Source: an optimization exercise on an open RTL-to-GDS flow (aim: small area and a short achievable clock period). Production flows keep margins and buffers that such runs may drop.
RTL that was checked went through simulation tests only; none was proved equivalent to the original.
Some runs may be left out. An edit can pass the tests and still lose a function that they never use.
No functional check of the RTL was part of runs 2, 3 and 5.
Power figures rest on the tool's default switching activity, not on a simulated workload.

### config.mk
export PLATFORM = sky130hd
export DESIGN_NAME = mips_cpu
export DESIGN_NICKNAME = mips_cpu
export VERILOG_FILES = /design/flow/design.v
export SDC_FILE = /design/flow/constraint.sdc
export NUM_CORES = 4
export LEC_CHECK = 0
export CAP_MARGIN = 20
export CORE_MARGIN = 2
export CORE_UTILIZATION = 40
export PLACE_DENSITY = 0.6
export SLEW_MARGIN = 20
### design.v
module Adder(
	input [31:0] in1,
	input [31:0] in2, 
	output [31:0] out);
	assign out = in1+in2;
endmodule 
module And(
	input a,
	input b,
	output c);
	assign c = a&b;
endmodule 
module BranchPC (
	input [31:0] pcPlus4,
	input [31:0] imm,
	output reg [31:0] branchPc);
	always @(pcPlus4 or imm) begin
		branchPc = pcPlus4 + (imm<<2);
	end
endmodule
module JumpPC(
	input [31:0] nextPc,
	input [31:0] inst,
	output reg [31:0] jumpPc);
	always @(nextPc or inst) begin
		jumpPc[1:0] = 2'b00;
		jumpPc[27:2] = inst[25:0];
		jumpPc[31:28] = nextPc[31:28];
	end 
endmodule 
module Mux5 (
	input [4:0] in1,
	input [4:0] in2, 
	input sel,
	output reg [4:0] out);
	always @(in1 or in2 or sel) begin
		if(sel == 0) begin out = in1; end
		else begin out = in2; end
	end
endmodule 
module Mux32 (
	input [31:0] in1,
	input [31:0] in2, 
	input sel,
	output reg [31:0] out);
	always @(in1 or in2 or sel) begin
		if(sel == 0) begin out = in1; end
		else begin out = in2; end
	end
endmodule 
module SignExtend16(
	input [15:0] in,
	output reg [31:0] out);
	always @(in) begin
		out[15:0] = in;
		out[31:16] = {16{in[15]}};
	end
endmodule
module ALU_Control(
	input [5:0] opcode,
	input [5:0] funct,
	output reg[5:0] CONTROL_ALU_BITS);
	always @(opcode or funct) begin
		case(opcode)
			6'b000000:  
				begin CONTROL_ALU_BITS = funct; end
			6'b001000:  
				begin CONTROL_ALU_BITS = 6'b100000; end
			6'b001001:  
				begin CONTROL_ALU_BITS = 6'b100001; end
			6'b001100:  
				begin CONTROL_ALU_BITS = 6'b100100; end
			6'b001101:  
				begin CONTROL_ALU_BITS = 6'b100101; end
			6'b001010:  
				begin CONTROL_ALU_BITS = 6'b101010; end
			6'b001011:  
				begin CONTROL_ALU_BITS = 6'b101011; end
			6'b001110:  
				begin CONTROL_ALU_BITS = 6'b100110; end
			6'b100000, 6'b100011, 6'b101000, 6'b101011:  
				begin CONTROL_ALU_BITS = 6'b100001; end
			6'b001111:  
				begin CONTROL_ALU_BITS = 6'b111000; end
			6'b000100:  
				begin CONTROL_ALU_BITS = 6'b110000; end
			6'b000101:  
				begin CONTROL_ALU_BITS = 6'b110001; end
			6'b000111:  
				begin CONTROL_ALU_BITS = 6'b110010; end
			6'b000110:  
				begin CONTROL_ALU_BITS = 6'b110011; end
			6'b000001:  
				begin CONTROL_ALU_BITS = funct; end
			default: CONTROL_ALU_BITS = 6'b111111;
		endcase
	end
endmodule
module ALU (
	input signed [31:0] in1,
	input signed [31:0] in2,
	input [5:0] CONTROL_ALU_BITS,
	output reg[31:0] out, 
	output reg zero);
	reg [31:0] unsigned_in1;
	reg [31:0] unsigned_in2;
	always @(in1 or in2 or CONTROL_ALU_BITS) begin
		unsigned_in1 = in1;
		unsigned_in2 = in2;
		out = 32'd0; zero = 1'b0;
		case(CONTROL_ALU_BITS) 
			6'b100000:    
				begin out = in1 + in2; zero = 1'b0; end
			6'b100001:    
				begin out = in1 + in2; zero = 1'b0; end 
			6'b100100:    
				begin out = in1 & in2; zero = 1'b0; end
			6'b100101:    
				begin out = in1 | in2; zero = 1'b0; end
			6'b100110:    
				begin out = in1 ^ in2; zero = 1'b0; end
			6'b100010:    
				begin out = in1 - in2; zero = 1'b0; end
			6'b100011:    
				begin out = in1 - in2; zero = 1'b0; end
			6'b000000, 6'b000100:    
				begin out = unsigned_in1 << unsigned_in2; zero = 1'b0; end
			6'b000011:    
				begin out = unsigned_in1 >> unsigned_in2; zero = 1'b0; end
			6'b000010:    
				begin out = unsigned_in1 >> unsigned_in2; zero = 1'b0; end
			6'b000110:    
				begin out = unsigned_in1 >> unsigned_in2; zero = 1'b0; end
			6'b101010:   
				begin if (in1<in2) begin out = 32'd1; end else begin out = 32'd0; end zero=1'b0; end
			6'b101011:    
				begin 
					if (unsigned_in1<unsigned_in2) begin out = 32'd1; end else begin out = 32'd0; end zero=1'b0; end
			6'b001000:  
				begin out = in1; zero=1'b0; end
			6'b111000:  
				begin out = {in2[15:0], 16'd0}; zero=1'b0; end
			6'b110000:  
				begin out = 32'd0; zero = in1 == in2; end
			6'b110001:  
				begin out = 32'd0; zero = in1 != in2; end
			6'b110010:  
				begin out = 32'd0; zero = in1 > 0; end
			6'b110011:  
				begin out = 32'd0; zero = in1 <= 0; end
			6'b110100:  
				begin out = 32'd0; zero = in1 >= 0; end
			6'b110101:  
				begin out = 32'd0; zero = in1 < 0; end
			default: begin out = 32'd0; zero = 1'b0; end
		endcase
	end
endmodule 
module RegisterFile(
	input Clk,
	input Rst,
	input [4:0] readReg1,
	input [4:0] readReg2,
	input [4:0] writeReg,
	input [31:0] writeData,
	input CONTROL_REG_WRITE,
	output reg[31:0] readData1,
	output reg[31:0] readData2);
	reg [31:0] memory[7:0];
	integer i;
	always @(posedge Clk) begin
		if (Rst) begin
			for (i = 0; i < 8; i = i + 1) memory[i] <= (i == 1) ? 32'h00000001 : 32'h00000000;
		end else if (CONTROL_REG_WRITE == 1) begin
			memory[writeReg[2:0]] <= writeData;
		end
	end
	always @(*) begin
		readData1 = memory[readReg1[2:0]];
		readData2 = memory[readReg2[2:0]];
	end
endmodule 
module Core
(
  input Clk,
  input Rst,
  input [31:0] instruction,
  input [31:0] regData1,
  input [31:0] regData2,
  input [31:0] ramOutput,
  output reg CONTROL_REG_WRITE,
  output reg CONTROL_MEM_READ,
  output reg CONTROL_MEM_WRITE,
  output reg CONTROL_BRANCH,
  output reg [4:0] readReg1,
  output reg [4:0] readReg2,
  output [4:0] writeReg,
  output [31:0] aluOutput,
  output [31:0] writeRegData,
  output reg [31:0] PC
);
	reg CONTROL_REG_DST, CONTROL_ALU_SRC, CONTROL_MEM_TO_REG;
	reg CONTROL_JUMP, CONTROL_JUMP_REGISTER, CONTROL_LINK;
	wire CONTROL_BRANCH_SELECT;
	wire [5:0] CONTROL_ALU_BITS;
	reg [5:0] funct;
	wire [31:0] aluInput1;
	wire [31:0] aluInput2;
	wire aluZero;
	wire [31:0] pcPlus4;
	wire [31:0] jumpPc;
	wire [31:0] branchPc;
	wire [31:0] afterBranchPc;
	wire [31:0] nextPc;
	wire [31:0] afterJumpPc;
	reg [5:0]opcode;reg [4:0]s;reg [4:0]t;reg [4:0]d;reg [15:0]immediate;reg [4:0] shift;
	wire [31:0] signExtendedImmediate;
	Mux5 writeRegMux(t, d, CONTROL_REG_DST, writeReg);
	Mux32 alu1Mux(regData1, 32'd0, 1'b0, aluInput1);
	Mux32 alu2Mux(regData2, signExtendedImmediate, CONTROL_ALU_SRC, aluInput2);
	SignExtend16 immSignExtend(immediate, signExtendedImmediate);
	ALU_Control aluControl(opcode, funct, CONTROL_ALU_BITS);
	ALU alu(aluInput1, aluInput2, CONTROL_ALU_BITS, aluOutput, aluZero);
	wire [31:0] tempPc = PC;
	wire [31:0] tempIns = instruction;
	Adder pcAdder(tempPc, 32'h00000004, pcPlus4);
	JumpPC gettingJumpPc(pcPlus4, tempIns, jumpPc);
	BranchPC gettingBranchPc(pcPlus4, signExtendedImmediate, branchPc);
	And branchAnd(aluZero, CONTROL_BRANCH, CONTROL_BRANCH_SELECT);
	Mux32 branchSelectPC(pcPlus4, branchPc, CONTROL_BRANCH_SELECT, afterBranchPc);
	Mux32 jumpSelectPC(afterBranchPc, jumpPc, CONTROL_JUMP, afterJumpPc);
	Mux32 jumpRegisterSelectPC(afterJumpPc, aluOutput, CONTROL_JUMP_REGISTER, nextPc);
	wire[31:0] afterMemOutput;
	Mux32 writeRegDataMux(aluOutput, ramOutput, CONTROL_MEM_TO_REG, afterMemOutput);
	Mux32 writeLinkPCMux(afterMemOutput, pcPlus4, CONTROL_LINK, writeRegData);
	always @(posedge Clk) begin
		if (Rst) PC <= 32'h00000000;
		else PC <= nextPc;
	end
	always @(*) begin
		opcode = instruction[31:26];
		s = instruction[25:21];
		readReg1 = instruction[25:21];
		readReg2 = instruction[20:16];
		t = instruction[20:16];
		d = instruction[15:11];
		immediate = instruction[15:0];
		shift = instruction[10:6];
		funct = instruction[5:0];
		CONTROL_REG_DST = 0;
		CONTROL_ALU_SRC = 0;
		CONTROL_REG_WRITE = 0;
		CONTROL_MEM_TO_REG = 0;
		CONTROL_MEM_READ = 0;
		CONTROL_MEM_WRITE = 0;
		CONTROL_BRANCH = 0;
		CONTROL_JUMP = 0;
		CONTROL_LINK = 0;
		CONTROL_JUMP_REGISTER = 0;
		case(opcode)
			6'b000000:  begin      
				CONTROL_REG_DST = 1;
				if(funct == 6'b001000) begin CONTROL_JUMP_REGISTER = 1'b1; CONTROL_REG_WRITE = 1'b0; end
				else begin CONTROL_JUMP_REGISTER = 1'b0; CONTROL_REG_WRITE = 1'b1; end
				end
			6'b001000, 6'b001001, 6'b001100, 6'b001101, 6'b001010, 6'b001011, 6'b001110:  begin      
				CONTROL_ALU_SRC = 1;
				CONTROL_REG_WRITE = 1;
				end
			6'b100000, 6'b100011: begin   
				CONTROL_ALU_SRC = 1;
				CONTROL_REG_WRITE = 1;
				CONTROL_MEM_TO_REG = 1;
				CONTROL_MEM_READ = 1;
				end
			6'b101000, 6'b101011: begin   
				CONTROL_ALU_SRC = 1;
				CONTROL_MEM_WRITE = 1;
				end
			6'b001111: begin   
				CONTROL_ALU_SRC = 1;
				CONTROL_REG_WRITE = 1;
				end
			6'b000010: begin   
				CONTROL_JUMP = 1;
				end
			6'b000011: begin  
				d = 5'h1f;
				CONTROL_REG_DST = 1;
				CONTROL_REG_WRITE = 1;
				CONTROL_JUMP = 1;
				CONTROL_LINK = 1;
				end
			6'b000100, 6'b000111, 6'b000110, 6'b000101: begin  
				CONTROL_BRANCH = 1;
				end
			6'b000001: begin  
				funct = 6'b111111;
				if (t==5'b00000) begin CONTROL_BRANCH = 1; funct=6'b110100; end
				if (t==5'b10000) begin CONTROL_BRANCH = 1; CONTROL_LINK = 1; CONTROL_REG_WRITE = 1; CONTROL_REG_DST = 1; d = 5'h1f; funct=6'b110100; end
				if (t==5'b00001) begin CONTROL_BRANCH = 1; funct=6'b110101; end
				if (t==5'b10001) begin CONTROL_BRANCH = 1; CONTROL_LINK = 1; CONTROL_REG_WRITE = 1; CONTROL_REG_DST = 1; d = 5'h1f; funct=6'b110101; end
				end
			default: ;
		endcase
	end
endmodule
module mips_cpu (
  input         clk,
  input         rst,
  output [31:0] imem_addr,
  input  [31:0] imem_rdata,
  output [31:0] dmem_addr,
  output [31:0] dmem_wdata,
  output        dmem_we,
  output        dmem_re,
  input  [31:0] dmem_rdata,
  output        reg_we,
  output [4:0]  reg_waddr,
  output [31:0] reg_wdata
);
  wire [4:0] readReg1, readReg2;
  wire [31:0] regData1, regData2;
  wire branch;
  RegisterFile register(clk, rst, readReg1, readReg2, reg_waddr, reg_wdata, reg_we, regData1, regData2);
  Core core(clk, rst, imem_rdata, regData1, regData2, dmem_rdata, reg_we, dmem_re, dmem_we,
    branch, readReg1, readReg2, reg_waddr, dmem_addr, reg_wdata, imem_addr);
  assign dmem_wdata = regData2;
endmodule
### run.sh
#!/bin/bash
# synth_recipe.tcl (not shown) runs the flow's synth.tcl, then flattens the netlist and writes it again
# the make line also repeats each setting of config.mk as NAME=value (left out here)
make -C /OpenROAD-flow-scripts/flow DESIGN_CONFIG=/design/flow/config.mk WORK_HOME=/design/flow/orfs CLKGATE_MAP_FILE= SYNTH_SCRIPT=/design/flow/synth_recipe.tcl finish
### constraint.sdc
create_clock -name core_clock -period 10.5 [get_ports {clk}]
set_input_delay 2.1000 -clock core_clock [delete_from_list [all_inputs] [get_ports {clk}]]
set_output_delay 2.1000 -clock core_clock [all_outputs]
set_load 0.01 [all_outputs]
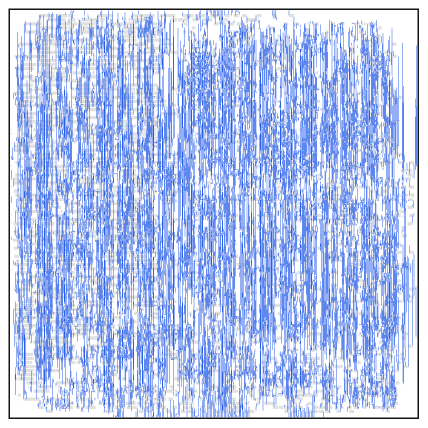
*M2 wires, run 1*
Drawn at 1.5 px/micron. Cells faint in the background.
main direction: vertical
nets with wire on the layer: 3136

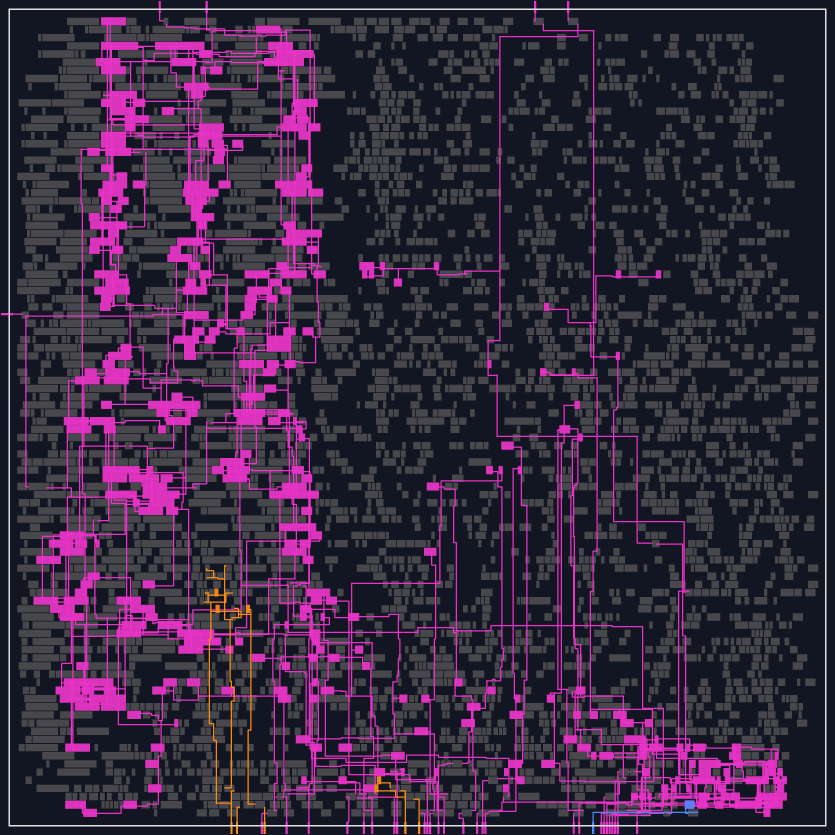
*Nets reached from selected ports, run 1*
Drawn at 3 px/micron.
| color | port | bits | direction | end cells | buffers | wire |
|---|---|---|---|---|---|---|
| magenta | `imem_rdata` | 32 | input | 392 | 68 | 10700 microns |
| orange | `reg_waddr` | 5 | output | 5 | 5 | 349 microns |
| blue | `dmem_we` | 1 | output | 1 | 1 | 42.8 microns |

==> results.json, run 1 <==
{
  "reg2regPathDepth": 17,
  "period_needed_ps": 10370,
  "tightestPinTransition_ps": 1190,
  "synthToLayoutAreaGrowth_pct": 20.3,
  "rsz0062_at_grt": "false",
  "synth_top_family_by_area": "compound AO/OA/AOI/OAI gates",
  "cp_max_fo": 31,
  "final-setup-viol-count": 0,
  "yosys_most_used_dff": "edfxtp_1",
  "synth_most_common_cell": "nor2_1",
  "synthArstFlopShare": 0,
  "final.period_utilization": 0.987,
  "grt_pass1_vias": 29533,
  "place.gp.congestion": 1.09,
  "cts_hold_buf": 0,
  "vias_per_cell": 7.02,
  "synth-simple-area-share": 0.190,
  "synthAdderAreaFrac": 0.0606,
  "start_util": 0.402,
  "htree_levels": 1,
  "clkTransAtPathRegs_ps": 60,
  "min_from": "core.PC[0]$_SDFFE_PP0P_",
  "p_per_area_nw_per_um2": 139,
  "grt_pass1_wl_microns": 239000,
  "grt_max_degree": 64,
  "insertion_delay_ps": 610,
  "start_kind": "primary input",
  "dr.pass1.iters": 10,
  "r2r-end": "core.PC[26]$_SDFF_PP0_",
  "antenna_found_initial": 9,
  "fmax_mhz": 96.5,
  "rrSetupSlack_ps": 4640,
  "finalClockSkew_ps": 49.7,
  "final_area_sq_um": 34500,
  "ys_seq_elements": 288,
  "power.leakage_nw": 13.2,
  "die_w_microns": 272,
  "routed-via-count": 31823,
  "ys_types": 106,
  "core_area_sq_um": 71200,
  "dp.cells": 4470,
  "layout-drive-gt1-share": 0.184,
  "wire_per_inst_microns": 38.5,
  "total_power_mw": 4.78,
  "status": "finished clean",
  "die-area_sq_um": 73800,
  "root_buffer": "clkbuf_16",
  "grtUsageTotal": 0.456,
  "synth_area_leaders": "edfxtp_1 (27%), mux4_2 (7.5%), ha_1 (5.8%), nor2_1 (4.9%), a21oi_1 (3.4%)",
  "worstSetupPathType": "primary input to primary output",
  "r2r-start": "register.memory[7][29]$_SDFFCE_PN0P_",
  "io_buffers": 201,
  "min_to": "core.PC[0]$_SDFFE_PP0P_",
  "cp-end-kind": "primary output",
  "critPathArrivalTime_ps": 8270
}
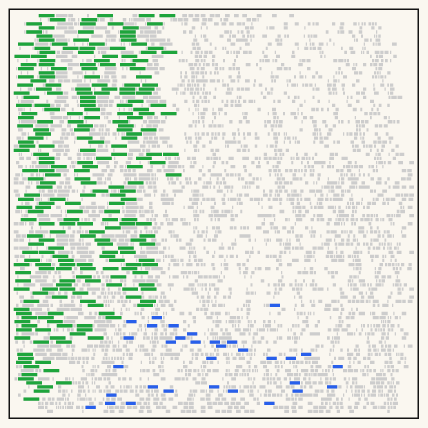
*Flops by top-level scope, run 1*
Drawn at 1.5 px/micron.
| color | scope | placed flops |
|---|---|---|
| green | `register` | 256 |
| blue | `core` | 32 |

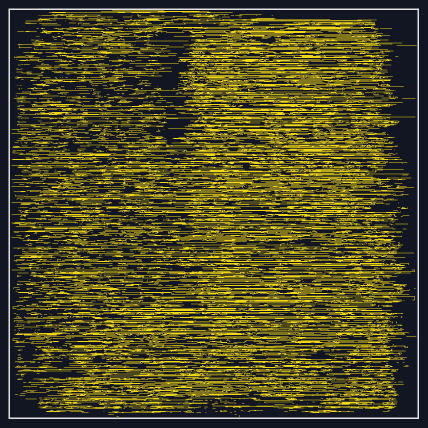
*Metal 1, run 1*
Drawn at 1.5 px/micron.
longest straight run: 123 microns
share of all routed wire: 38%
main direction: horizontal
nets with wire on the layer: 3498
wire length on this layer: 65.9 mm

## run 1: routing by layer
metal / global-route usage / up-vias / part of all wire
li1: - / 13110 / -
met1: 0.583 / 15590 / 0.38
met2: 0.671 / 2515 / 0.41
met5: 0 / - / 0.00028
met4: 0.274 / 8 / 0.077
met3: 0.148 / 600 / 0.13
## run 1: cell usage in the layout, fill, tap and decap left out, types with 28 or more instances in the layout
cell	n
and2_1	81
buf_4	313
ha_1	134
o21a_1	28
a32oi_1	28
nand3_1	115
nand4_1	45
a21oi_1	197
a31oi_1	30
mux2_2	77
edfxtp_1	256
a211oi_1	45
a221oi_1	32
o22ai_1	34
inv_1	107
nor3_1	84
dfxtp_1	32
clkdlybuf4s50_1	195
o211ai_1	85
clkbuf_16	31
mux2i_1	91
or3_1	39
mux4_2	96
nor2_1	371
xnor2_1	44
o21ai_0	180
nand2_1	229
## run 1: report_power, final
group	switching, mW	internal [mW]
Clock	0.492	0.712
Sequential	0.0299	1.29
Combinational	1.50	0.756
## run 1: flip-flops by register name, summed over array words and instances (netlist names)
register	flops
register.memory	256
core.PC	32
## run 1: worst max-delay path, cell delays in order
cell and delay [ps]:
buf_8 290, buf_4 260, mux4_2 520, mux2i_2 290
buf_4 230, nand2_1 90, o21ai_1 280, ha_1 400
buf_4 190, a21oi_1 200, o31a_1 200, nand3b_1 240
a2111oi_2 440, buf_4 220, o211ai_1 100, a221oi_1 340
mux2_2 410, a211o_1 290, mux2i_4 250, buf_4 170
nand2_1 90, clkdlybuf4s50_1 520
## run 1: timing repair
action | in CTS | in global routing
resized for setup | 4 | 8
endpoints found under the setup margin | 2 | 6
pin swaps | 0 | 1
## run 1: worst max-delay path by stage
stage                   start       endpoint  slack, ps  cells after the start
2_1_floorplan  imem_rdata[16]  reg_wdata[26]        960                     22
3_3_place_gp   imem_rdata[16]  reg_wdata[26]       -280                     22
3_5_place_dp   imem_rdata[26]  reg_wdata[26]       -220                     20
4_1_cts        imem_rdata[26]  reg_wdata[26]         60                     20
5_1_grt        imem_rdata[16]  reg_wdata[19]         30                     21
6_report       imem_rdata[16]  reg_wdata[26]        130                     22
## run 1: final cells by class
class / instances / area [sq um]
Antenna cell: 4 / 10.0
Clock buffer: 37 / 798
Clock inverter: 19 / 277
Fill cell: 6905 / 36800
Inverter: 118 / 443
Multi-Input combinational cell: 2592 / 18900
Sequential cell: 288 / 8330
Tap cell: 950 / 1190
Timing Repair Buffer: 522 / 4540
## run 1: kinds of logic (layout without fill, tap and decap cells)
| family | after synthesis | count (layout) |
|---|---|---|
| compound gates | 983 | 983 |
| fa+ha+maj | 137 | 137 |
| xor+xnor | 66 | 66 |
| simple gates | 1128 | 1128 |
| other cells | 0 | 4 |
| buf+inv | 373 | 696 |
| mux | 278 | 278 |
| flops | 288 | 288 |
## Run 2: files that changed since run 1, shown whole
==> design.v <==
module mips_cpu (
  input         clk,
  input         rst,
  output [31:0] imem_addr,
  input  [31:0] imem_rdata,
  output [31:0] dmem_addr,
  output [31:0] dmem_wdata,
  output        dmem_we,
  output        dmem_re,
  input  [31:0] dmem_rdata,
  output        reg_we,
  output [4:0]  reg_waddr,
  output [31:0] reg_wdata
);
  reg  [31:0] pc;
  wire [31:0] rf [0:7];
  wire [31:0] ins = imem_rdata;
  wire [5:0]  op  = ins[31:26];
  wire [5:0]  fn  = ins[5:0];
  wire [4:0]  rt  = ins[20:16];
  wire [31:0] se  = {{16{ins[15]}}, ins[15:0]};
  wire [31:0] a = rf[ins[23:21]];
  wire [31:0] b = rf[ins[18:16]];
  wire r_type  = (op == 6'h00);
  wire r_add   = r_type & (fn[5:1] == 5'b10000);
  wire r_sub   = r_type & (fn[5:1] == 5'b10001);
  wire r_and   = r_type & (fn == 6'h24);
  wire r_or    = r_type & (fn == 6'h25);
  wire r_xor   = r_type & (fn == 6'h26);
  wire r_sll   = r_type & (fn == 6'h00 || fn == 6'h04);
  wire r_srl   = r_type & (fn == 6'h02 || fn == 6'h03 || fn == 6'h06);
  wire r_slt   = r_type & (fn == 6'h2a);
  wire r_sltu  = r_type & (fn == 6'h2b);
  wire r_lui   = r_type & (fn == 6'h38);
  wire r_jr    = r_type & (fn == 6'h08);
  wire i_add   = (op[5:1] == 5'b00100);
  wire i_slt   = (op == 6'h0a);
  wire i_sltu  = (op == 6'h0b);
  wire i_and   = (op == 6'h0c);
  wire i_or    = (op == 6'h0d);
  wire i_xor   = (op == 6'h0e);
  wire i_lui   = (op == 6'h0f);
  wire i_alu   = (op[5:3] == 3'b001);
  wire ld      = (op == 6'h20 || op == 6'h23);
  wire st      = (op == 6'h28 || op == 6'h2b);
  wire jmp     = (op[5:1] == 5'b00001);
  wire jal     = (op == 6'h03);
  wire beq     = (op == 6'h04);
  wire bne     = (op == 6'h05);
  wire blez    = (op == 6'h06);
  wire bgtz    = (op == 6'h07);
  wire regimm  = (op == 6'h01);
  wire rim_ge  = regimm & (rt == 5'd0 || rt == 5'd16);
  wire rim_lt  = regimm & (rt == 5'd1 || rt == 5'd17);
  wire rim_lnk = regimm & (rt == 5'd16 || rt == 5'd17);
  wire link    = jal | rim_lnk;
  wire use_imm = op[5] | op[3];
  wire sub     = r_type ? fn[1] : (~op[5] & (op[3] ? op[1] : op[2]));
  wire [31:0] b2 = use_imm ? se : b;
  wire [32:0] sum = {1'b0, a} + {1'b0, b2 ^ {32{sub}}} + {32'd0, sub};
  wire [31:0] s   = sum[31:0];
  wire lt_s = (a[31] ^ b2[31]) ? a[31] : s[31];
  wire lt_u = ~sum[32];
  wire eq   = (s == 32'd0);
  wire az   = (a == 32'd0);
  function [31:0] rev(input [31:0] x);
    integer k;
    for (k = 0; k < 32; k = k + 1) rev[k] = x[31-k];
  endfunction
  wire        big = |b[31:5];
  wire [31:0] shin = r_srl ? rev(a) : a;
  wire [31:0] shy  = shin << b[4:0];
  wire sel_add  = r_add | r_sub | i_add;
  wire sel_and  = r_and | i_and;
  wire sel_or   = r_or  | i_or;
  wire sel_xor  = r_xor | i_xor;
  wire sel_sll  = r_sll & ~big;
  wire sel_srl  = r_srl & ~big;
  wire sel_slt  = r_slt | i_slt;
  wire sel_sltu = r_sltu | i_sltu;
  wire sel_lui  = r_lui | i_lui;
  wire [31:0] pc4 = pc + 32'd4;
  assign reg_wdata = ({32{sel_add}} & s)
                   | ({32{sel_and}} & (a & b2))
                   | ({32{sel_or}}  & (a | b2))
                   | ({32{sel_xor}} & (a ^ b2))
                   | ({32{sel_sll}} & shy)
                   | ({32{sel_srl}} & rev(shy))
                   | {31'd0, sel_slt & lt_s | sel_sltu & lt_u}
                   | ({32{sel_lui}} & {b2[15:0], 16'd0})
                   | ({32{ld}} & dmem_rdata)
                   | ({32{link}} & pc4);
  assign reg_we    = (r_type & ~r_jr) | i_alu | ld | jal | rim_lnk;
  assign reg_waddr = link ? 5'd31 : r_type ? ins[15:11] : rt;
  assign dmem_re   = ld;
  assign dmem_we   = st;
  assign dmem_addr = s;
  assign dmem_wdata = b;
  assign imem_addr = pc;
  wire taken = (beq & eq) | (bne & ~eq) | (blez & (a[31] | az))
             | (bgtz & ~a[31] & ~az) | (rim_ge & ~a[31]) | (rim_lt & a[31]);
  wire [31:0] bt = pc4 + {se[29:0], 2'b00};
  wire [31:0] jt = {pc4[31:28], ins[25:0], 2'b00};
  wire [31:0] npc = r_jr ? a : jmp ? jt : taken ? bt : pc4;
  always @(posedge clk) begin
    if (rst) pc <= 32'd0;
    else pc <= npc;
  end
  wire [2:0]  wa = reg_waddr[2:0];
  wire [31:0] wd = reg_wdata & {32{~rst}};
  genvar i;
  generate
    for (i = 0; i < 8; i = i + 1) begin : g_rf
      reg [31:0] q;
      wire en = rst | (reg_we & (wa == i));
      always @(posedge clk) begin
        if (en) q <= (i == 1) ? {wd[31:1], wd[0] | rst} : wd;
      end
      assign rf[i] = q;
    end
  endgenerate
endmodule
==> config.mk <==
export PLATFORM = sky130hd
export DESIGN_NAME = mips_cpu
export DESIGN_NICKNAME = mips_cpu
export VERILOG_FILES = /design/flow/design.v
export SDC_FILE = /design/flow/constraint.sdc
export NUM_CORES = 4
export LEC_CHECK = 0
export CAP_MARGIN = 20
export CORE_MARGIN = 2
export CORE_UTILIZATION = 40
export PLACE_DENSITY = 0.6
export SETUP_SLACK_MARGIN = 3.5
export SLEW_MARGIN = 20
==> results.json, run 2 <==
{
  "status": "finished clean",
  "finalClockSkew_ps": 48.1,
  "critPathRequiredTime_ps": 8400,
  "ys_seq_area_frac": 0.358,
  "drtIter0Drc": 3509,
  "critPathArrivalTime_ps": 6360,
  "final.period_utilization": 0.806,
  "ys_types": 100,
  "antenna_found_initial": 4,
  "htree_levels": 2,
  "synth_edf_count": 256,
  "antenna_cells": 0,
  "fmax_mhz": 118,
  "grt_overflow": 0,
  "clkTransAtPathRegs_ps": 60,
  "r2r-end": "pc[25]$_SDFF_PP0_",
  "placed_cell_area_sq_um": 27500,
  "start_util": 0.404,
  "cts_buffer_depth": 3,
  "largest-register": "g_rf.q",
  "cts_buffers": 36,
  "cp_max_fo": 6,
  "fin_tns_setup_ps": 0,
  "die-height_microns": 245,
  "period_needed_ps": 8460,
  "top_regs": "g_rf.q x256, pc x32",
  "nets": 3258,
  "grt_pass1_wl_microns": 179000,
  "critPathLaunch": "imem_rdata[16]",
  "root_buffer": "clkbuf_16",
  "cts_hold_buf": 0,
  "ios": 202,
  "p_per_area_nw_per_um2": 152,
  "die-area_sq_um": 60100,
  "final_common_cell": "buf_4",
  "vdd.ir_drop.worst_mv": 0.169,
  "largest_reg_flops": 256,
  "io_buffers": 201,
  "synth_area_leaders": "edfxtp_1 (33%), ha_1 (6.7%), mux2i_1 (5.8%), nand2_1 (3.8%), o21ai_0 (3.5%)",
  "hp-class": "flip-flop to flip-flop",
  "most-common-layout-cells": "buf_4 (359), edfxtp_1 (256), nand2_1 (200)",
  "cp-end-kind": "primary output",
  "core_area_sq_um": 57600,
  "synthArstFlopShare": 0,
  "rsz0062_at_grt": "true",
  "vias_per_cell": 6.60,
  "grt_pass1_vias": 23927,
  "endpoint": "reg_wdata[6]",
  "rrSetupSlack_ps": 4160,
  "final-setup-viol-count": 0,
  "r2r-start": "g_rf[7].q[2]$_DFFE_PP_",
  "total_power_mw": 5.30,
  "wl_microns": 132000,
  "dp_hpwl_microns": 92700,
  "maxCapViolations": 0,
  "reg2regPathDepth": 27,
  "dr.pass1.iters": 6,
  "insertion_delay_ps": 590,
  "place.gp.congestion": 1.09,
  "tritoncts": "done",
  "die_w_microns": 245,
  "ys_seq_elements": 288,
  "layout-drive-gt1-share": 0.369,
  "final_area_sq_um": 34800,
  "worstSetupPathType": "primary input to primary output",
  "postRouteAntennaNets": 0,
  "grtUsageTotal": 0.418,
  "syn_inst": 2491,
  "synth_most_common_cell": "edfxtp_1",
  "yosys_most_used_dff": "edfxtp_1",
  "synth.net_count": 2684,
  "routed-via-count": 25459,
  "synthToLayoutAreaGrowth_pct": 49.5,
  "power.leakage_nw": 13.9,
  "final_core_utilization": 0.604,
  "max_slew_margin": 0.267,
  "grt_max_degree": 60,
  "tightestPinTransition_ps": 1090,
  "wire_per_inst_microns": 34.2,
  "start_kind": "primary input"
}
[run 2: final cells by class]
class | instances | area [sq um]
repair buffers | 684 | 6520
fillers | 4815 | 22800
multi-input cells | 1921 | 17300
clock inverters | 21 | 193
inverters | 134 | 533
clock buffers | 45 | 935
well taps | 765 | 957
flip-flops and latches | 288 | 8330
[run 2: power breakdown]
group | switching [mW] | leakage, nW | internal, mW | total [mW]
logic | 1.55 | 10.5 | 1.18 | 2.73
registers | 0.0401 | 2.90 | 1.32 | 1.36
clock network | 0.515 | 0.552 | 0.690 | 1.20
total | 2.10 | 13.9 | 3.19 | 5.30
[run 2: worst min path at each step]
stage                            start                  to  slack (ps)  depth (start not counted)
floorplan           pc[0]$_SDFFE_PP0P_  pc[0]$_SDFFE_PP0P_         500                          2
global placement    pc[0]$_SDFFE_PP0P_  pc[0]$_SDFFE_PP0P_         570                          2
detailed placement  pc[0]$_SDFFE_PP0P_  pc[0]$_SDFFE_PP0P_         580                          2
CTS                 pc[0]$_SDFFE_PP0P_  pc[0]$_SDFFE_PP0P_         580                          2
global route        pc[0]$_SDFFE_PP0P_  pc[0]$_SDFFE_PP0P_         610                          2
finish              pc[0]$_SDFFE_PP0P_  pc[0]$_SDFFE_PP0P_         590                          2
[run 2: cells by family (layout without fill, tap and decap cells)]
| logic type | Yosys count | count (layout) | synth area share |
|---|---|---|---|
| compound gates | 770 | 771 | 0.230 |
| xor+xnor | 117 | 117 | 0.0440 |
| fa+ha+maj | 127 | 127 | 0.0689 |
| buf+inv | 289 | 884 | 0.0552 |
| flops | 288 | 288 | 0.358 |
| mux | 196 | 196 | 0.0997 |
| simple gates | 704 | 710 | 0.144 |
[run 2: what timing repair did]
action / in CTS / in global routing
setup buffers: 197 / 95
cloned: 11 / 5
resized for setup: 781 / 254
endpoints found under the setup margin: 198 / 98
pin swaps: 146 / 131
[run 2: critical path: stages]
cell and delay [ps]:
buf_16 120, buf_12 140, mux4_2 500, and2_4 150, o22a_1 230, inv_2 170, o21ai_4 90, xnor2_2 210
ha_4 230, or2b_4 230, buf_6 100, buf_6 100, a21oi_2 40, or2b_1 250, a211oi_2 260, nor3_1 120
buf_4 170, a222oi_1 250, o211ai_1 320, a21oi_1 250, o21ai_2 140, buf_2 180
[run 2: through the flow]
step	instances	hold WS, ps	setup WS (ps)
floorplan	2491	502	2320
global placement	3484	571	652
detailed placement	3484	577	535
CTS	3758	585	2190
global route	3858	611	1990
finish	3858	594	2040
[run 2: metal layers]
metal,wire length [microns],track usage,up-vias
met4,10900,0.265,6
met2,56700,0.640,1919
met5,33,0,-
met3,15300,0.0998,500
li1,-,-,10622
met1,49200,0.528,12412
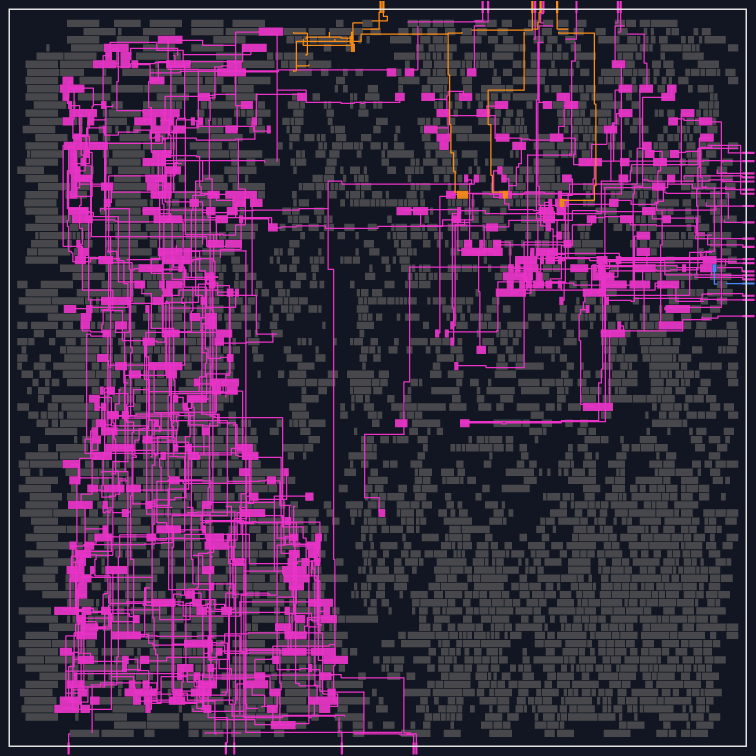
*Nets reached from selected ports, run 2*
Drawn at 3 px/micron.
| color | port | bits | direction | end cells | buffers | wire |
|---|---|---|---|---|---|---|
| orange | `reg_waddr` | 5 | output | 5 | 5 | 411 microns |
| magenta | `imem_rdata` | 32 | input | 436 | 101 | 14400 microns |
| blue | `dmem_we` | 1 | output | 1 | 1 | 11.8 microns |

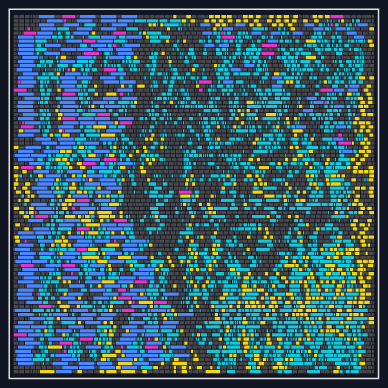
*Placement by cell class, run 2*
Drawn at 1.5 px/micron. Fill, decap, tap and diode cells in gray.
| color | class | cells |
|---|---|---|
| blue | flops | 288 |
| yellow | other buffers and delay cells | 684 |
| cyan | all other logic | 2055 |
| magenta | clock drivers and dummy loads | 66 |

==> run 3, diff against run 2 <==
--- a/config.mk
+++ b/config.mk
@@ -9,5 +9,5 @@
 export CORE_MARGIN = 2
 export CORE_UTILIZATION = 40
 export PLACE_DENSITY = 0.6
-export SETUP_SLACK_MARGIN = 3.5
+export SETUP_SLACK_MARGIN = 2
 export SLEW_MARGIN = 20
==> results.json, run 3 <==
{
  "maxCapViolations": 0,
  "start_util": 0.404,
  "min_to": "pc[1]$_SDFFE_PP0P_",
  "core_area_sq_um": 57600,
  "reg2regPathDepth": 40,
  "dp_hpwl_microns": 92600,
  "die_w_microns": 245,
  "final_common_cell": "buf_4",
  "worstSetupPathType": "primary input to primary output",
  "path_cells": "buf_12 -> buf_12 -> mux2_2 -> a221oi_2 -> a21oi_1 -> o22ai_1 -> buf_4 -> inv_1 -> ha_1 -> buf_4 -> nand4_1 -> buf_4 -> nor4_4 -> nor3_4 -> o21bai_1 -> xor2_1 -> buf_4 -> a221oi_2 -> buf_4 -> o21ai_2 -> buf_4 -> dlygate4sd2_1",
  "top_regs": "g_rf.q x256, pc x32",
  "wl_microns": 125000,
  "final_area_sq_um": 31800,
  "ys_seq_elements": 288,
  "cp.depth": 22,
  "critPathMaxStageDelay_ps": 350,
  "insertion_delay_ps": 570,
  "r2r-end": "g_rf[6].q[3]$_DFFE_PP_",
  "drtIter0Drc": 3168,
  "max_slew_margin": 0.142,
  "synth-simple-area-share": 0.144,
  "power.leakage_nw": 12.9,
  "tritoncts": "done",
  "yosys_most_used_dff": "edfxtp_1",
  "largest-register": "g_rf.q",
  "final.period_utilization": 0.819,
  "critPathArrivalTime_ps": 6500,
  "synth-compound-area-share": 0.230,
  "critPathSlowestCell": "mux2_2",
  "synth_top_family_by_area": "compound AO/OA/AOI/OAI gates",
  "root_buffer": "clkbuf_16",
  "cts_hold_buf": 0,
  "status": "finished clean",
  "fin_ws_ps": 1900,
  "ys_seq_area_frac": 0.358,
  "rsz0062_at_grt": "true",
  "critPathBufInv": 10,
  "synth_edf_count": 256,
  "synth_most_common_cell": "edfxtp_1",
  "grt_pass1_wl_microns": 172000,
  "synthAdderAreaFrac": 0.0689,
  "synth_mux_area_frac": 0.0997,
  "synthArstFlopShare": 0,
  "nets": 3139,
  "synth_xor_area_frac": 0.0440,
  "place_ws_ps": 415
}
==> run 3: cell counts after synthesis <==
Identical to the previous run, type by type.
==> run 3: worst max path at each step <==
stage	start	end	slack, ps
after global routing	imem_rdata[22]	reg_wdata[9]	1880
after floorplan	imem_rdata[16]	reg_wdata[24]	2000
final	imem_rdata[22]	reg_wdata[9]	1900
after detailed placement	imem_rdata[18]	reg_wdata[25]	420
after CTS	imem_rdata[17]	reg_wdata[24]	1860
after global placement	imem_rdata[18]	reg_wdata[25]	460
==> run 3: where the power goes <==
group          internal (mW)  switching, mW
registers               1.32         0.0415
clock network          0.714          0.497
logic                  0.918           1.34
==> run 3: through the flow <==
step | hold slack [ps] | util
2_1_floorplan | 502 | -
3_3_place_gp | 552 | 0.477
3_5_place_dp | 552 | 0.477
5_1_grt | 575 | 0.552
6_report | 564 | 0.552
4_1_cts | 560 | 0.533
==> run 3: worst register-to-register path, delay by kind of cell, from the launching register on <==
kind	cells	cell delay (ps)
flops	1	410
xor+xnor	2	350
fa+ha+maj	1	340
buf+inv	27	3400
compound gates	5	1190
simple gates	4	550
mux	1	470
==> run 3: cells by family (layout without fill, tap and decap cells) <==
| kind of cell | Yosys count | after routing |
|---|---|---|
| AO/OA/AOI/OAI | 770 | 770 |
| multiplexers | 196 | 196 |
| other | 0 | 1 |
| XOR/XNOR | 117 | 117 |
| flip-flops | 288 | 288 |
| AND/OR/NAND/NOR | 704 | 706 |
| adder cells (fa/ha/maj) | 127 | 127 |
| buffers and inverters | 289 | 765 |
==> run 3: layout make-up <==
cell class	count	area (sq um)
antenna	1	2.50
clock buffer	40	895
clock inverter	19	223
fill	5161	25800
inverter	134	515
multi-input combinational	1916	15700
sequential	288	8330
tap	765	957
timing repair buffer	572	5170
==> run 3: per-layer routing <==
layer,vias up,global-route usage,part of all wire
met1,11956,0.502,0.37
met5,-,0,0.00037
met3,422,0.0984,0.12
met4,8,0.240,0.076
met2,1751,0.629,0.44
li1,10364,-,-
==> run 3: timing repair <==
item                       4_1_cts  5_1_grt
gates cloned                     5        0
setup buffers                  100       35
pin swaps                       71       65
setup endpoints to repair       85       80
gates resized for setup        352      190
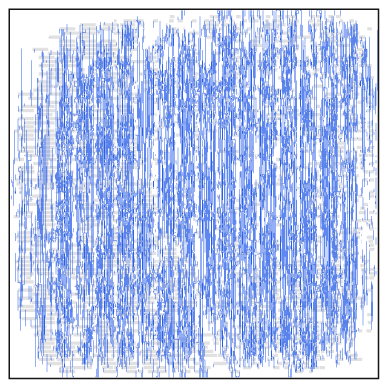
*M2 wires, run 3*
Drawn at 1.5 px/micron. Cells faint in the background.
main direction: vertical
wire length on this layer: 54.9 mm
longest straight run: 149 microns

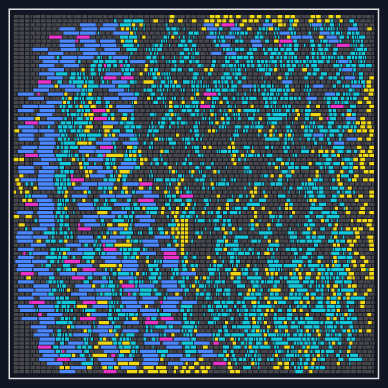
*Placement by cell class, run 3*
Drawn at 1.5 px/micron. Fill, decap, tap and diode cells in gray.
| color | class | cells |
|---|---|---|
| cyan | all other logic | 2050 |
| magenta | clock drivers and dummy loads | 59 |
| yellow | other buffers and delay cells | 572 |
| blue | flops | 288 |

==> run 4, diff against run 3 <==
--- a/design.v
+++ b/design.v
@@ -54,15 +54,15 @@
   wire rim_lt  = regimm & (rt == 5'd1 || rt == 5'd17);
   wire rim_lnk = regimm & (rt == 5'd16 || rt == 5'd17);
   wire link    = jal | rim_lnk;
-  wire use_imm = op[5] | op[3];
-  wire sub     = r_type ? fn[1] : (~op[5] & (op[3] ? op[1] : op[2]));
-  wire [31:0] b2 = use_imm ? se : b;
+  wire use_imm = i_alu | ld | st;
+  wire use_b   = r_type | beq | bne;
+  wire sub     = r_sub | r_slt | r_sltu | i_slt | i_sltu | beq | bne;
+  wire [31:0] b2 = ({32{use_imm}} & se) | ({32{use_b}} & b);
   wire [32:0] sum = {1'b0, a} + {1'b0, b2 ^ {32{sub}}} + {32'd0, sub};
   wire [31:0] s   = sum[31:0];
   wire lt_s = (a[31] ^ b2[31]) ? a[31] : s[31];
   wire lt_u = ~sum[32];
-  wire eq   = (s == 32'd0);
-  wire az   = (a == 32'd0);
+  wire zero = (s == 32'd0);
   function [31:0] rev(input [31:0] x);
     integer k;
     for (k = 0; k < 32; k = k + 1) rev[k] = x[31-k];
@@ -97,8 +97,8 @@
   assign dmem_addr = s;
   assign dmem_wdata = b;
   assign imem_addr = pc;
-  wire taken = (beq & eq) | (bne & ~eq) | (blez & (a[31] | az))
-             | (bgtz & ~a[31] & ~az) | (rim_ge & ~a[31]) | (rim_lt & a[31]);
+  wire taken = (beq & zero) | (bne & ~zero) | (blez & (a[31] | zero))
+             | (bgtz & ~a[31] & ~zero) | (rim_ge & ~a[31]) | (rim_lt & a[31]);
   wire [31:0] bt = pc4 + {se[29:0], 2'b00};
   wire [31:0] jt = {pc4[31:28], ins[25:0], 2'b00};
   wire [31:0] npc = r_jr ? a : jmp ? jt : taken ? bt : pc4;
--- a/config.mk
+++ b/config.mk
@@ -9,5 +9,4 @@
 export CORE_MARGIN = 2
 export CORE_UTILIZATION = 40
 export PLACE_DENSITY = 0.6
-export SETUP_SLACK_MARGIN = 2
 export SLEW_MARGIN = 20
==> results.json, run 4 <==
{
  "ys_seq_area_frac": 0.359,
  "dp_hpwl_microns": 92000,
  "cp.depth": 16,
  "synthToLayoutAreaGrowth_pct": 21.2,
  "critPathMaxStageDelay_ps": 670,
  "place_ws_ps": 67.6,
  "fill_cells": 5446,
  "wire_per_inst_microns": 33.8,
  "r2r-start": "g_rf[7].q[0]$_DFFE_PP_",
  "yosysTopAreaCellShare": 0.331,
  "crit_top_cell": "clkdlybuf4s50_1",
  "status": "finished clean",
  "fmax_mhz": 98.4,
  "root_buffer": "clkbuf_16",
  "whs_ps": 563,
  "largest-register": "g_rf.q",
  "placed_cell_area_sq_um": 27000,
  "critPathArrivalTime_ps": 8060,
  "final_area_sq_um": 28100,
  "ys_seq_elements": 288,
  "grt_pass1_vias": 22069,
  "grtUsageTotal": 0.389,
  "layout-drive-gt1-share": 0.131,
  "antenna_found_initial": 5,
  "synth_area_leaders": "edfxtp_1 (33%), ha_1 (6.7%), mux2i_1 (5.3%), a21oi_1 (3.9%), nor2_1 (3.7%)",
  "yosys-top-cells-count": "edfxtp_1 (256), nor2_1 (228), a21oi_1 (181)",
  "wl_microns": 120000,
  "nets": 2938,
  "max_slew_margin": 0.238,
  "synth.net_count": 2686,
  "synth_most_common_cell": "edfxtp_1",
  "avgSynthCellArea_sq_um": 9.31,
  "critPathLaunch": "imem_rdata[30]",
  "cp_max_fo": 12,
  "yosys_warnings": 1,
  "final-setup-viol-count": 0,
  "cts_hold_buf": 0,
  "core_area_sq_um": 57500,
  "multi_input_area_sq_um": 13800,
  "maxCapViolations": 0,
  "yosys.area.top_type": "edfxtp_1",
  "worstSetupPathType": "primary input to primary output",
  "cts_setup_buffers": 0,
  "grt_pass1_wl_microns": 167000,
  "synthArstFlopShare": 0,
  "insertion_delay_ps": 560,
  "top_regs": "g_rf.q x256, pc x32",
  "die-area_sq_um": 59900,
  "sw_frac_of_total": 0.356,
  "hold_violations": 0,
  "postRouteAntennaNets": 0,
  "power.leakage_nw": 11.2,
  "tritoncts": "done",
  "htree_levels": 2,
  "slew_viol_final": 0,
  "internal-power_mw": 2.52,
  "io_buffers": 201,
  "place.gp.congestion": 1.04,
  "cp-end-kind": "primary output",
  "yosys_most_used_dff": "edfxtp_1",
  "final_common_cell": "edfxtp_1",
  "final.period_utilization": 0.968,
  "start_util": 0.404,
  "p_per_area_nw_per_um2": 139,
  "seq_area_sq_um": 8330,
  "synth_edf_count": 256,
  "seqPwrFrac": 0.345,
  "path_cells": "clkdlybuf4s50_1 -> nor2_1 -> and3_1 -> a31oi_1 -> and2_4 -> xor2_1 -> ha_1 -> nand2_1 -> a2111oi_2 -> mux2i_4 -> a211oi_1 -> a311oi_1 -> xnor2_1 -> a221oi_1 -> o21ai_0 -> clkdlybuf4s50_1",
  "fin_ws_ps": 340,
  "critPathBufInv": 2,
  "syn_inst": 2493,
  "reg2regPathDepth": 22,
  "grt_max_degree": 54,
  "p_clk_frac": 0.314,
  "drcViolationCount": 0,
  "p_comb_frac": 0.341,
  "power.switching_mw": 1.39,
  "largest_reg_flops": 256,
  "critPathSlowestCell": "clkdlybuf4s50_1",
  "drtIter0Drc": 3230,
  "cts_resized": 0
}
-- run 4: cell types whose count changed after synthesis, sizes merged, moves of 25 or more --
cell / previous run / this run
nor2b: 25 / 76
nor2: 188 / 229
o221ai: 17 / 42
a221oi: 66 / 38
and2: 44 / 12
nand2: 235 / 180
-- run 4: worst reg2reg max path: cells and delay by family (launching register included) --
| family | cells | cell delay (ps) |
|---|---|---|
| buffers and inverters | 2 | 580 |
| muxes | 2 | 710 |
| DFF | 1 | 380 |
| AOI/OAI and AO/OA | 8 | 3010 |
| and+or+nand+nor | 9 | 2000 |
| adders and majority gates | 1 | 450 |
-- run 4: per-stage QoR --
stage,std cells,setup TNS (ps),total power [mW],util
2_1_floorplan,2493,0,2.04,-
3_3_place_gp,3472,0,2.66,0.469
3_5_place_dp,3474,0,2.66,0.469
4_1_cts,3536,0,3.87,0.489
5_1_grt,3537,-9.32,4.02,0.489
6_report,3539,0,3.91,0.489
-- run 4: final cells by class --
cell class | count | share of cell area
tap | 765 | 0.0340
timing repair buffer | 382 | 0.121
clock buffer | 35 | 0.0304
antenna | 3 | 0.000267
clock inverter | 27 | 0.0101
multi-input combinational | 1910 | 0.491
sequential | 288 | 0.296
inverter | 129 | 0.0172
-- run 4: path summary, 6_finish.rpt --
check                            end  slack, ps
setup / recovery       reg_wdata[17]        340
hold / removal    pc[0]$_SDFFE_PP0P_        560
setup reg to reg   pc[10]$_SDFF_PP0_       3240
hold reg to reg   pc[0]$_SDFFE_PP0P_        560
-- run 4: kinds of logic after synthesis --
logic type,count (synthesis),share of synthesized area
compound gates,769,0.228
xor+xnor,107,0.0404
fa+ha+maj,127,0.0691
buf+inv,295,0.0497
flops,288,0.359
mux,205,0.105
simple gates,702,0.149
-- run 4: metal layers --
metal / GRT usage / part of all wire / vias to the layer above
met1: 0.516 / 0.41 / 11513
met5: 0 / 0.000092 / -
met3: 0.0666 / 0.087 / 288
met4: 0.194 / 0.060 / 2
li1: - / - / 9967
met2: 0.614 / 0.44 / 1394
-- run 4: power groups by stage --
stage                     clock (mW)  sequential [mW]  combinational (mW)
after floorplan                    0             1.36               0.682
final                           1.23             1.35                1.33
after CTS                       1.23             1.35                1.30
after global placement             0             1.37                1.29
after detailed placement           0             1.37                1.29
after global routing            1.28             1.35                1.39
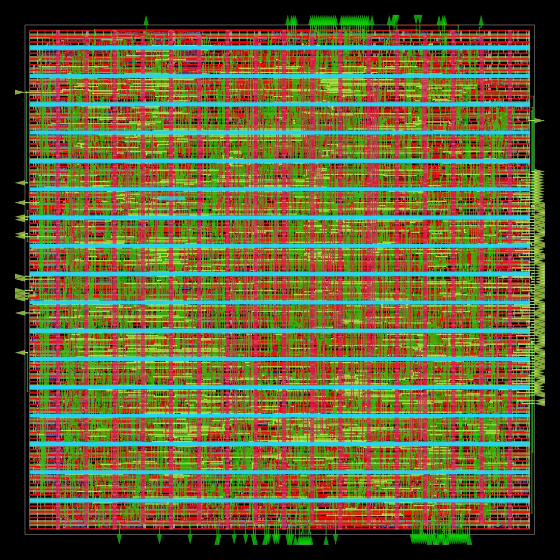
*The whole layout, all layers, run 4*
die width: 245 microns
# rows: 88
# IOs: 202

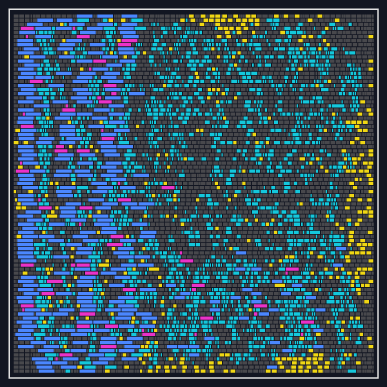
*Placement by cell class, run 4*
Drawn at 1.5 px/micron. Fill, decap, tap and diode cells in gray.
| color | class | cells |
|---|---|---|
| yellow | other buffers and delay cells | 382 |
| magenta | clock drivers and dummy loads | 62 |
| cyan | all other logic | 2039 |
| blue | flops | 288 |

==> run 5, diff against run 4 <==
--- a/design.v
+++ b/design.v
@@ -19,8 +19,19 @@
   wire [5:0]  fn  = ins[5:0];
   wire [4:0]  rt  = ins[20:16];
   wire [31:0] se  = {{16{ins[15]}}, ins[15:0]};
-  wire [31:0] a = rf[ins[23:21]];
-  wire [31:0] b = rf[ins[18:16]];
+  wire [7:0] dec_s, dec_t;
+  genvar j;
+  generate
+    for (j = 0; j < 8; j = j + 1) begin : g_dec
+      assign dec_s[j] = (ins[23:21] == j);
+      assign dec_t[j] = (ins[18:16] == j);
+    end
+  endgenerate
+  wire [31:0] a, b;
+  rf_read rd_a (.sel(dec_s), .r0(rf[0]), .r1(rf[1]), .r2(rf[2]), .r3(rf[3]),
+                .r4(rf[4]), .r5(rf[5]), .r6(rf[6]), .r7(rf[7]), .q(a));
+  rf_read rd_b (.sel(dec_t), .r0(rf[0]), .r1(rf[1]), .r2(rf[2]), .r3(rf[3]),
+                .r4(rf[4]), .r5(rf[5]), .r6(rf[6]), .r7(rf[7]), .q(b));
   wire r_type  = (op == 6'h00);
   wire r_add   = r_type & (fn[5:1] == 5'b10000);
   wire r_sub   = r_type & (fn[5:1] == 5'b10001);
@@ -54,15 +65,15 @@
   wire rim_lt  = regimm & (rt == 5'd1 || rt == 5'd17);
   wire rim_lnk = regimm & (rt == 5'd16 || rt == 5'd17);
   wire link    = jal | rim_lnk;
-  wire use_imm = i_alu | ld | st;
-  wire use_b   = r_type | beq | bne;
-  wire sub     = r_sub | r_slt | r_sltu | i_slt | i_sltu | beq | bne;
-  wire [31:0] b2 = ({32{use_imm}} & se) | ({32{use_b}} & b);
-  wire [32:0] sum = {1'b0, a} + {1'b0, b2 ^ {32{sub}}} + {32'd0, sub};
-  wire [31:0] s   = sum[31:0];
+  wire use_imm = op[5] | op[3];
+  wire sub     = r_type ? fn[1] : (~op[5] & (op[3] ? op[1] : op[2]));
+  wire [31:0] b2 = use_imm ? se : b;
+  wire [33:0] sum = {1'b0, a, 1'b1} + {1'b0, b2 ^ {32{sub}}, sub};
+  wire [31:0] s   = sum[32:1];
   wire lt_s = (a[31] ^ b2[31]) ? a[31] : s[31];
-  wire lt_u = ~sum[32];
-  wire zero = (s == 32'd0);
+  wire lt_u = ~sum[33];
+  wire eq   = (s == 32'd0);
+  wire az   = (a == 32'd0);
   function [31:0] rev(input [31:0] x);
     integer k;
     for (k = 0; k < 32; k = k + 1) rev[k] = x[31-k];
@@ -97,8 +108,8 @@
   assign dmem_addr = s;
   assign dmem_wdata = b;
   assign imem_addr = pc;
-  wire taken = (beq & zero) | (bne & ~zero) | (blez & (a[31] | zero))
-             | (bgtz & ~a[31] & ~zero) | (rim_ge & ~a[31]) | (rim_lt & a[31]);
+  wire taken = (beq & eq) | (bne & ~eq) | (blez & (a[31] | az))
+             | (bgtz & ~a[31] & ~az) | (rim_ge & ~a[31]) | (rim_lt & a[31]);
   wire [31:0] bt = pc4 + {se[29:0], 2'b00};
   wire [31:0] jt = {pc4[31:28], ins[25:0], 2'b00};
   wire [31:0] npc = r_jr ? a : jmp ? jt : taken ? bt : pc4;
@@ -120,3 +131,12 @@
     end
   endgenerate
 endmodule
+module rf_read (
+  input  [7:0]  sel,
+  input  [31:0] r0, r1, r2, r3, r4, r5, r6, r7,
+  output [31:0] q
+);
+  assign q = ({32{sel[0]}} & r0) | ({32{sel[1]}} & r1) | ({32{sel[2]}} & r2)
+           | ({32{sel[3]}} & r3) | ({32{sel[4]}} & r4) | ({32{sel[5]}} & r5)
+           | ({32{sel[6]}} & r6) | ({32{sel[7]}} & r7);
+endmodule
==> flow/run.sh (new file) <==
#!/bin/bash
# The standard layout, with the port buffers made of plain buffers instead of
# delay cells.
set -euo pipefail
export BUFFER_PORTS_ARGS="-buffer_cell sky130_fd_sc_hd__buf_2"
bash standard.sh > standard.log 2>&1
==> standard.sh (new file) <==
#!/bin/bash
# synth_recipe.tcl (not shown) runs the flow's synth.tcl, then flattens the netlist and writes it again
# the make line also repeats each setting of config.mk as NAME=value (left out here)
make -C /OpenROAD-flow-scripts/flow DESIGN_CONFIG=/design/flow/config.mk WORK_HOME=/design/flow/orfs CLKGATE_MAP_FILE= SYNTH_SCRIPT=/design/flow/synth_recipe.tcl "${@:-finish}"
--- a/config.mk
+++ b/config.mk
@@ -10,3 +10,4 @@
 export CORE_UTILIZATION = 40
 export PLACE_DENSITY = 0.6
 export SLEW_MARGIN = 20
+export SYNTH_HIERARCHICAL = 1
removed: run.sh
==> results.json, run 5 <==
{
  "status": "finished clean",
  "top_regs": "g_rf.q x256, pc x32",
  "grt_overflow": 0,
  "critPathRequiredTime_ps": 8400,
  "use_met1": 0.474,
  "p_per_area_nw_per_um2": 155,
  "nets": 2621,
  "final_common_cell": "a22oi_1",
  "grt_pass1_wl_microns": 148000,
  "critPathArrivalTime_ps": 7840,
  "use_met3": 0.0827,
  "most-common-layout-cells": "a22oi_1 (283), edfxtp_1 (256), buf_2 (201)",
  "cts_sinks": 288,
  "worstSetupPathType": "primary input to primary output",
  "io_buffers": 201,
  "htree_levels": 1,
  "grt_max_degree": 57,
  "grt_pass1_vias": 20560,
  "rrSetupSlack_ps": 3530,
  "synthArstFlopShare": 0,
  "cts_hold_buf": 0,
  "cts_resized": 0,
  "slew_viol_final": 0,
  "yosys_most_used_dff": "edfxtp_1",
  "layout.cells.non_filler": 3151,
  "rows": 85,
  "wire_per_inst_microns": 33.5,
  "avgSynthCellArea_sq_um": 9.78,
  "hp-class": "flip-flop to flip-flop",
  "r2r-start": "g_rf[6].q[8]$_DFFE_PP_",
  "synth_area_sq_um": 22000,
  "start_kind": "primary input",
  "dp.cells": 3087,
  "power.leakage_nw": 9.98,
  "largest-register": "g_rf.q",
  "insertion_delay_ps": 610,
  "final-setup-viol-count": 0,
  "critPathLaunch": "imem_rdata[17]",
  "start_util": 0.407,
  "clkTransAtPathRegs_ps": 60,
  "yosysTopAreaCellShare": 0.350,
  "die-area_sq_um": 56800,
  "rsz0062_at_grt": "false",
  "period_needed_ps": 9940,
  "root_buffer": "clkbuf_16",
  "grtUsageTotal": 0.359,
  "ys_seq_area_frac": 0.379,
  "synth_edf_count": 256,
  "busiest_layer": "met2",
  "tightestPinTransition_ps": 1140,
  "core_area_sq_um": 54000,
  "total_power_mw": 3.89,
  "final.period_utilization": 0.947,
  "vias_per_cell": 7.01,
  "max_slew_margin": 0.235,
  "synth_area_leaders": "edfxtp_1 (35%), a22oi_1 (9.7%), ha_1 (7.3%), mux2i_1 (5.8%), xnor2_1 (3.2%)",
  "fin_tns_setup_ps": 0,
  "placed_cell_area_sq_um": 24000,
  "cp-end-kind": "primary output",
  "ys_seq_elements": 288,
  "postRouteAntennaNets": 0,
  "yosys-top-cells-count": "a22oi_1 (283), edfxtp_1 (256), nand2_1 (139)",
  "whs_ps": 545,
  "ios": 202,
  "finalClockSkew_ps": 31.0,
  "met2_usage": 0.537,
  "fmax_mhz": 101,
  "drtIter0Drc": 3758,
  "synthToLayoutAreaGrowth_pct": 13.9,
  "ys_types": 86,
  "layout-drive-gt1-share": 0.165,
  "largest_reg_flops": 256,
  "drcViolationCount": 0,
  "yosys.area.top_type": "edfxtp_1",
  "yosys_warnings": 7,
  "antenna_found_initial": 5,
  "syn_inst": 2245,
  "cp_max_fo": 14,
  "vdd.ir_drop.worst_mv": 0.151,
  "maxCapViolations": 0,
  "tritoncts": "done",
  "place.gp.congestion": 1.10,
  "cts_buffers": 31,
  "routed-via-count": 22095,
  "cts_setup_buffers": 0,
  "place_ws_ps": 718,
  "fin_ws_ps": 562,
  "synth.net_count": 2441,
  "hold_violations": 0,
  "dr.pass1.iters": 7,
  "synth_most_common_cell": "a22oi_1",
  "dp_hpwl_microns": 79100,
  "min_from": "pc[1]$_SDFFE_PP0P_",
  "cts_buffer_depth": 3
}
## run 5: cell types whose count changed after synthesis, moves of 23 or more
cell,change
nand2_1,-41
nor2_1,-119
nand3_1,+28
inv_1,-43
clkbuf_1,-29
a22oi_1,+247
o21ai_0,-83
nor2b_1,-58
a21oi_1,-63
o221ai_1,-34
and2_1,+30
nand4_1,+63
mux2_2,-32
buf_1,-23
## run 5: per-layer routing
| metal | share of wire | vias to the layer above |
|---|---|---|
| li1 | - | 9245 |
| met1 | 0.38 | 10840 |
| met2 | 0.43 | 1686 |
| met3 | 0.12 | 320 |
| met4 | 0.072 | 4 |
| met5 | 0.00028 | - |
## run 5: worst paths after layout
| path | cells after the start | to |
|---|---|---|
| worst min-delay path | 2 | pc[1]$_SDFFE_PP0P_ |
| worst max-delay path | 17 | reg_wdata[27] |
| worst max register to register | 18 | pc[12]$_SDFF_PP0_ |
| worst min register to register | 2 | pc[1]$_SDFFE_PP0P_ |
## run 5: worst max-delay path, stage by stage
cell     delay, ps
buf_2          210
nor3b_2        600
buf_4          370
a22oi_1        140
nand4_1        310
mux2i_1        360
xnor2_1        320
ha_1           370
a21oi_1        440
o21ai_1        280
nor4_1         320
nor2_1         130
a31oi_1        440
o21ai_0        200
xor2_1         600
a221o_1        430
buf_2          180
## run 5: layout make-up
cell class | count | area (sq um)
flip-flops and latches | 288 | 8330
repair buffers | 298 | 1780
diodes | 6 | 15.0
clock inverters | 20 | 153
clock buffers | 37 | 798
multi-input cells | 1721 | 12800
fillers | 5128 | 29000
inverters | 85 | 319
well taps | 696 | 871
## run 5: Yosys stat by module, one instance, submodules excluded
module	cells	cell area [sq um]
rf_read	184	1340
mips_cpu	1877	19300
## run 5: cell families after synthesis
group,after synthesis,synth area share
buffers and inverters,236,0.0499
multiplexers,140,0.0661
flip-flops,288,0.379
AND/OR/NAND/NOR,583,0.137
XOR/XNOR,111,0.0446
adder cells (fa/ha/maj),130,0.0744
AO/OA/AOI/OAI,757,0.249
## run 5: report_power, final
group	leakage (nW)	switching, mW	internal, mW
Sequential	2.90	0.0367	1.32
Combinational	6.61	1.02	0.471
Clock	0.461	0.476	0.570
Total	9.98	1.53	2.36
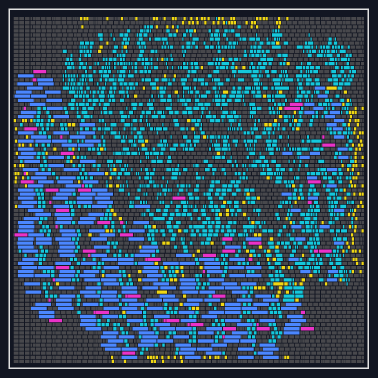
*Placement by cell class, run 5*
Drawn at 1.5 px/micron. Fill, decap, tap and diode cells in gray.
| color | class | cells |
|---|---|---|
| magenta | clock drivers and dummy loads | 57 |
| blue | flops | 288 |
| yellow | other buffers and delay cells | 298 |
| cyan | all other logic | 1806 |

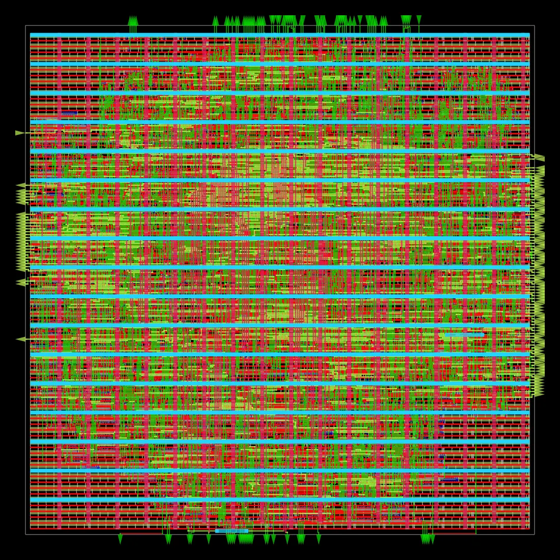
*The whole layout, all layers, run 5*
Post-Route Utilization: 0.463
final wirelength: 106000 microns
Die Ht: 238 microns
die width: 238 microns
Final Cell Area: 25000 sq um

==> run 6: a larger rewrite; changed files in full <==
==> design.v <==
module mips_cpu (
  input         clk,
  input         rst,
  output [31:0] imem_addr,
  input  [31:0] imem_rdata,
  output [31:0] dmem_addr,
  output [31:0] dmem_wdata,
  output        dmem_we,
  output        dmem_re,
  input  [31:0] dmem_rdata,
  output        reg_we,
  output [4:0]  reg_waddr,
  output [31:0] reg_wdata
);
  reg  [31:0] pc;
  wire [31:0] rf [0:7];
  wire [31:0] ins = imem_rdata;
  wire [5:0]  op  = ins[31:26];
  wire [5:0]  fn  = ins[5:0];
  wire [4:0]  rt  = ins[20:16];
  wire [31:0] se  = {{16{ins[15]}}, ins[15:0]};
  wire [7:0] dec_s, dec_t;
  genvar j;
  generate
    for (j = 0; j < 8; j = j + 1) begin : g_dec
      assign dec_s[j] = (ins[23:21] == j);
      assign dec_t[j] = (ins[18:16] == j);
    end
  endgenerate
  wire [31:0] a, b;
  rf_read rd_a (.sel(dec_s), .r0(rf[0]), .r1(rf[1]), .r2(rf[2]), .r3(rf[3]),
                .r4(rf[4]), .r5(rf[5]), .r6(rf[6]), .r7(rf[7]), .q(a));
  rf_read rd_b (.sel(dec_t), .r0(rf[0]), .r1(rf[1]), .r2(rf[2]), .r3(rf[3]),
                .r4(rf[4]), .r5(rf[5]), .r6(rf[6]), .r7(rf[7]), .q(b));
  wire r_type  = (op == 6'h00);
  wire r_add   = r_type & (fn[5:1] == 5'b10000);
  wire r_sub   = r_type & (fn[5:1] == 5'b10001);
  wire r_and   = r_type & (fn == 6'h24);
  wire r_or    = r_type & (fn == 6'h25);
  wire r_xor   = r_type & (fn == 6'h26);
  wire r_sll   = r_type & (fn == 6'h00 || fn == 6'h04);
  wire r_srl   = r_type & (fn == 6'h02 || fn == 6'h03 || fn == 6'h06);
  wire r_slt   = r_type & (fn == 6'h2a);
  wire r_sltu  = r_type & (fn == 6'h2b);
  wire r_lui   = r_type & (fn == 6'h38);
  wire r_jr    = r_type & (fn == 6'h08);
  wire i_add   = (op[5:1] == 5'b00100);
  wire i_slt   = (op == 6'h0a);
  wire i_sltu  = (op == 6'h0b);
  wire i_and   = (op == 6'h0c);
  wire i_or    = (op == 6'h0d);
  wire i_xor   = (op == 6'h0e);
  wire i_lui   = (op == 6'h0f);
  wire i_alu   = (op[5:3] == 3'b001);
  wire ld      = (op == 6'h20 || op == 6'h23);
  wire st      = (op == 6'h28 || op == 6'h2b);
  wire jmp     = (op[5:1] == 5'b00001);
  wire jal     = (op == 6'h03);
  wire beq     = (op == 6'h04);
  wire bne     = (op == 6'h05);
  wire blez    = (op == 6'h06);
  wire bgtz    = (op == 6'h07);
  wire regimm  = (op == 6'h01);
  wire rim_ge  = regimm & (rt == 5'd0 || rt == 5'd16);
  wire rim_lt  = regimm & (rt == 5'd1 || rt == 5'd17);
  wire rim_lnk = regimm & (rt == 5'd16 || rt == 5'd17);
  wire link    = jal | rim_lnk;
  wire use_imm = op[5] | op[3];
  wire sub     = r_type ? (fn[1] & ~fn[2])
                        : (~op[5] & (op[3] ? (op[1] & ~op[2]) : op[2]));
  wire [31:0] b2 = use_imm ? se : b;
  wire [31:0] bx = b2 ^ {32{sub}};
  wire [33:0] sum = {1'b0, a, 1'b1} + {1'b0, bx, sub};
  wire [31:0] s   = sum[32:1];
  wire lt_s = ~(a[31] ^ b2[31]) ^ sum[33];
  wire lt_u = ~sum[33];
  wire eq   = (s == 32'd0);
  wire az   = (a == 32'd0);
  function [31:0] rev(input [31:0] x);
    integer k;
    for (k = 0; k < 32; k = k + 1) rev[k] = x[31-k];
  endfunction
  wire        big = |b[31:5];
  wire [31:0] shin = r_srl ? rev(a) : a;
  wire [31:0] shy  = shin << b[4:0];
  wire nr       = ~rst;
  wire sel_add  = (r_add | r_sub | i_add) & nr;
  wire sel_and  = (r_and | i_and) & nr;
  wire sel_or   = (r_or  | i_or) & nr;
  wire sel_xor  = (r_xor | i_xor) & nr;
  wire sel_sll  = r_sll & ~big & nr;
  wire sel_srl  = r_srl & ~big & nr;
  wire sel_slt  = (r_slt | i_slt) & nr;
  wire sel_sltu = (r_sltu | i_sltu) & nr;
  wire sel_lui  = (r_lui | i_lui) & nr;
  wire sel_ld   = ld & nr;
  wire sel_link = link & nr;
  wire [13:0] pc_hi = pc[31:18];
  wire [13:0] hinc  = pc_hi + 14'd1;
  wire [13:0] hdec  = pc_hi - 14'd1;
  wire [16:0] lo4   = {1'b0, pc[17:2]} + 17'd1;
  wire [31:0] pc4   = {lo4[16] ? hinc : pc_hi, lo4[15:0], pc[1:0]};
  wire [17:0] lob   = {1'b0, pc[17:2], 1'b1} + {1'b0, ins[15:0], 1'b1};
  wire        bc    = lob[17];
  wire        bs    = ins[15];
  wire [13:0] bhi   = (bc & ~bs) ? hinc : (~bc & bs) ? hdec : pc_hi;
  wire [31:0] bt    = {bhi, lob[16:1], pc[1:0]};
  assign reg_wdata = ({32{sel_add}} & s)
                   | ({32{sel_and}} & (a & bx))
                   | ({32{sel_or}}  & (a | bx))
                   | ({32{sel_xor}} & (a ^ bx))
                   | ({32{sel_sll}} & shy)
                   | ({32{sel_srl}} & rev(shy))
                   | {31'd0, sel_slt & lt_s | sel_sltu & lt_u}
                   | ({32{sel_lui}} & {bx[15:0], 16'd0})
                   | ({32{sel_ld}} & dmem_rdata)
                   | ({32{sel_link}} & pc4);
  assign reg_we    = (r_type & ~r_jr) | i_alu | ld | jal | rim_lnk;
  assign reg_waddr = link ? 5'd31 : r_type ? ins[15:11] : rt;
  assign dmem_re   = ld;
  assign dmem_we   = st;
  assign dmem_addr = s;
  assign dmem_wdata = b;
  assign imem_addr = pc;
  wire taken = (beq & eq) | (bne & ~eq) | (blez & (a[31] | az))
             | (bgtz & ~a[31] & ~az) | (rim_ge & ~a[31]) | (rim_lt & a[31]);
  wire [31:0] jt = {pc4[31:28], ins[25:0], 2'b00};
  wire s_jr  = r_jr & nr;
  wire s_j   = jmp & nr;
  wire s_bt  = taken & nr;
  wire s_seq = ~(r_jr | jmp | taken) & nr;
  wire [31:0] npc = ({32{s_jr}} & a) | ({32{s_j}} & jt) | ({32{s_bt}} & bt)
                  | ({32{s_seq}} & pc4);
  always @(posedge clk) pc <= npc;
  wire [2:0]  wa = reg_waddr[2:0];
  wire [31:0] wd = reg_wdata;
  genvar i;
  generate
    for (i = 0; i < 8; i = i + 1) begin : g_rf
      reg [31:0] q;
      wire en = rst | (reg_we & (wa == i));
      always @(posedge clk) begin
        if (en) q <= (i == 1) ? {wd[31:1], wd[0] | rst} : wd;
      end
      assign rf[i] = q;
    end
  endgenerate
endmodule
module rf_read (
  input  [7:0]  sel,
  input  [31:0] r0, r1, r2, r3, r4, r5, r6, r7,
  output [31:0] q
);
  wire [31:0] n0, n1, n2;
  aoi3 g0 (.s0(sel[0]), .s1(sel[1]), .s2(sel[2]), .r0(r0), .r1(r1), .r2(r2), .qn(n0));
  aoi3 g1 (.s0(sel[3]), .s1(sel[4]), .s2(sel[5]), .r0(r3), .r1(r4), .r2(r5), .qn(n1));
  assign n2 = ~(({32{sel[6]}} & r6) | ({32{sel[7]}} & r7));
  assign q = ~(n0 & n1 & n2);
endmodule
module aoi3 (
  input         s0, s1, s2,
  input  [31:0] r0, r1, r2,
  output [31:0] qn
);
  assign qn = ~(({32{s0}} & r0) | ({32{s1}} & r1) | ({32{s2}} & r2));
endmodule
==> config.mk <==
export PLATFORM = sky130hd
export DESIGN_NAME = mips_cpu
export DESIGN_NICKNAME = mips_cpu
export VERILOG_FILES = /design/flow/design.v
export SDC_FILE = /design/flow/constraint.sdc
export NUM_CORES = 4
export LEC_CHECK = 0
export CAP_MARGIN = 20
export CORE_MARGIN = 2
export CORE_UTILIZATION = 50
export PLACE_DENSITY = 0.65
export SETUP_SLACK_MARGIN = 2
export SLEW_MARGIN = 20
export SYNTH_HIERARCHICAL = 1
export TNS_END_PERCENT = 0
==> results.json, run 6 <==
{
  "status": "finished clean",
  "wl_microns": 97900,
  "drtIter0Drc": 3969,
  "top_regs": "g_rf.q x256, pc x32",
  "ios": 202,
  "insertion_delay_ps": 580,
  "grt_pass1_vias": 19950,
  "io_buffers": 201,
  "grt_max_degree": 44,
  "largest-register": "g_rf.q",
  "place.gp.congestion": 1.07,
  "critPathBufInv": 5,
  "final-setup-viol-count": 0,
  "power.leakage_nw": 10.2,
  "p_comb_frac": 0.407,
  "layout.cells.non_filler": 2906,
  "finalClockSkew_ps": 26.4,
  "yosys_most_used_dff": "edfxtp_1",
  "vias_per_cell": 7.45,
  "whs_ps": 550,
  "ys_seq_area_frac": 0.399,
  "cpLargestDelayFamily": "simple AND/OR/NAND/NOR gates",
  "fin_tns_setup_ps": 0,
  "synth_most_common_cell": "edfxtp_1",
  "htree_levels": 1,
  "synth_area_leaders": "edfxtp_1 (37%), a222oi_1 (6.9%), mux2i_1 (5.9%), ha_1 (5.0%), a22oi_1 (3.4%)",
  "dp.cells": 2763,
  "grt_pass1_wl_microns": 138000,
  "synthToLayoutAreaGrowth_pct": 21.2,
  "nets": 2498,
  "drcViolationCount": 0,
  "cp-end-kind": "primary output",
  "critPathMaxStageDelay_ps": 700,
  "final_common_cell": "edfxtp_1",
  "critPathSlowestCell": "nor4_1",
  "clkTransAtPathRegs_ps": 60,
  "avgSynthCellArea_sq_um": 9.93,
  "hp-class": "flip-flop to flip-flop",
  "die-area_sq_um": 43400,
  "critPathRequiredTime_ps": 8400,
  "synth_edf_count": 256,
  "tightestPinTransition_ps": 1150,
  "synth.net_count": 2253,
  "critPathArrivalTime_ps": 6650,
  "yosysTopAreaCellShare": 0.368,
  "wl_met2_microns": 41300,
  "rows": 74,
  "synthArstFlopShare": 0,
  "postRouteAntennaNets": 0,
  "final.period_utilization": 0.834,
  "crit_top_cell": "buf_4",
  "wire_per_inst_microns": 33.7,
  "sw_frac_of_total": 0.389,
  "dp_hpwl_microns": 70200,
  "dr_wl_met3_microns": 14000,
  "fmax_mhz": 114,
  "yosys-top-cells-count": "edfxtp_1 (256), a222oi_1 (144), nand3_1 (125)",
  "yosys_warnings": 7,
  "cp_max_fo": 6,
  "routed-via-count": 21644,
  "wl_met1_microns": 35300,
  "rrSetupSlack_ps": 3970,
  "total_power_mw": 4.07,
  "top_layer": "met5",
  "period_needed_ps": 8750,
  "antenna_found_initial": 4,
  "cts_sinks": 288
}
-- run 6: cell types whose count changed after synthesis, sizes merged, moves of 14 or more --
cell,delta
nand4,-60
a22oi,-190
nand2,-16
a222oi,+121
inv,+20
o221ai,+24
nand3,+73
ha,-46
and2,-31
o211ai,-14
buf,+14
-- run 6: routing by layer --
metal | vias to the layer above | track usage
li1 | 8943 | -
met1 | 10426 | 0.574
met2 | 1873 | 0.642
met3 | 400 | 0.106
met4 | 2 | 0.252
met5 | - | 0
-- run 6: power by group through the flow --
stage / logic [mW] / clock network [mW] / registers [mW]
3_3_place_gp: 1.39 / 0 / 1.40
2_1_floorplan: 0.843 / 0 / 1.39
4_1_cts: 1.48 / 1.03 / 1.38
3_5_place_dp: 1.40 / 0 / 1.41
6_report: 1.65 / 1.03 / 1.39
5_1_grt: 1.72 / 1.07 / 1.39
-- run 6: cell families after synthesis --
| group | Yosys count | share of synthesized area |
|---|---|---|
| xor gates and xnor gates | 104 | 0.0436 |
| AOI/OAI and AO/OA | 668 | 0.244 |
| DFF | 288 | 0.399 |
| muxes | 129 | 0.0637 |
| buffers and inverters | 263 | 0.0617 |
| adders and majority gates | 84 | 0.0507 |
| and+or+nand+nor | 567 | 0.138 |
-- run 6: final cells by class --
type	instances	area, sq um	share of cell area
clock buffer	39	806	0.0318
tap	532	666	0.0263
sequential	288	8330	0.329
timing repair buffer	371	2500	0.0986
antenna	7	17.5	0.000691
clock inverter	13	125	0.00494
multi-input combinational	1553	12500	0.493
inverter	103	390	0.0154
-- run 6: Yosys stat by module, one instance, submodules excluded --
module / times used / flops+latches / cell area, sq um
aoi3: 4 / 0 / 403
mips_cpu: 1 / 288 / 18400
rf_read: 2 / 0 / 452
-- run 6: final timing paths --
check,end,start,cells past startpoint
setup / recovery,reg_wdata[0],imem_rdata[18],17
hold / removal,pc[1]$_DFF_P_,pc[1]$_DFF_P_,1
setup reg to reg,pc[25]$_DFF_P_,g_rf[3].q[3]$_DFFE_PP_,21
hold reg to reg,pc[1]$_DFF_P_,pc[1]$_DFF_P_,1
-- run 6: through the flow --
stage | util | cell area, sq um
after floorplan | - | 20900
after global placement | 0.548 | 22500
after detailed placement | 0.548 | 22500
after CTS | 0.592 | 24300
after global routing | 0.617 | 25300
final | 0.618 | 25300
-- run 6: timing repair --
action | in CTS | in global routing
pin swaps | 40 | 68
gates resized for setup | 130 | 121
setup buffers | 34 | 46
hold buffers | 0 | 0
cloned | 1 | 3
setup endpoints to repair | 75 | 46
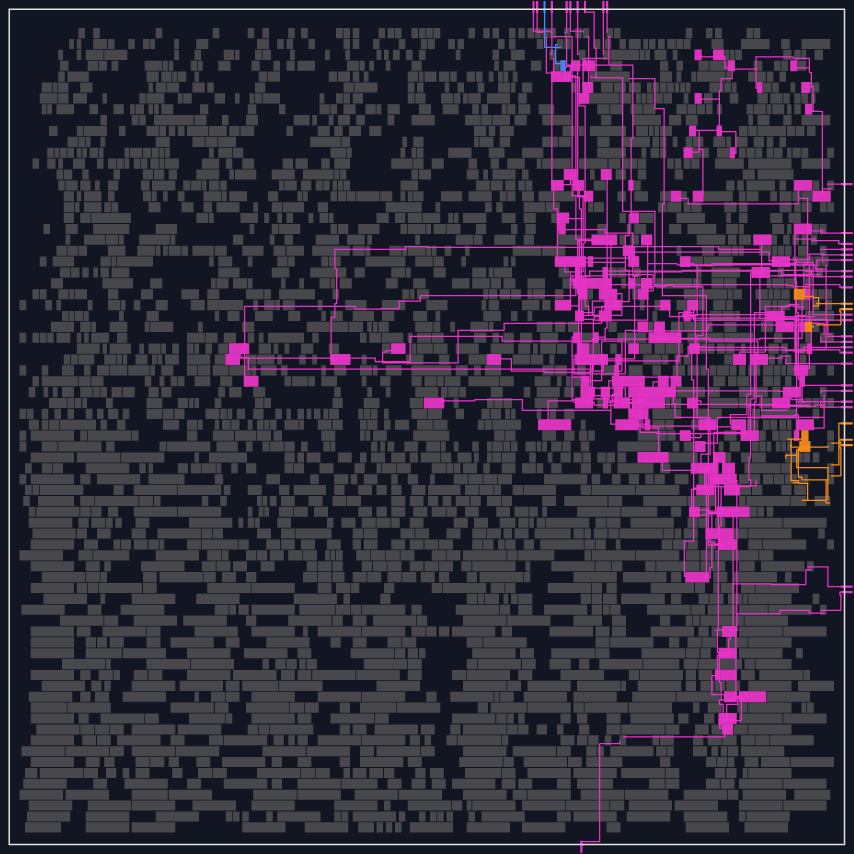
*Nets reached from selected ports, run 6*
Drawn at 4 px/micron.
| color | port | bits | direction | end cells | buffers | wire |
|---|---|---|---|---|---|---|
| orange | `reg_waddr` | 5 | output | 5 | 5 | 144 microns |
| blue | `dmem_we` | 1 | output | 1 | 1 | 19.8 microns |
| magenta | `imem_rdata` | 32 | input | 143 | 36 | 4500 microns |

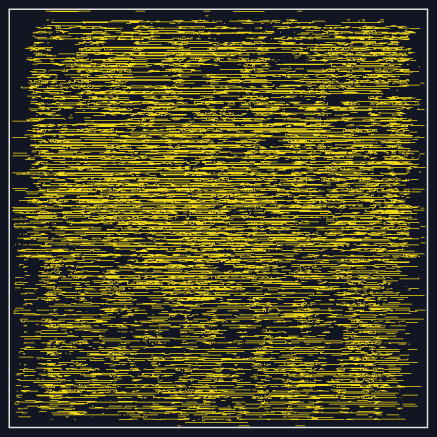
*Metal 1, run 6*
Drawn at 2 px/micron.
main direction: horizontal
wire length on this layer: 35.3 mm
nets with wire on the layer: 2336
longest straight run: 115 microns

==> run 7, diff against run 6 <==
--- a/design.v
+++ b/design.v
@@ -69,11 +69,11 @@
   wire sub     = r_type ? (fn[1] & ~fn[2])
                         : (~op[5] & (op[3] ? (op[1] & ~op[2]) : op[2]));
   wire [31:0] b2 = use_imm ? se : b;
-  wire [31:0] bx = b2 ^ {32{sub}};
-  wire [33:0] sum = {1'b0, a, 1'b1} + {1'b0, bx, sub};
-  wire [31:0] s   = sum[32:1];
-  wire lt_s = ~(a[31] ^ b2[31]) ^ sum[33];
-  wire lt_u = ~sum[33];
+  wire [31:0] ax = a ^ {32{sub}};
+  wire [32:0] sum = {1'b0, ax} + {1'b0, b2};
+  wire [31:0] s   = sum[31:0] ^ {32{sub}};
+  wire lt_s = a[31] ^ b2[31] ^ sum[32];
+  wire lt_u = sum[32];
   wire eq   = (s == 32'd0);
   wire az   = (a == 32'd0);
   function [31:0] rev(input [31:0] x);
@@ -106,13 +106,13 @@
   wire [13:0] bhi   = (bc & ~bs) ? hinc : (~bc & bs) ? hdec : pc_hi;
   wire [31:0] bt    = {bhi, lob[16:1], pc[1:0]};
   assign reg_wdata = ({32{sel_add}} & s)
-                   | ({32{sel_and}} & (a & bx))
-                   | ({32{sel_or}}  & (a | bx))
-                   | ({32{sel_xor}} & (a ^ bx))
+                   | ({32{sel_and}} & (ax & b2))
+                   | ({32{sel_or}}  & (ax | b2))
+                   | ({32{sel_xor}} & (ax ^ b2))
                    | ({32{sel_sll}} & shy)
                    | ({32{sel_srl}} & rev(shy))
                    | {31'd0, sel_slt & lt_s | sel_sltu & lt_u}
-                   | ({32{sel_lui}} & {bx[15:0], 16'd0})
+                   | ({32{sel_lui}} & {b2[15:0], 16'd0})
                    | ({32{sel_ld}} & dmem_rdata)
                    | ({32{sel_link}} & pc4);
   assign reg_we    = (r_type & ~r_jr) | i_alu | ld | jal | rim_lnk;
==> results.json, run 7 <==
{
  "htree_levels": 1,
  "dp.cells": 2740,
  "yosys-top-cells-count": "edfxtp_1 (256), a222oi_1 (148), nand2_1 (138)",
  "cp-end-kind": "primary output",
  "wire_per_inst_microns": 33.9,
  "tightestPinTransition_ps": 1010,
  "cp_max_fo": 15,
  "min_from": "pc[22]$_DFF_P_",
  "period_needed_ps": 8770,
  "dp_hpwl_microns": 69700,
  "largest-register": "g_rf.q",
  "insertion_delay_ps": 580,
  "placed_cell_area_sq_um": 22600,
  "nets": 2427,
  "avgSynthCellArea_sq_um": 10.1,
  "yosys_most_used_dff": "edfxtp_1",
  "multi_input_area_sq_um": 12400,
  "grt_max_degree": 39,
  "fin_tns_setup_ps": 0,
  "fmax_mhz": 114,
  "routed-via-count": 21103,
  "ios": 202,
  "synth_area_leaders": "edfxtp_1 (37%), a222oi_1 (7.1%), mux2i_1 (6.2%), ha_1 (5.0%), xnor2_1 (4.3%)",
  "postRouteAntennaNets": 0,
  "clkTransAtPathRegs_ps": 60,
  "power.leakage_nw": 9.96,
  "finalClockSkew_ps": 16.2,
  "yosys_warnings": 7,
  "r2r-start": "g_rf[3].q[0]$_DFFE_PP_",
  "vias_per_cell": 7.45,
  "drtIter0Drc": 4173,
  "synthArstFlopShare": 0,
  "final_common_cell": "edfxtp_1",
  "top_regs": "g_rf.q x256, pc x32",
  "synth.net_count": 2232,
  "critPathArrivalTime_ps": 6670,
  "cts_sinks": 288,
  "synthToLayoutAreaGrowth_pct": 17.9,
  "critPathLaunch": "imem_rdata[17]",
  "status": "finished clean",
  "grt_pass1_wl_microns": 136000,
  "synth_most_common_cell": "edfxtp_1"
}
[run 7: cell types whose count changed after synthesis, moves of 8 or more]
cell and delta:
nor3_1 +12, nand2_1 +16, a21o_1 +17, nor2_1 -13, xnor2_1 +34, and3_1 -8, a21oi_1 -11, a22oi_1 -15
a221oi_1 +10, o21a_1 -9, a211oi_1 -9, nand3_1 -18, o21ai_0 +11
[run 7: metrics by stage]
stage / utilization / setup slack (ps) / total power [mW]
6_report: 0.600 / 1730 / 4.10
5_1_grt: 0.600 / 1720 / 4.22
4_1_cts: 0.583 / 1670 / 3.96
3_5_place_dp: 0.550 / 956 / 2.89
3_3_place_gp: 0.550 / 1030 / 2.88
2_1_floorplan: - / 1950 / 2.31
[run 7: report_power, final]
group | leakage, nW | total, mW | switching [mW] | internal (mW)
clock | 0.462 | 1.04 | 0.456 | 0.588
combinational | 6.60 | 1.66 | 1.09 | 0.568
sequential | 2.90 | 1.40 | 0.0663 | 1.33
[run 7: cell families (layout without fill, tap and decap cells)]
| group | after synthesis | count (layout) | share of synthesized area |
|---|---|---|---|
| AO/OA/AOI/OAI | 649 | 651 | 0.242 |
| XOR/XNOR | 135 | 135 | 0.0571 |
| adder cells (fa/ha/maj) | 85 | 85 | 0.0515 |
| buffers and inverters | 248 | 463 | 0.0574 |
| flip-flops | 288 | 288 | 0.398 |
| multiplexers | 139 | 139 | 0.0675 |
| other | 0 | 1 | 0 |
| AND/OR/NAND/NOR | 537 | 538 | 0.127 |
[run 7: worst paths after layout]
kind                                        to  slack, ps  depth (start not counted)
worst min-delay path            pc[22]$_DFF_P_        590                          1
worst max-delay path              reg_wdata[7]       1730                         12
worst max register to register  pc[18]$_DFF_P_       4100                         18
worst min register to register  pc[22]$_DFF_P_        590                          1
[run 7: worst max-delay path: cells and delay by family]
kind	cells	cell delay [ps]
simple gates	7	2950
compound gates	2	920
buf+inv	3	700
[run 7: final cells by class]
type | instances | area share
Sequential cell | 288 | 0.337
Inverter | 97 | 0.0147
Antenna cell | 1 | 0.000101
Clock buffer | 33 | 0.0317
Multi-Input combinational cell | 1548 | 0.504
Tap cell | 532 | 0.0270
Clock inverter | 22 | 0.00745
Timing Repair Buffer | 311 | 0.0779
[run 7: repair_timing]
action	CTS	global route
cloned	2	1
pin swaps	16	36
resized for setup	68	100
setup buffers	11	22
hold endpoints to repair	0	0
hold buffers	0	0
setup endpoints to repair	44	40
[run 7: layer usage]
layer,vias to the layer above,share of wire,track usage
met5,-,0.00038,0.00445
met4,6,0.065,0.225
met1,10232,0.37,0.568
met2,1780,0.42,0.624
met3,355,0.14,0.109
li1,8730,-,-
[run 7: Yosys stat by module, one instance, submodules excluded]
| module | cells | flip-flops and latches | cell area, sq um | times used |
|---|---|---|---|---|
| rf_read | 70 | 0 | 452 | 2 |
| aoi3 | 41 | 0 | 403 | 4 |
| mips_cpu | 1777 | 288 | 18400 | 1 |
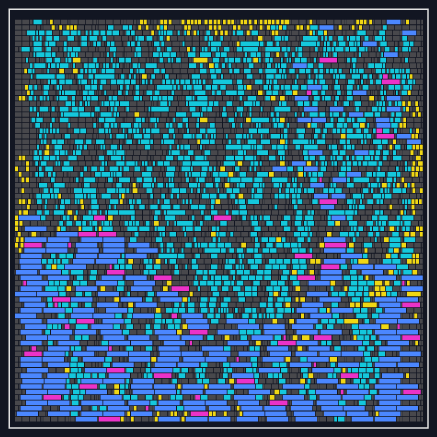
*Placement by cell class, run 7*
Drawn at 2 px/micron. Fill, decap, tap and diode cells in gray.
| color | class | cells |
|---|---|---|
| cyan | all other logic | 1645 |
| blue | flops | 288 |
| yellow | other buffers and delay cells | 311 |
| magenta | clock drivers and dummy loads | 55 |

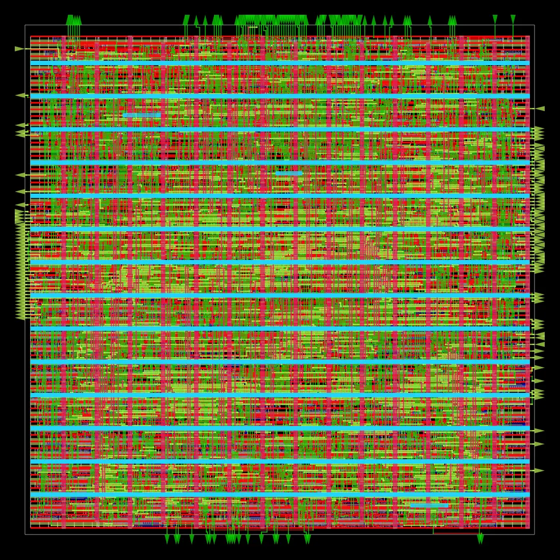
*The whole layout, all layers, run 7*
# rows: 74
final wirelength: 95900 microns

==> run 8, diff against run 7 <==
--- a/config.mk
+++ b/config.mk
@@ -7,8 +7,8 @@
 export LEC_CHECK = 0
 export CAP_MARGIN = 20
 export CORE_MARGIN = 2
-export CORE_UTILIZATION = 50
-export PLACE_DENSITY = 0.65
+export CORE_UTILIZATION = 55
+export PLACE_DENSITY = 0.7
 export SETUP_SLACK_MARGIN = 2
 export SLEW_MARGIN = 20
 export SYNTH_HIERARCHICAL = 1
==> results.json, run 8 <==
{
  "min_to": "pc[1]$_DFF_P_",
  "yosys-top-cells-count": "edfxtp_1 (256), a222oi_1 (148), nand2_1 (138)",
  "insertion_delay_ps": 590,
  "vias_per_cell": 7.59,
  "hold_depth": 1,
  "grt_pass1_wl_microns": 136000,
  "place_ws_ps": 876,
  "synth_mux_area_frac": 0.0675,
  "largest-register": "g_rf.q",
  "synthArstFlopShare": 0,
  "critPathArrivalTime_ps": 6760,
  "fin_tns_setup_ps": 0,
  "synth_top_family_by_area": "compound AO/OA/AOI/OAI gates",
  "status": "finished clean",
  "cpLargestDelayFamily": "compound AO/OA/AOI/OAI gates",
  "postRouteAntennaNets": 0,
  "tightestPinTransition_ps": 1260,
  "period_needed_ps": 8860,
  "multi_input_area_sq_um": 12400,
  "routed-via-count": 21491,
  "total_power_mw": 4.13,
  "fin_ws_ps": 1640,
  "ys_seq_elements": 288,
  "grt_max_degree": 39,
  "rows": 71,
  "synth-simple-area-share": 0.127,
  "yosys_warnings": 7,
  "cts_sinks": 288,
  "synthAdderAreaFrac": 0.0515,
  "final_common_cell": "edfxtp_1",
  "cts_buffers": 31,
  "finalClockSkew_ps": 29.2,
  "critPathBufInv": 4,
  "reg2regPathDepth": 18,
  "top_regs": "g_rf.q x256, pc x32",
  "synth-compound-area-share": 0.242,
  "rrSetupSlack_ps": 3510,
  "layout-drive-gt1-share": 0.248,
  "htree_levels": 1,
  "min_from": "pc[1]$_DFF_P_",
  "ios": 202,
  "fmax_mhz": 113,
  "cts_hold_buf": 0,
  "cp_max_fo": 31,
  "avgSynthCellArea_sq_um": 10.1,
  "nets": 2445,
  "wire_per_inst_microns": 33.7,
  "grt_overflow": 0,
  "yosys_most_used_dff": "edfxtp_1",
  "synth_xor_area_frac": 0.0571,
  "cp-end-kind": "primary output",
  "power.leakage_nw": 10.1,
  "drtIter0Drc": 4117,
  "maxCapViolations": 0,
  "r2r-start": "g_rf[0].q[0]$_DFFE_PP_",
  "synth_most_common_cell": "edfxtp_1",
  "synth_edf_count": 256,
  "r2r-end": "pc[24]$_DFF_P_",
  "synth.net_count": 2232
}
-- run 8: cell families after synthesis --
family                   count (synthesis)
multiplexers                           139
flip-flops                             288
buffers and inverters                  248
XOR/XNOR                               135
AND/OR/NAND/NOR                        537
adder cells (fa/ha/maj)                 85
AO/OA/AOI/OAI                          649
-- run 8: power breakdown --
group          total [mW]  leakage, nW  internal [mW]  switching, mW
sequential           1.39         2.90           1.33         0.0650
clock                1.06        0.466          0.592          0.465
combinational        1.68         6.70          0.580           1.10
-- run 8: routing by layer --
metal / vias up / wire length [microns] / track usage
li1: 8763 / - / -
met1: 10222 / 33600 / 0.612
met2: 2033 / 39900 / 0.699
met3: 473 / 14600 / 0.154
met4: 0 / 7470 / 0.274
met5: - / 0 / 0
-- run 8: worst max path at each step --
| stage | startpoint | to | slack, ps | cells past startpoint |
|---|---|---|---|---|
| after floorplan | imem_rdata[31] | reg_wdata[6] | 1950 | 18 |
| after global placement | imem_rdata[17] | reg_wdata[0] | 1000 | 19 |
| after detailed placement | imem_rdata[23] | reg_wdata[0] | 880 | 19 |
| after CTS | imem_rdata[16] | reg_wdata[10] | 1980 | 18 |
| after global routing | imem_rdata[16] | reg_wdata[27] | 1680 | 17 |
| final | imem_rdata[21] | reg_wdata[27] | 1640 | 17 |
-- run 8: what timing repair did --
action                     CTS  global route
pin swaps                   48             4
setup buffers               49             5
gates cloned                 1             0
setup endpoints to repair   67            39
gates resized for setup    161             8
-- run 8: final cells by class --
cell class | count | area share
diodes | 3 | 0.000303
clock buffers | 38 | 0.0324
clock inverters | 19 | 0.00652
inverters | 97 | 0.0147
multi-input cells | 1546 | 0.501
flip-flops and latches | 288 | 0.336
well taps | 511 | 0.0258
repair buffers | 330 | 0.0828
-- run 8: per-stage QoR --
step | instance area [sq um] | hold slack [ps] | instances | util
2_1_floorplan | 21000 | 537 | 2081 | -
3_3_place_gp | 22500 | 546 | 2717 | 0.600
3_5_place_dp | 22500 | 547 | 2717 | 0.600
4_1_cts | 24700 | 571 | 2824 | 0.657
5_1_grt | 24800 | 613 | 2829 | 0.659
6_report | 24800 | 582 | 2832 | 0.659
-- run 8: Yosys stat by module (local to each module, per instance) --
module    times used  area [sq um]  flip-flops and latches
aoi3               4           403                       0
mips_cpu           1         18400                     288
rf_read            2           452                       0
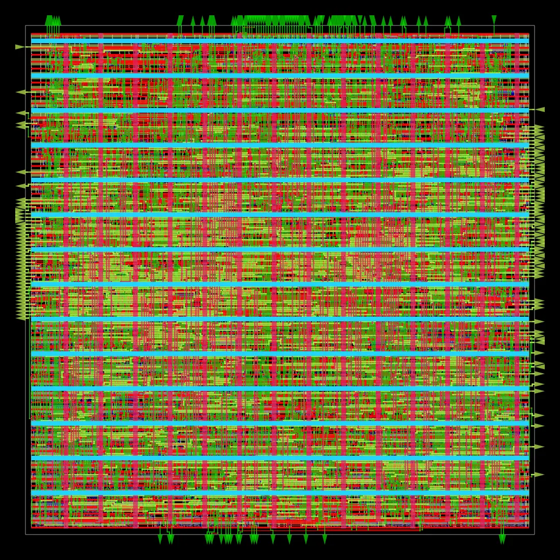
*The whole layout, all layers, run 8*
Die Area: 39700 sq um
final wirelength: 95600 microns
Die Ht: 199 microns

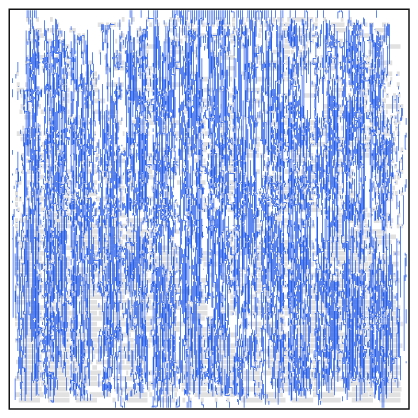
*M2 wires, run 8*
Drawn at 2 px/micron. Cells faint in the background.
nets with wire on the layer: 2201
share of all routed wire: 42%
main direction: vertical
longest straight run: 88.7 microns

==> run 9, diff against run 8 <==
--- a/design.v
+++ b/design.v
@@ -80,7 +80,13 @@
     integer k;
     for (k = 0; k < 32; k = k + 1) rev[k] = x[31-k];
   endfunction
-  wire        big = |b[31:5];
+  wire [7:0]  bigr;
+  generate
+    for (j = 0; j < 8; j = j + 1) begin : g_big
+      assign bigr[j] = |rf[j][31:5];
+    end
+  endgenerate
+  wire        big = |(bigr & dec_t);
   wire [31:0] shin = r_srl ? rev(a) : a;
   wire [31:0] shy  = shin << b[4:0];
   wire nr       = ~rst;
--- a/config.mk
+++ b/config.mk
@@ -7,8 +7,8 @@
 export LEC_CHECK = 0
 export CAP_MARGIN = 20
 export CORE_MARGIN = 2
-export CORE_UTILIZATION = 55
-export PLACE_DENSITY = 0.7
+export CORE_UTILIZATION = 50
+export PLACE_DENSITY = 0.65
 export SETUP_SLACK_MARGIN = 2
 export SLEW_MARGIN = 20
 export SYNTH_HIERARCHICAL = 1
==> results.json, run 9 <==
{
  "place.gp.congestion": 1.03,
  "synth.net_count": 2275,
  "layout-drive-gt1-share": 0.215,
  "critPathRequiredTime_ps": 8400,
  "yosys_most_used_dff": "edfxtp_1",
  "cts_sinks": 288,
  "synth_edf_count": 256,
  "antenna_cells": 0,
  "fmax_mhz": 114,
  "final_common_cell": "edfxtp_1",
  "postRouteAntennaNets": 0,
  "grt_max_degree": 43,
  "grtUsageTotal": 0.425,
  "drtIter0Drc": 4398,
  "wire_per_inst_microns": 34.3,
  "period_needed_ps": 8790,
  "rrSetupSlack_ps": 4230,
  "endpoint": "reg_wdata[0]",
  "most-common-layout-cells": "edfxtp_1 (256), buf_2 (197), a222oi_1 (146)",
  "routed-via-count": 21514,
  "power.leakage_nw": 9.49,
  "cts_buffers": 31,
  "ys_types": 86,
  "r2r-end": "pc[30]$_DFF_P_",
  "tightestPinTransition_ps": 1170,
  "critPathArrivalTime_ps": 6690,
  "grt_pass1_vias": 19421,
  "grt_overflow": 0,
  "cp-end-kind": "primary output",
  "cp_max_fo": 9,
  "grt_pass1_wl_microns": 137000,
  "multi_input_area_sq_um": 12400,
  "ios": 202,
  "synth_area_leaders": "edfxtp_1 (36%), a222oi_1 (6.8%), mux2i_1 (5.9%), xnor2_1 (5.0%), ha_1 (4.9%)",
  "yosysTopAreaCellShare": 0.360,
  "vias_per_cell": 7.53,
  "synthArstFlopShare": 0,
  "synth_area_sq_um": 21400,
  "drcViolationCount": 0,
  "rows": 75,
  "worstSetupPathType": "primary input to primary output",
  "largest-register": "g_rf.q",
  "ys_seq_elements": 288,
  "core_area_sq_um": 42000,
  "insertion_delay_ps": 590,
  "r2r-start": "g_rf[0].q[6]$_DFFE_PP_",
  "final_area_sq_um": 24600,
  "critPathLaunch": "imem_rdata[18]",
  "reg2regPathDepth": 18,
  "top_regs": "g_rf.q x256, pc x32",
  "wl_microns": 97900,
  "yosys-top-cells-count": "edfxtp_1 (256), a222oi_1 (146), mux2i_1 (125)",
  "maxCapViolations": 0,
  "yosys.area.top_type": "edfxtp_1",
  "yosys_warnings": 7,
  "largest_reg_flops": 256,
  "placed_cell_area_sq_um": 22900,
  "io_buffers": 201,
  "finalClockSkew_ps": 22.9,
  "seq_area_sq_um": 8330,
  "synth_most_common_cell": "edfxtp_1",
  "status": "finished clean",
  "avgSynthCellArea_sq_um": 10.1,
  "nets": 2446,
  "fin_tns_setup_ps": 0,
  "htree_levels": 1
}
run 9: layout make-up:
type / instances / share of cell area
Inverter: 96 / 0.0149
Multi-Input combinational cell: 1572 / 0.506
Timing Repair Buffer: 306 / 0.0759
Tap cell: 539 / 0.0274
Clock buffer: 38 / 0.0326
Sequential cell: 288 / 0.339
Clock inverter: 18 / 0.00468
run 9: metrics by stage:
step           total power, mW  cells  utilization  hold slack, ps  setup WS (ps)
2_1_floorplan             2.24   2124            -             544           2000
3_3_place_gp              2.76   2765        0.544             610           1160
3_5_place_dp              2.76   2765        0.544             615           1090
4_1_cts                   3.78   2832        0.574             634           1680
5_1_grt                   4.00   2857        0.585             656           1640
6_report                  3.90   2857        0.585             634           1710
run 9: power by group:
part           leakage (nW)  internal [mW]  switching [mW]
Combinational          6.16          0.509           0.992
Sequential             2.90           1.32          0.0598
Clock                 0.437          0.562           0.451
run 9: cell families (layout without fill, tap and decap cells):
logic type / Yosys count / after routing / share of synthesized area
AO/OA/AOI/OAI: 618 / 618 / 0.225
XOR/XNOR: 146 / 146 / 0.0598
adder cells (fa/ha/maj): 85 / 85 / 0.0504
buffers and inverters: 265 / 458 / 0.0618
flip-flops: 288 / 288 / 0.389
multiplexers: 142 / 142 / 0.0737
AND/OR/NAND/NOR: 580 / 581 / 0.140
run 9: what timing repair did:
item,in CTS,in global routing
gates cloned,1,0
hold buffers,0,0
resized for setup,52,66
endpoints found under the setup margin,47,44
pin swaps,13,32
setup buffers,10,25
run 9: how the worst min path moves through the flow:
| stage | startpoint | endpoint | slack [ps] | depth (start not counted) |
|---|---|---|---|---|
| finish | pc[1]$_DFF_P_ | pc[1]$_DFF_P_ | 630 | 1 |
| global route | pc[1]$_DFF_P_ | pc[1]$_DFF_P_ | 660 | 1 |
| global placement | pc[2]$_DFF_P_ | pc[2]$_DFF_P_ | 610 | 1 |
| detailed placement | pc[1]$_DFF_P_ | pc[1]$_DFF_P_ | 610 | 1 |
| floorplan | pc[1]$_DFF_P_ | pc[1]$_DFF_P_ | 540 | 1 |
| CTS | pc[1]$_DFF_P_ | pc[1]$_DFF_P_ | 630 | 1 |
run 9: per-layer routing:
layer,vias up,GRT usage,part of all wire
met5,-,0.00890,0.00051
met4,2,0.217,0.066
met3,331,0.120,0.14
met2,1890,0.602,0.41
met1,10428,0.591,0.38
li1,8863,-,-
run 9: worst max-delay path, cell delays in order:
cell and delay [ps]:
buf_4 210, inv_4 120, and3_4 260, buf_12 140
a222oi_1 380, nand3_2 270, mux2i_4 310, inv_1 80
ha_1 360, o21a_1 220, o21a_1 270, a41o_2 350
a21oi_4 180, nand2_1 120, a31oi_1 180, o21bai_1 140
a21oi_2 190, mux2_4 330, o221ai_4 260, buf_4 200
run 9: modules after synthesis (local to each module, per instance):
module    cells inside  flops+latches
aoi3                41              0
mips_cpu          1820            288
rf_read             70              0
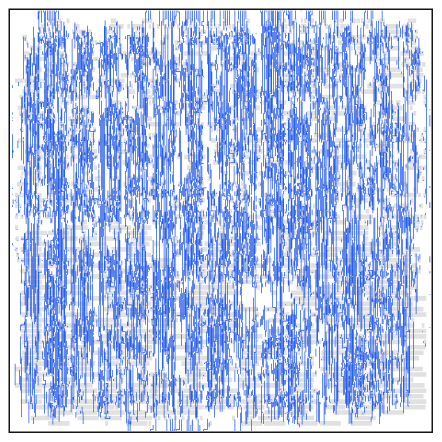
*M2 wires, run 9*
Drawn at 2 px/micron. Cells faint in the background.
longest straight run: 78.9 microns
share of all routed wire: 41%

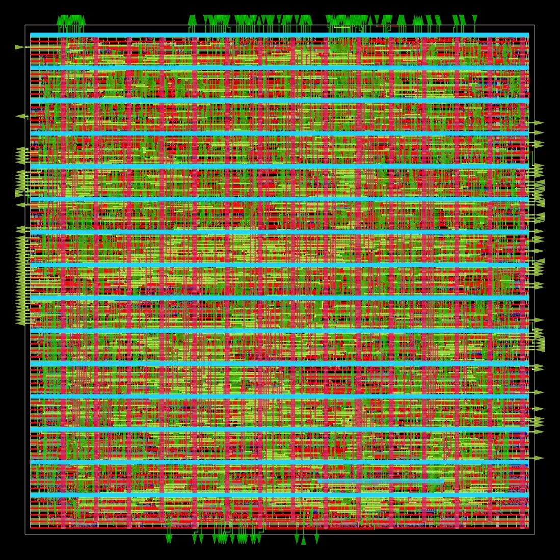
*The whole layout, all layers, run 9*
die width: 211 microns
Die Area: 44400 sq um
Die Ht: 211 microns


==> screenshots <==
Metal 1.
Drawn at 2 px/micron.
Plate I
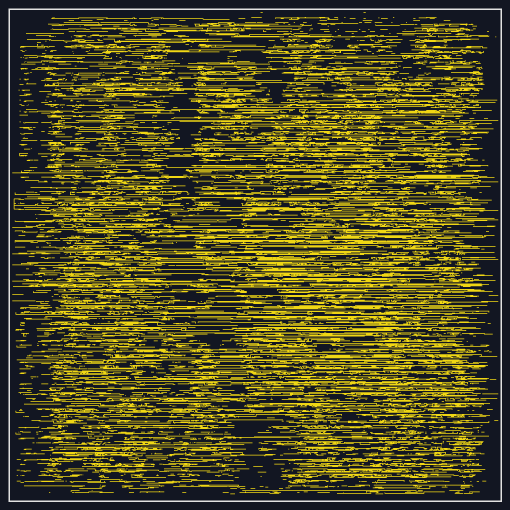
Plate II
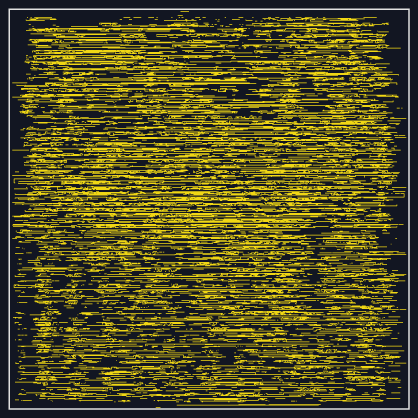
Plate III
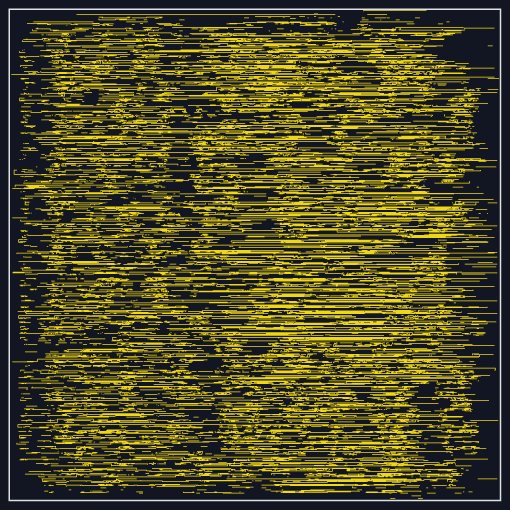
Plate IV
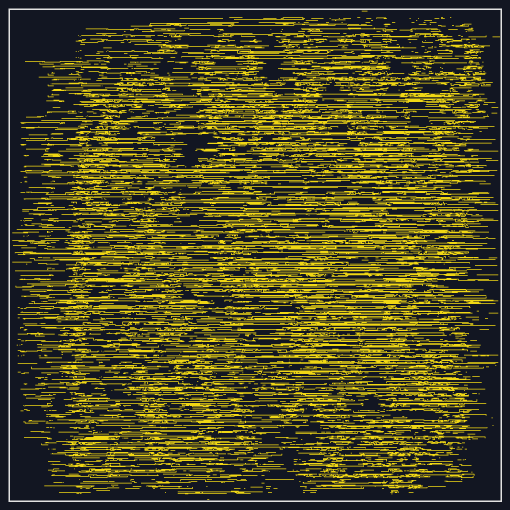
Plate V
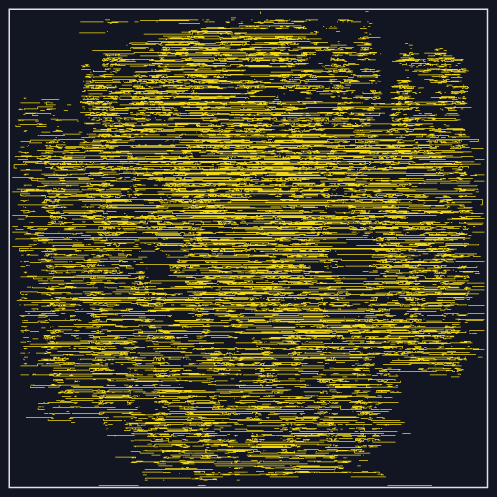
Plate VI
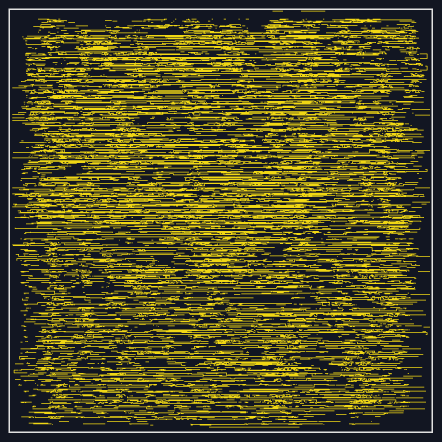
| picture | from |
|---|---|
| Plate IV | run 3 |
| Plate I | run 2 |
| Plate III | run 4 |
| Plate II | run 8 |
| Plate V | run 5 |
| Plate VI | run 9 |


==> screenshots <==
The whole layout, all layers.
image #1
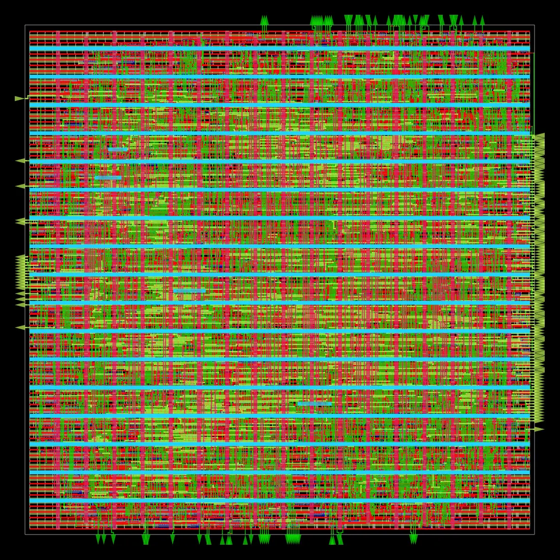
image #2
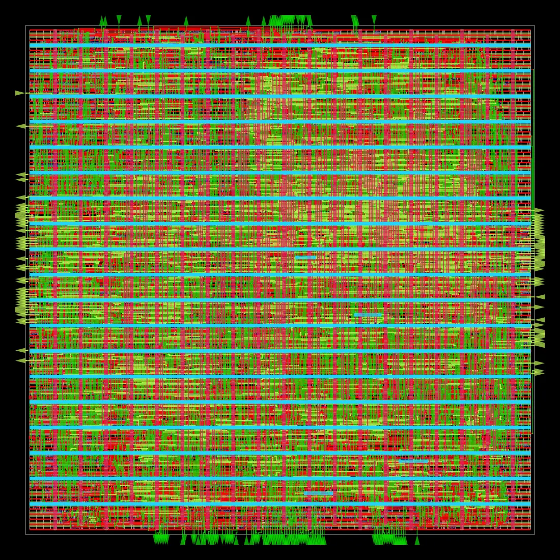
image #3
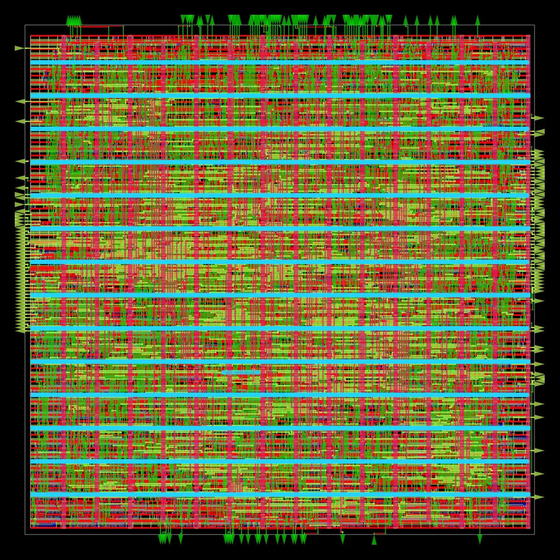
For run 6, see image #3.
For run 3, see image #1.
For run 1, see image #2.
Of these, largest die: image #2

==> re-timing with driven ports <==
The flow's constraints put no driver on any port. The routed layouts listed below were extracted and timed again, unchanged, in two steps.
Step 1: set_driving_cell puts a clkbuf_16 on clk and a buf_2 on each other input, an assumption about the parent block.
Step 2 also shifts input and output timing later by t, the mid clock arrival at the registers, as if the neighbouring blocks saw the same clock.
a / b / c = ideal ports / drivers / drivers and shift; a / b = the first two.
run | shift t [ns] | setup WS [ns] | worst slew at a driven data input, ns
run 1 | 0.644 | 0.134 / 0.066 / 0.066 | 0.07
run 2 | 0.626 | 2.040 / 1.797 / 1.797 | 0.30
run 3 | 0.615 | 1.901 / 1.837 / 1.429 | 0.09
run 4 | 0.603 | 0.340 / 0.314 / 0.314 | 0.06
run 5 | 0.647 | 0.562 / 0.496 / 0.496 | 0.08
run 6 | 0.627 | 1.746 / 1.657 / 1.657 | 0.19
run 7 | 0.627 | 1.727 / 1.704 / 1.704 | 0.08
run 8 | 0.640 | 1.640 / 1.603 / 1.344 | 0.06
run 9 | 0.637 | 1.712 / 1.659 / 1.659 | 0.05
After both steps setup and hold are still met in every run listed. For run 3, which loses most, drivers alone change the setup slack by -0.064 ns; drivers and shift together by -0.472 ns.
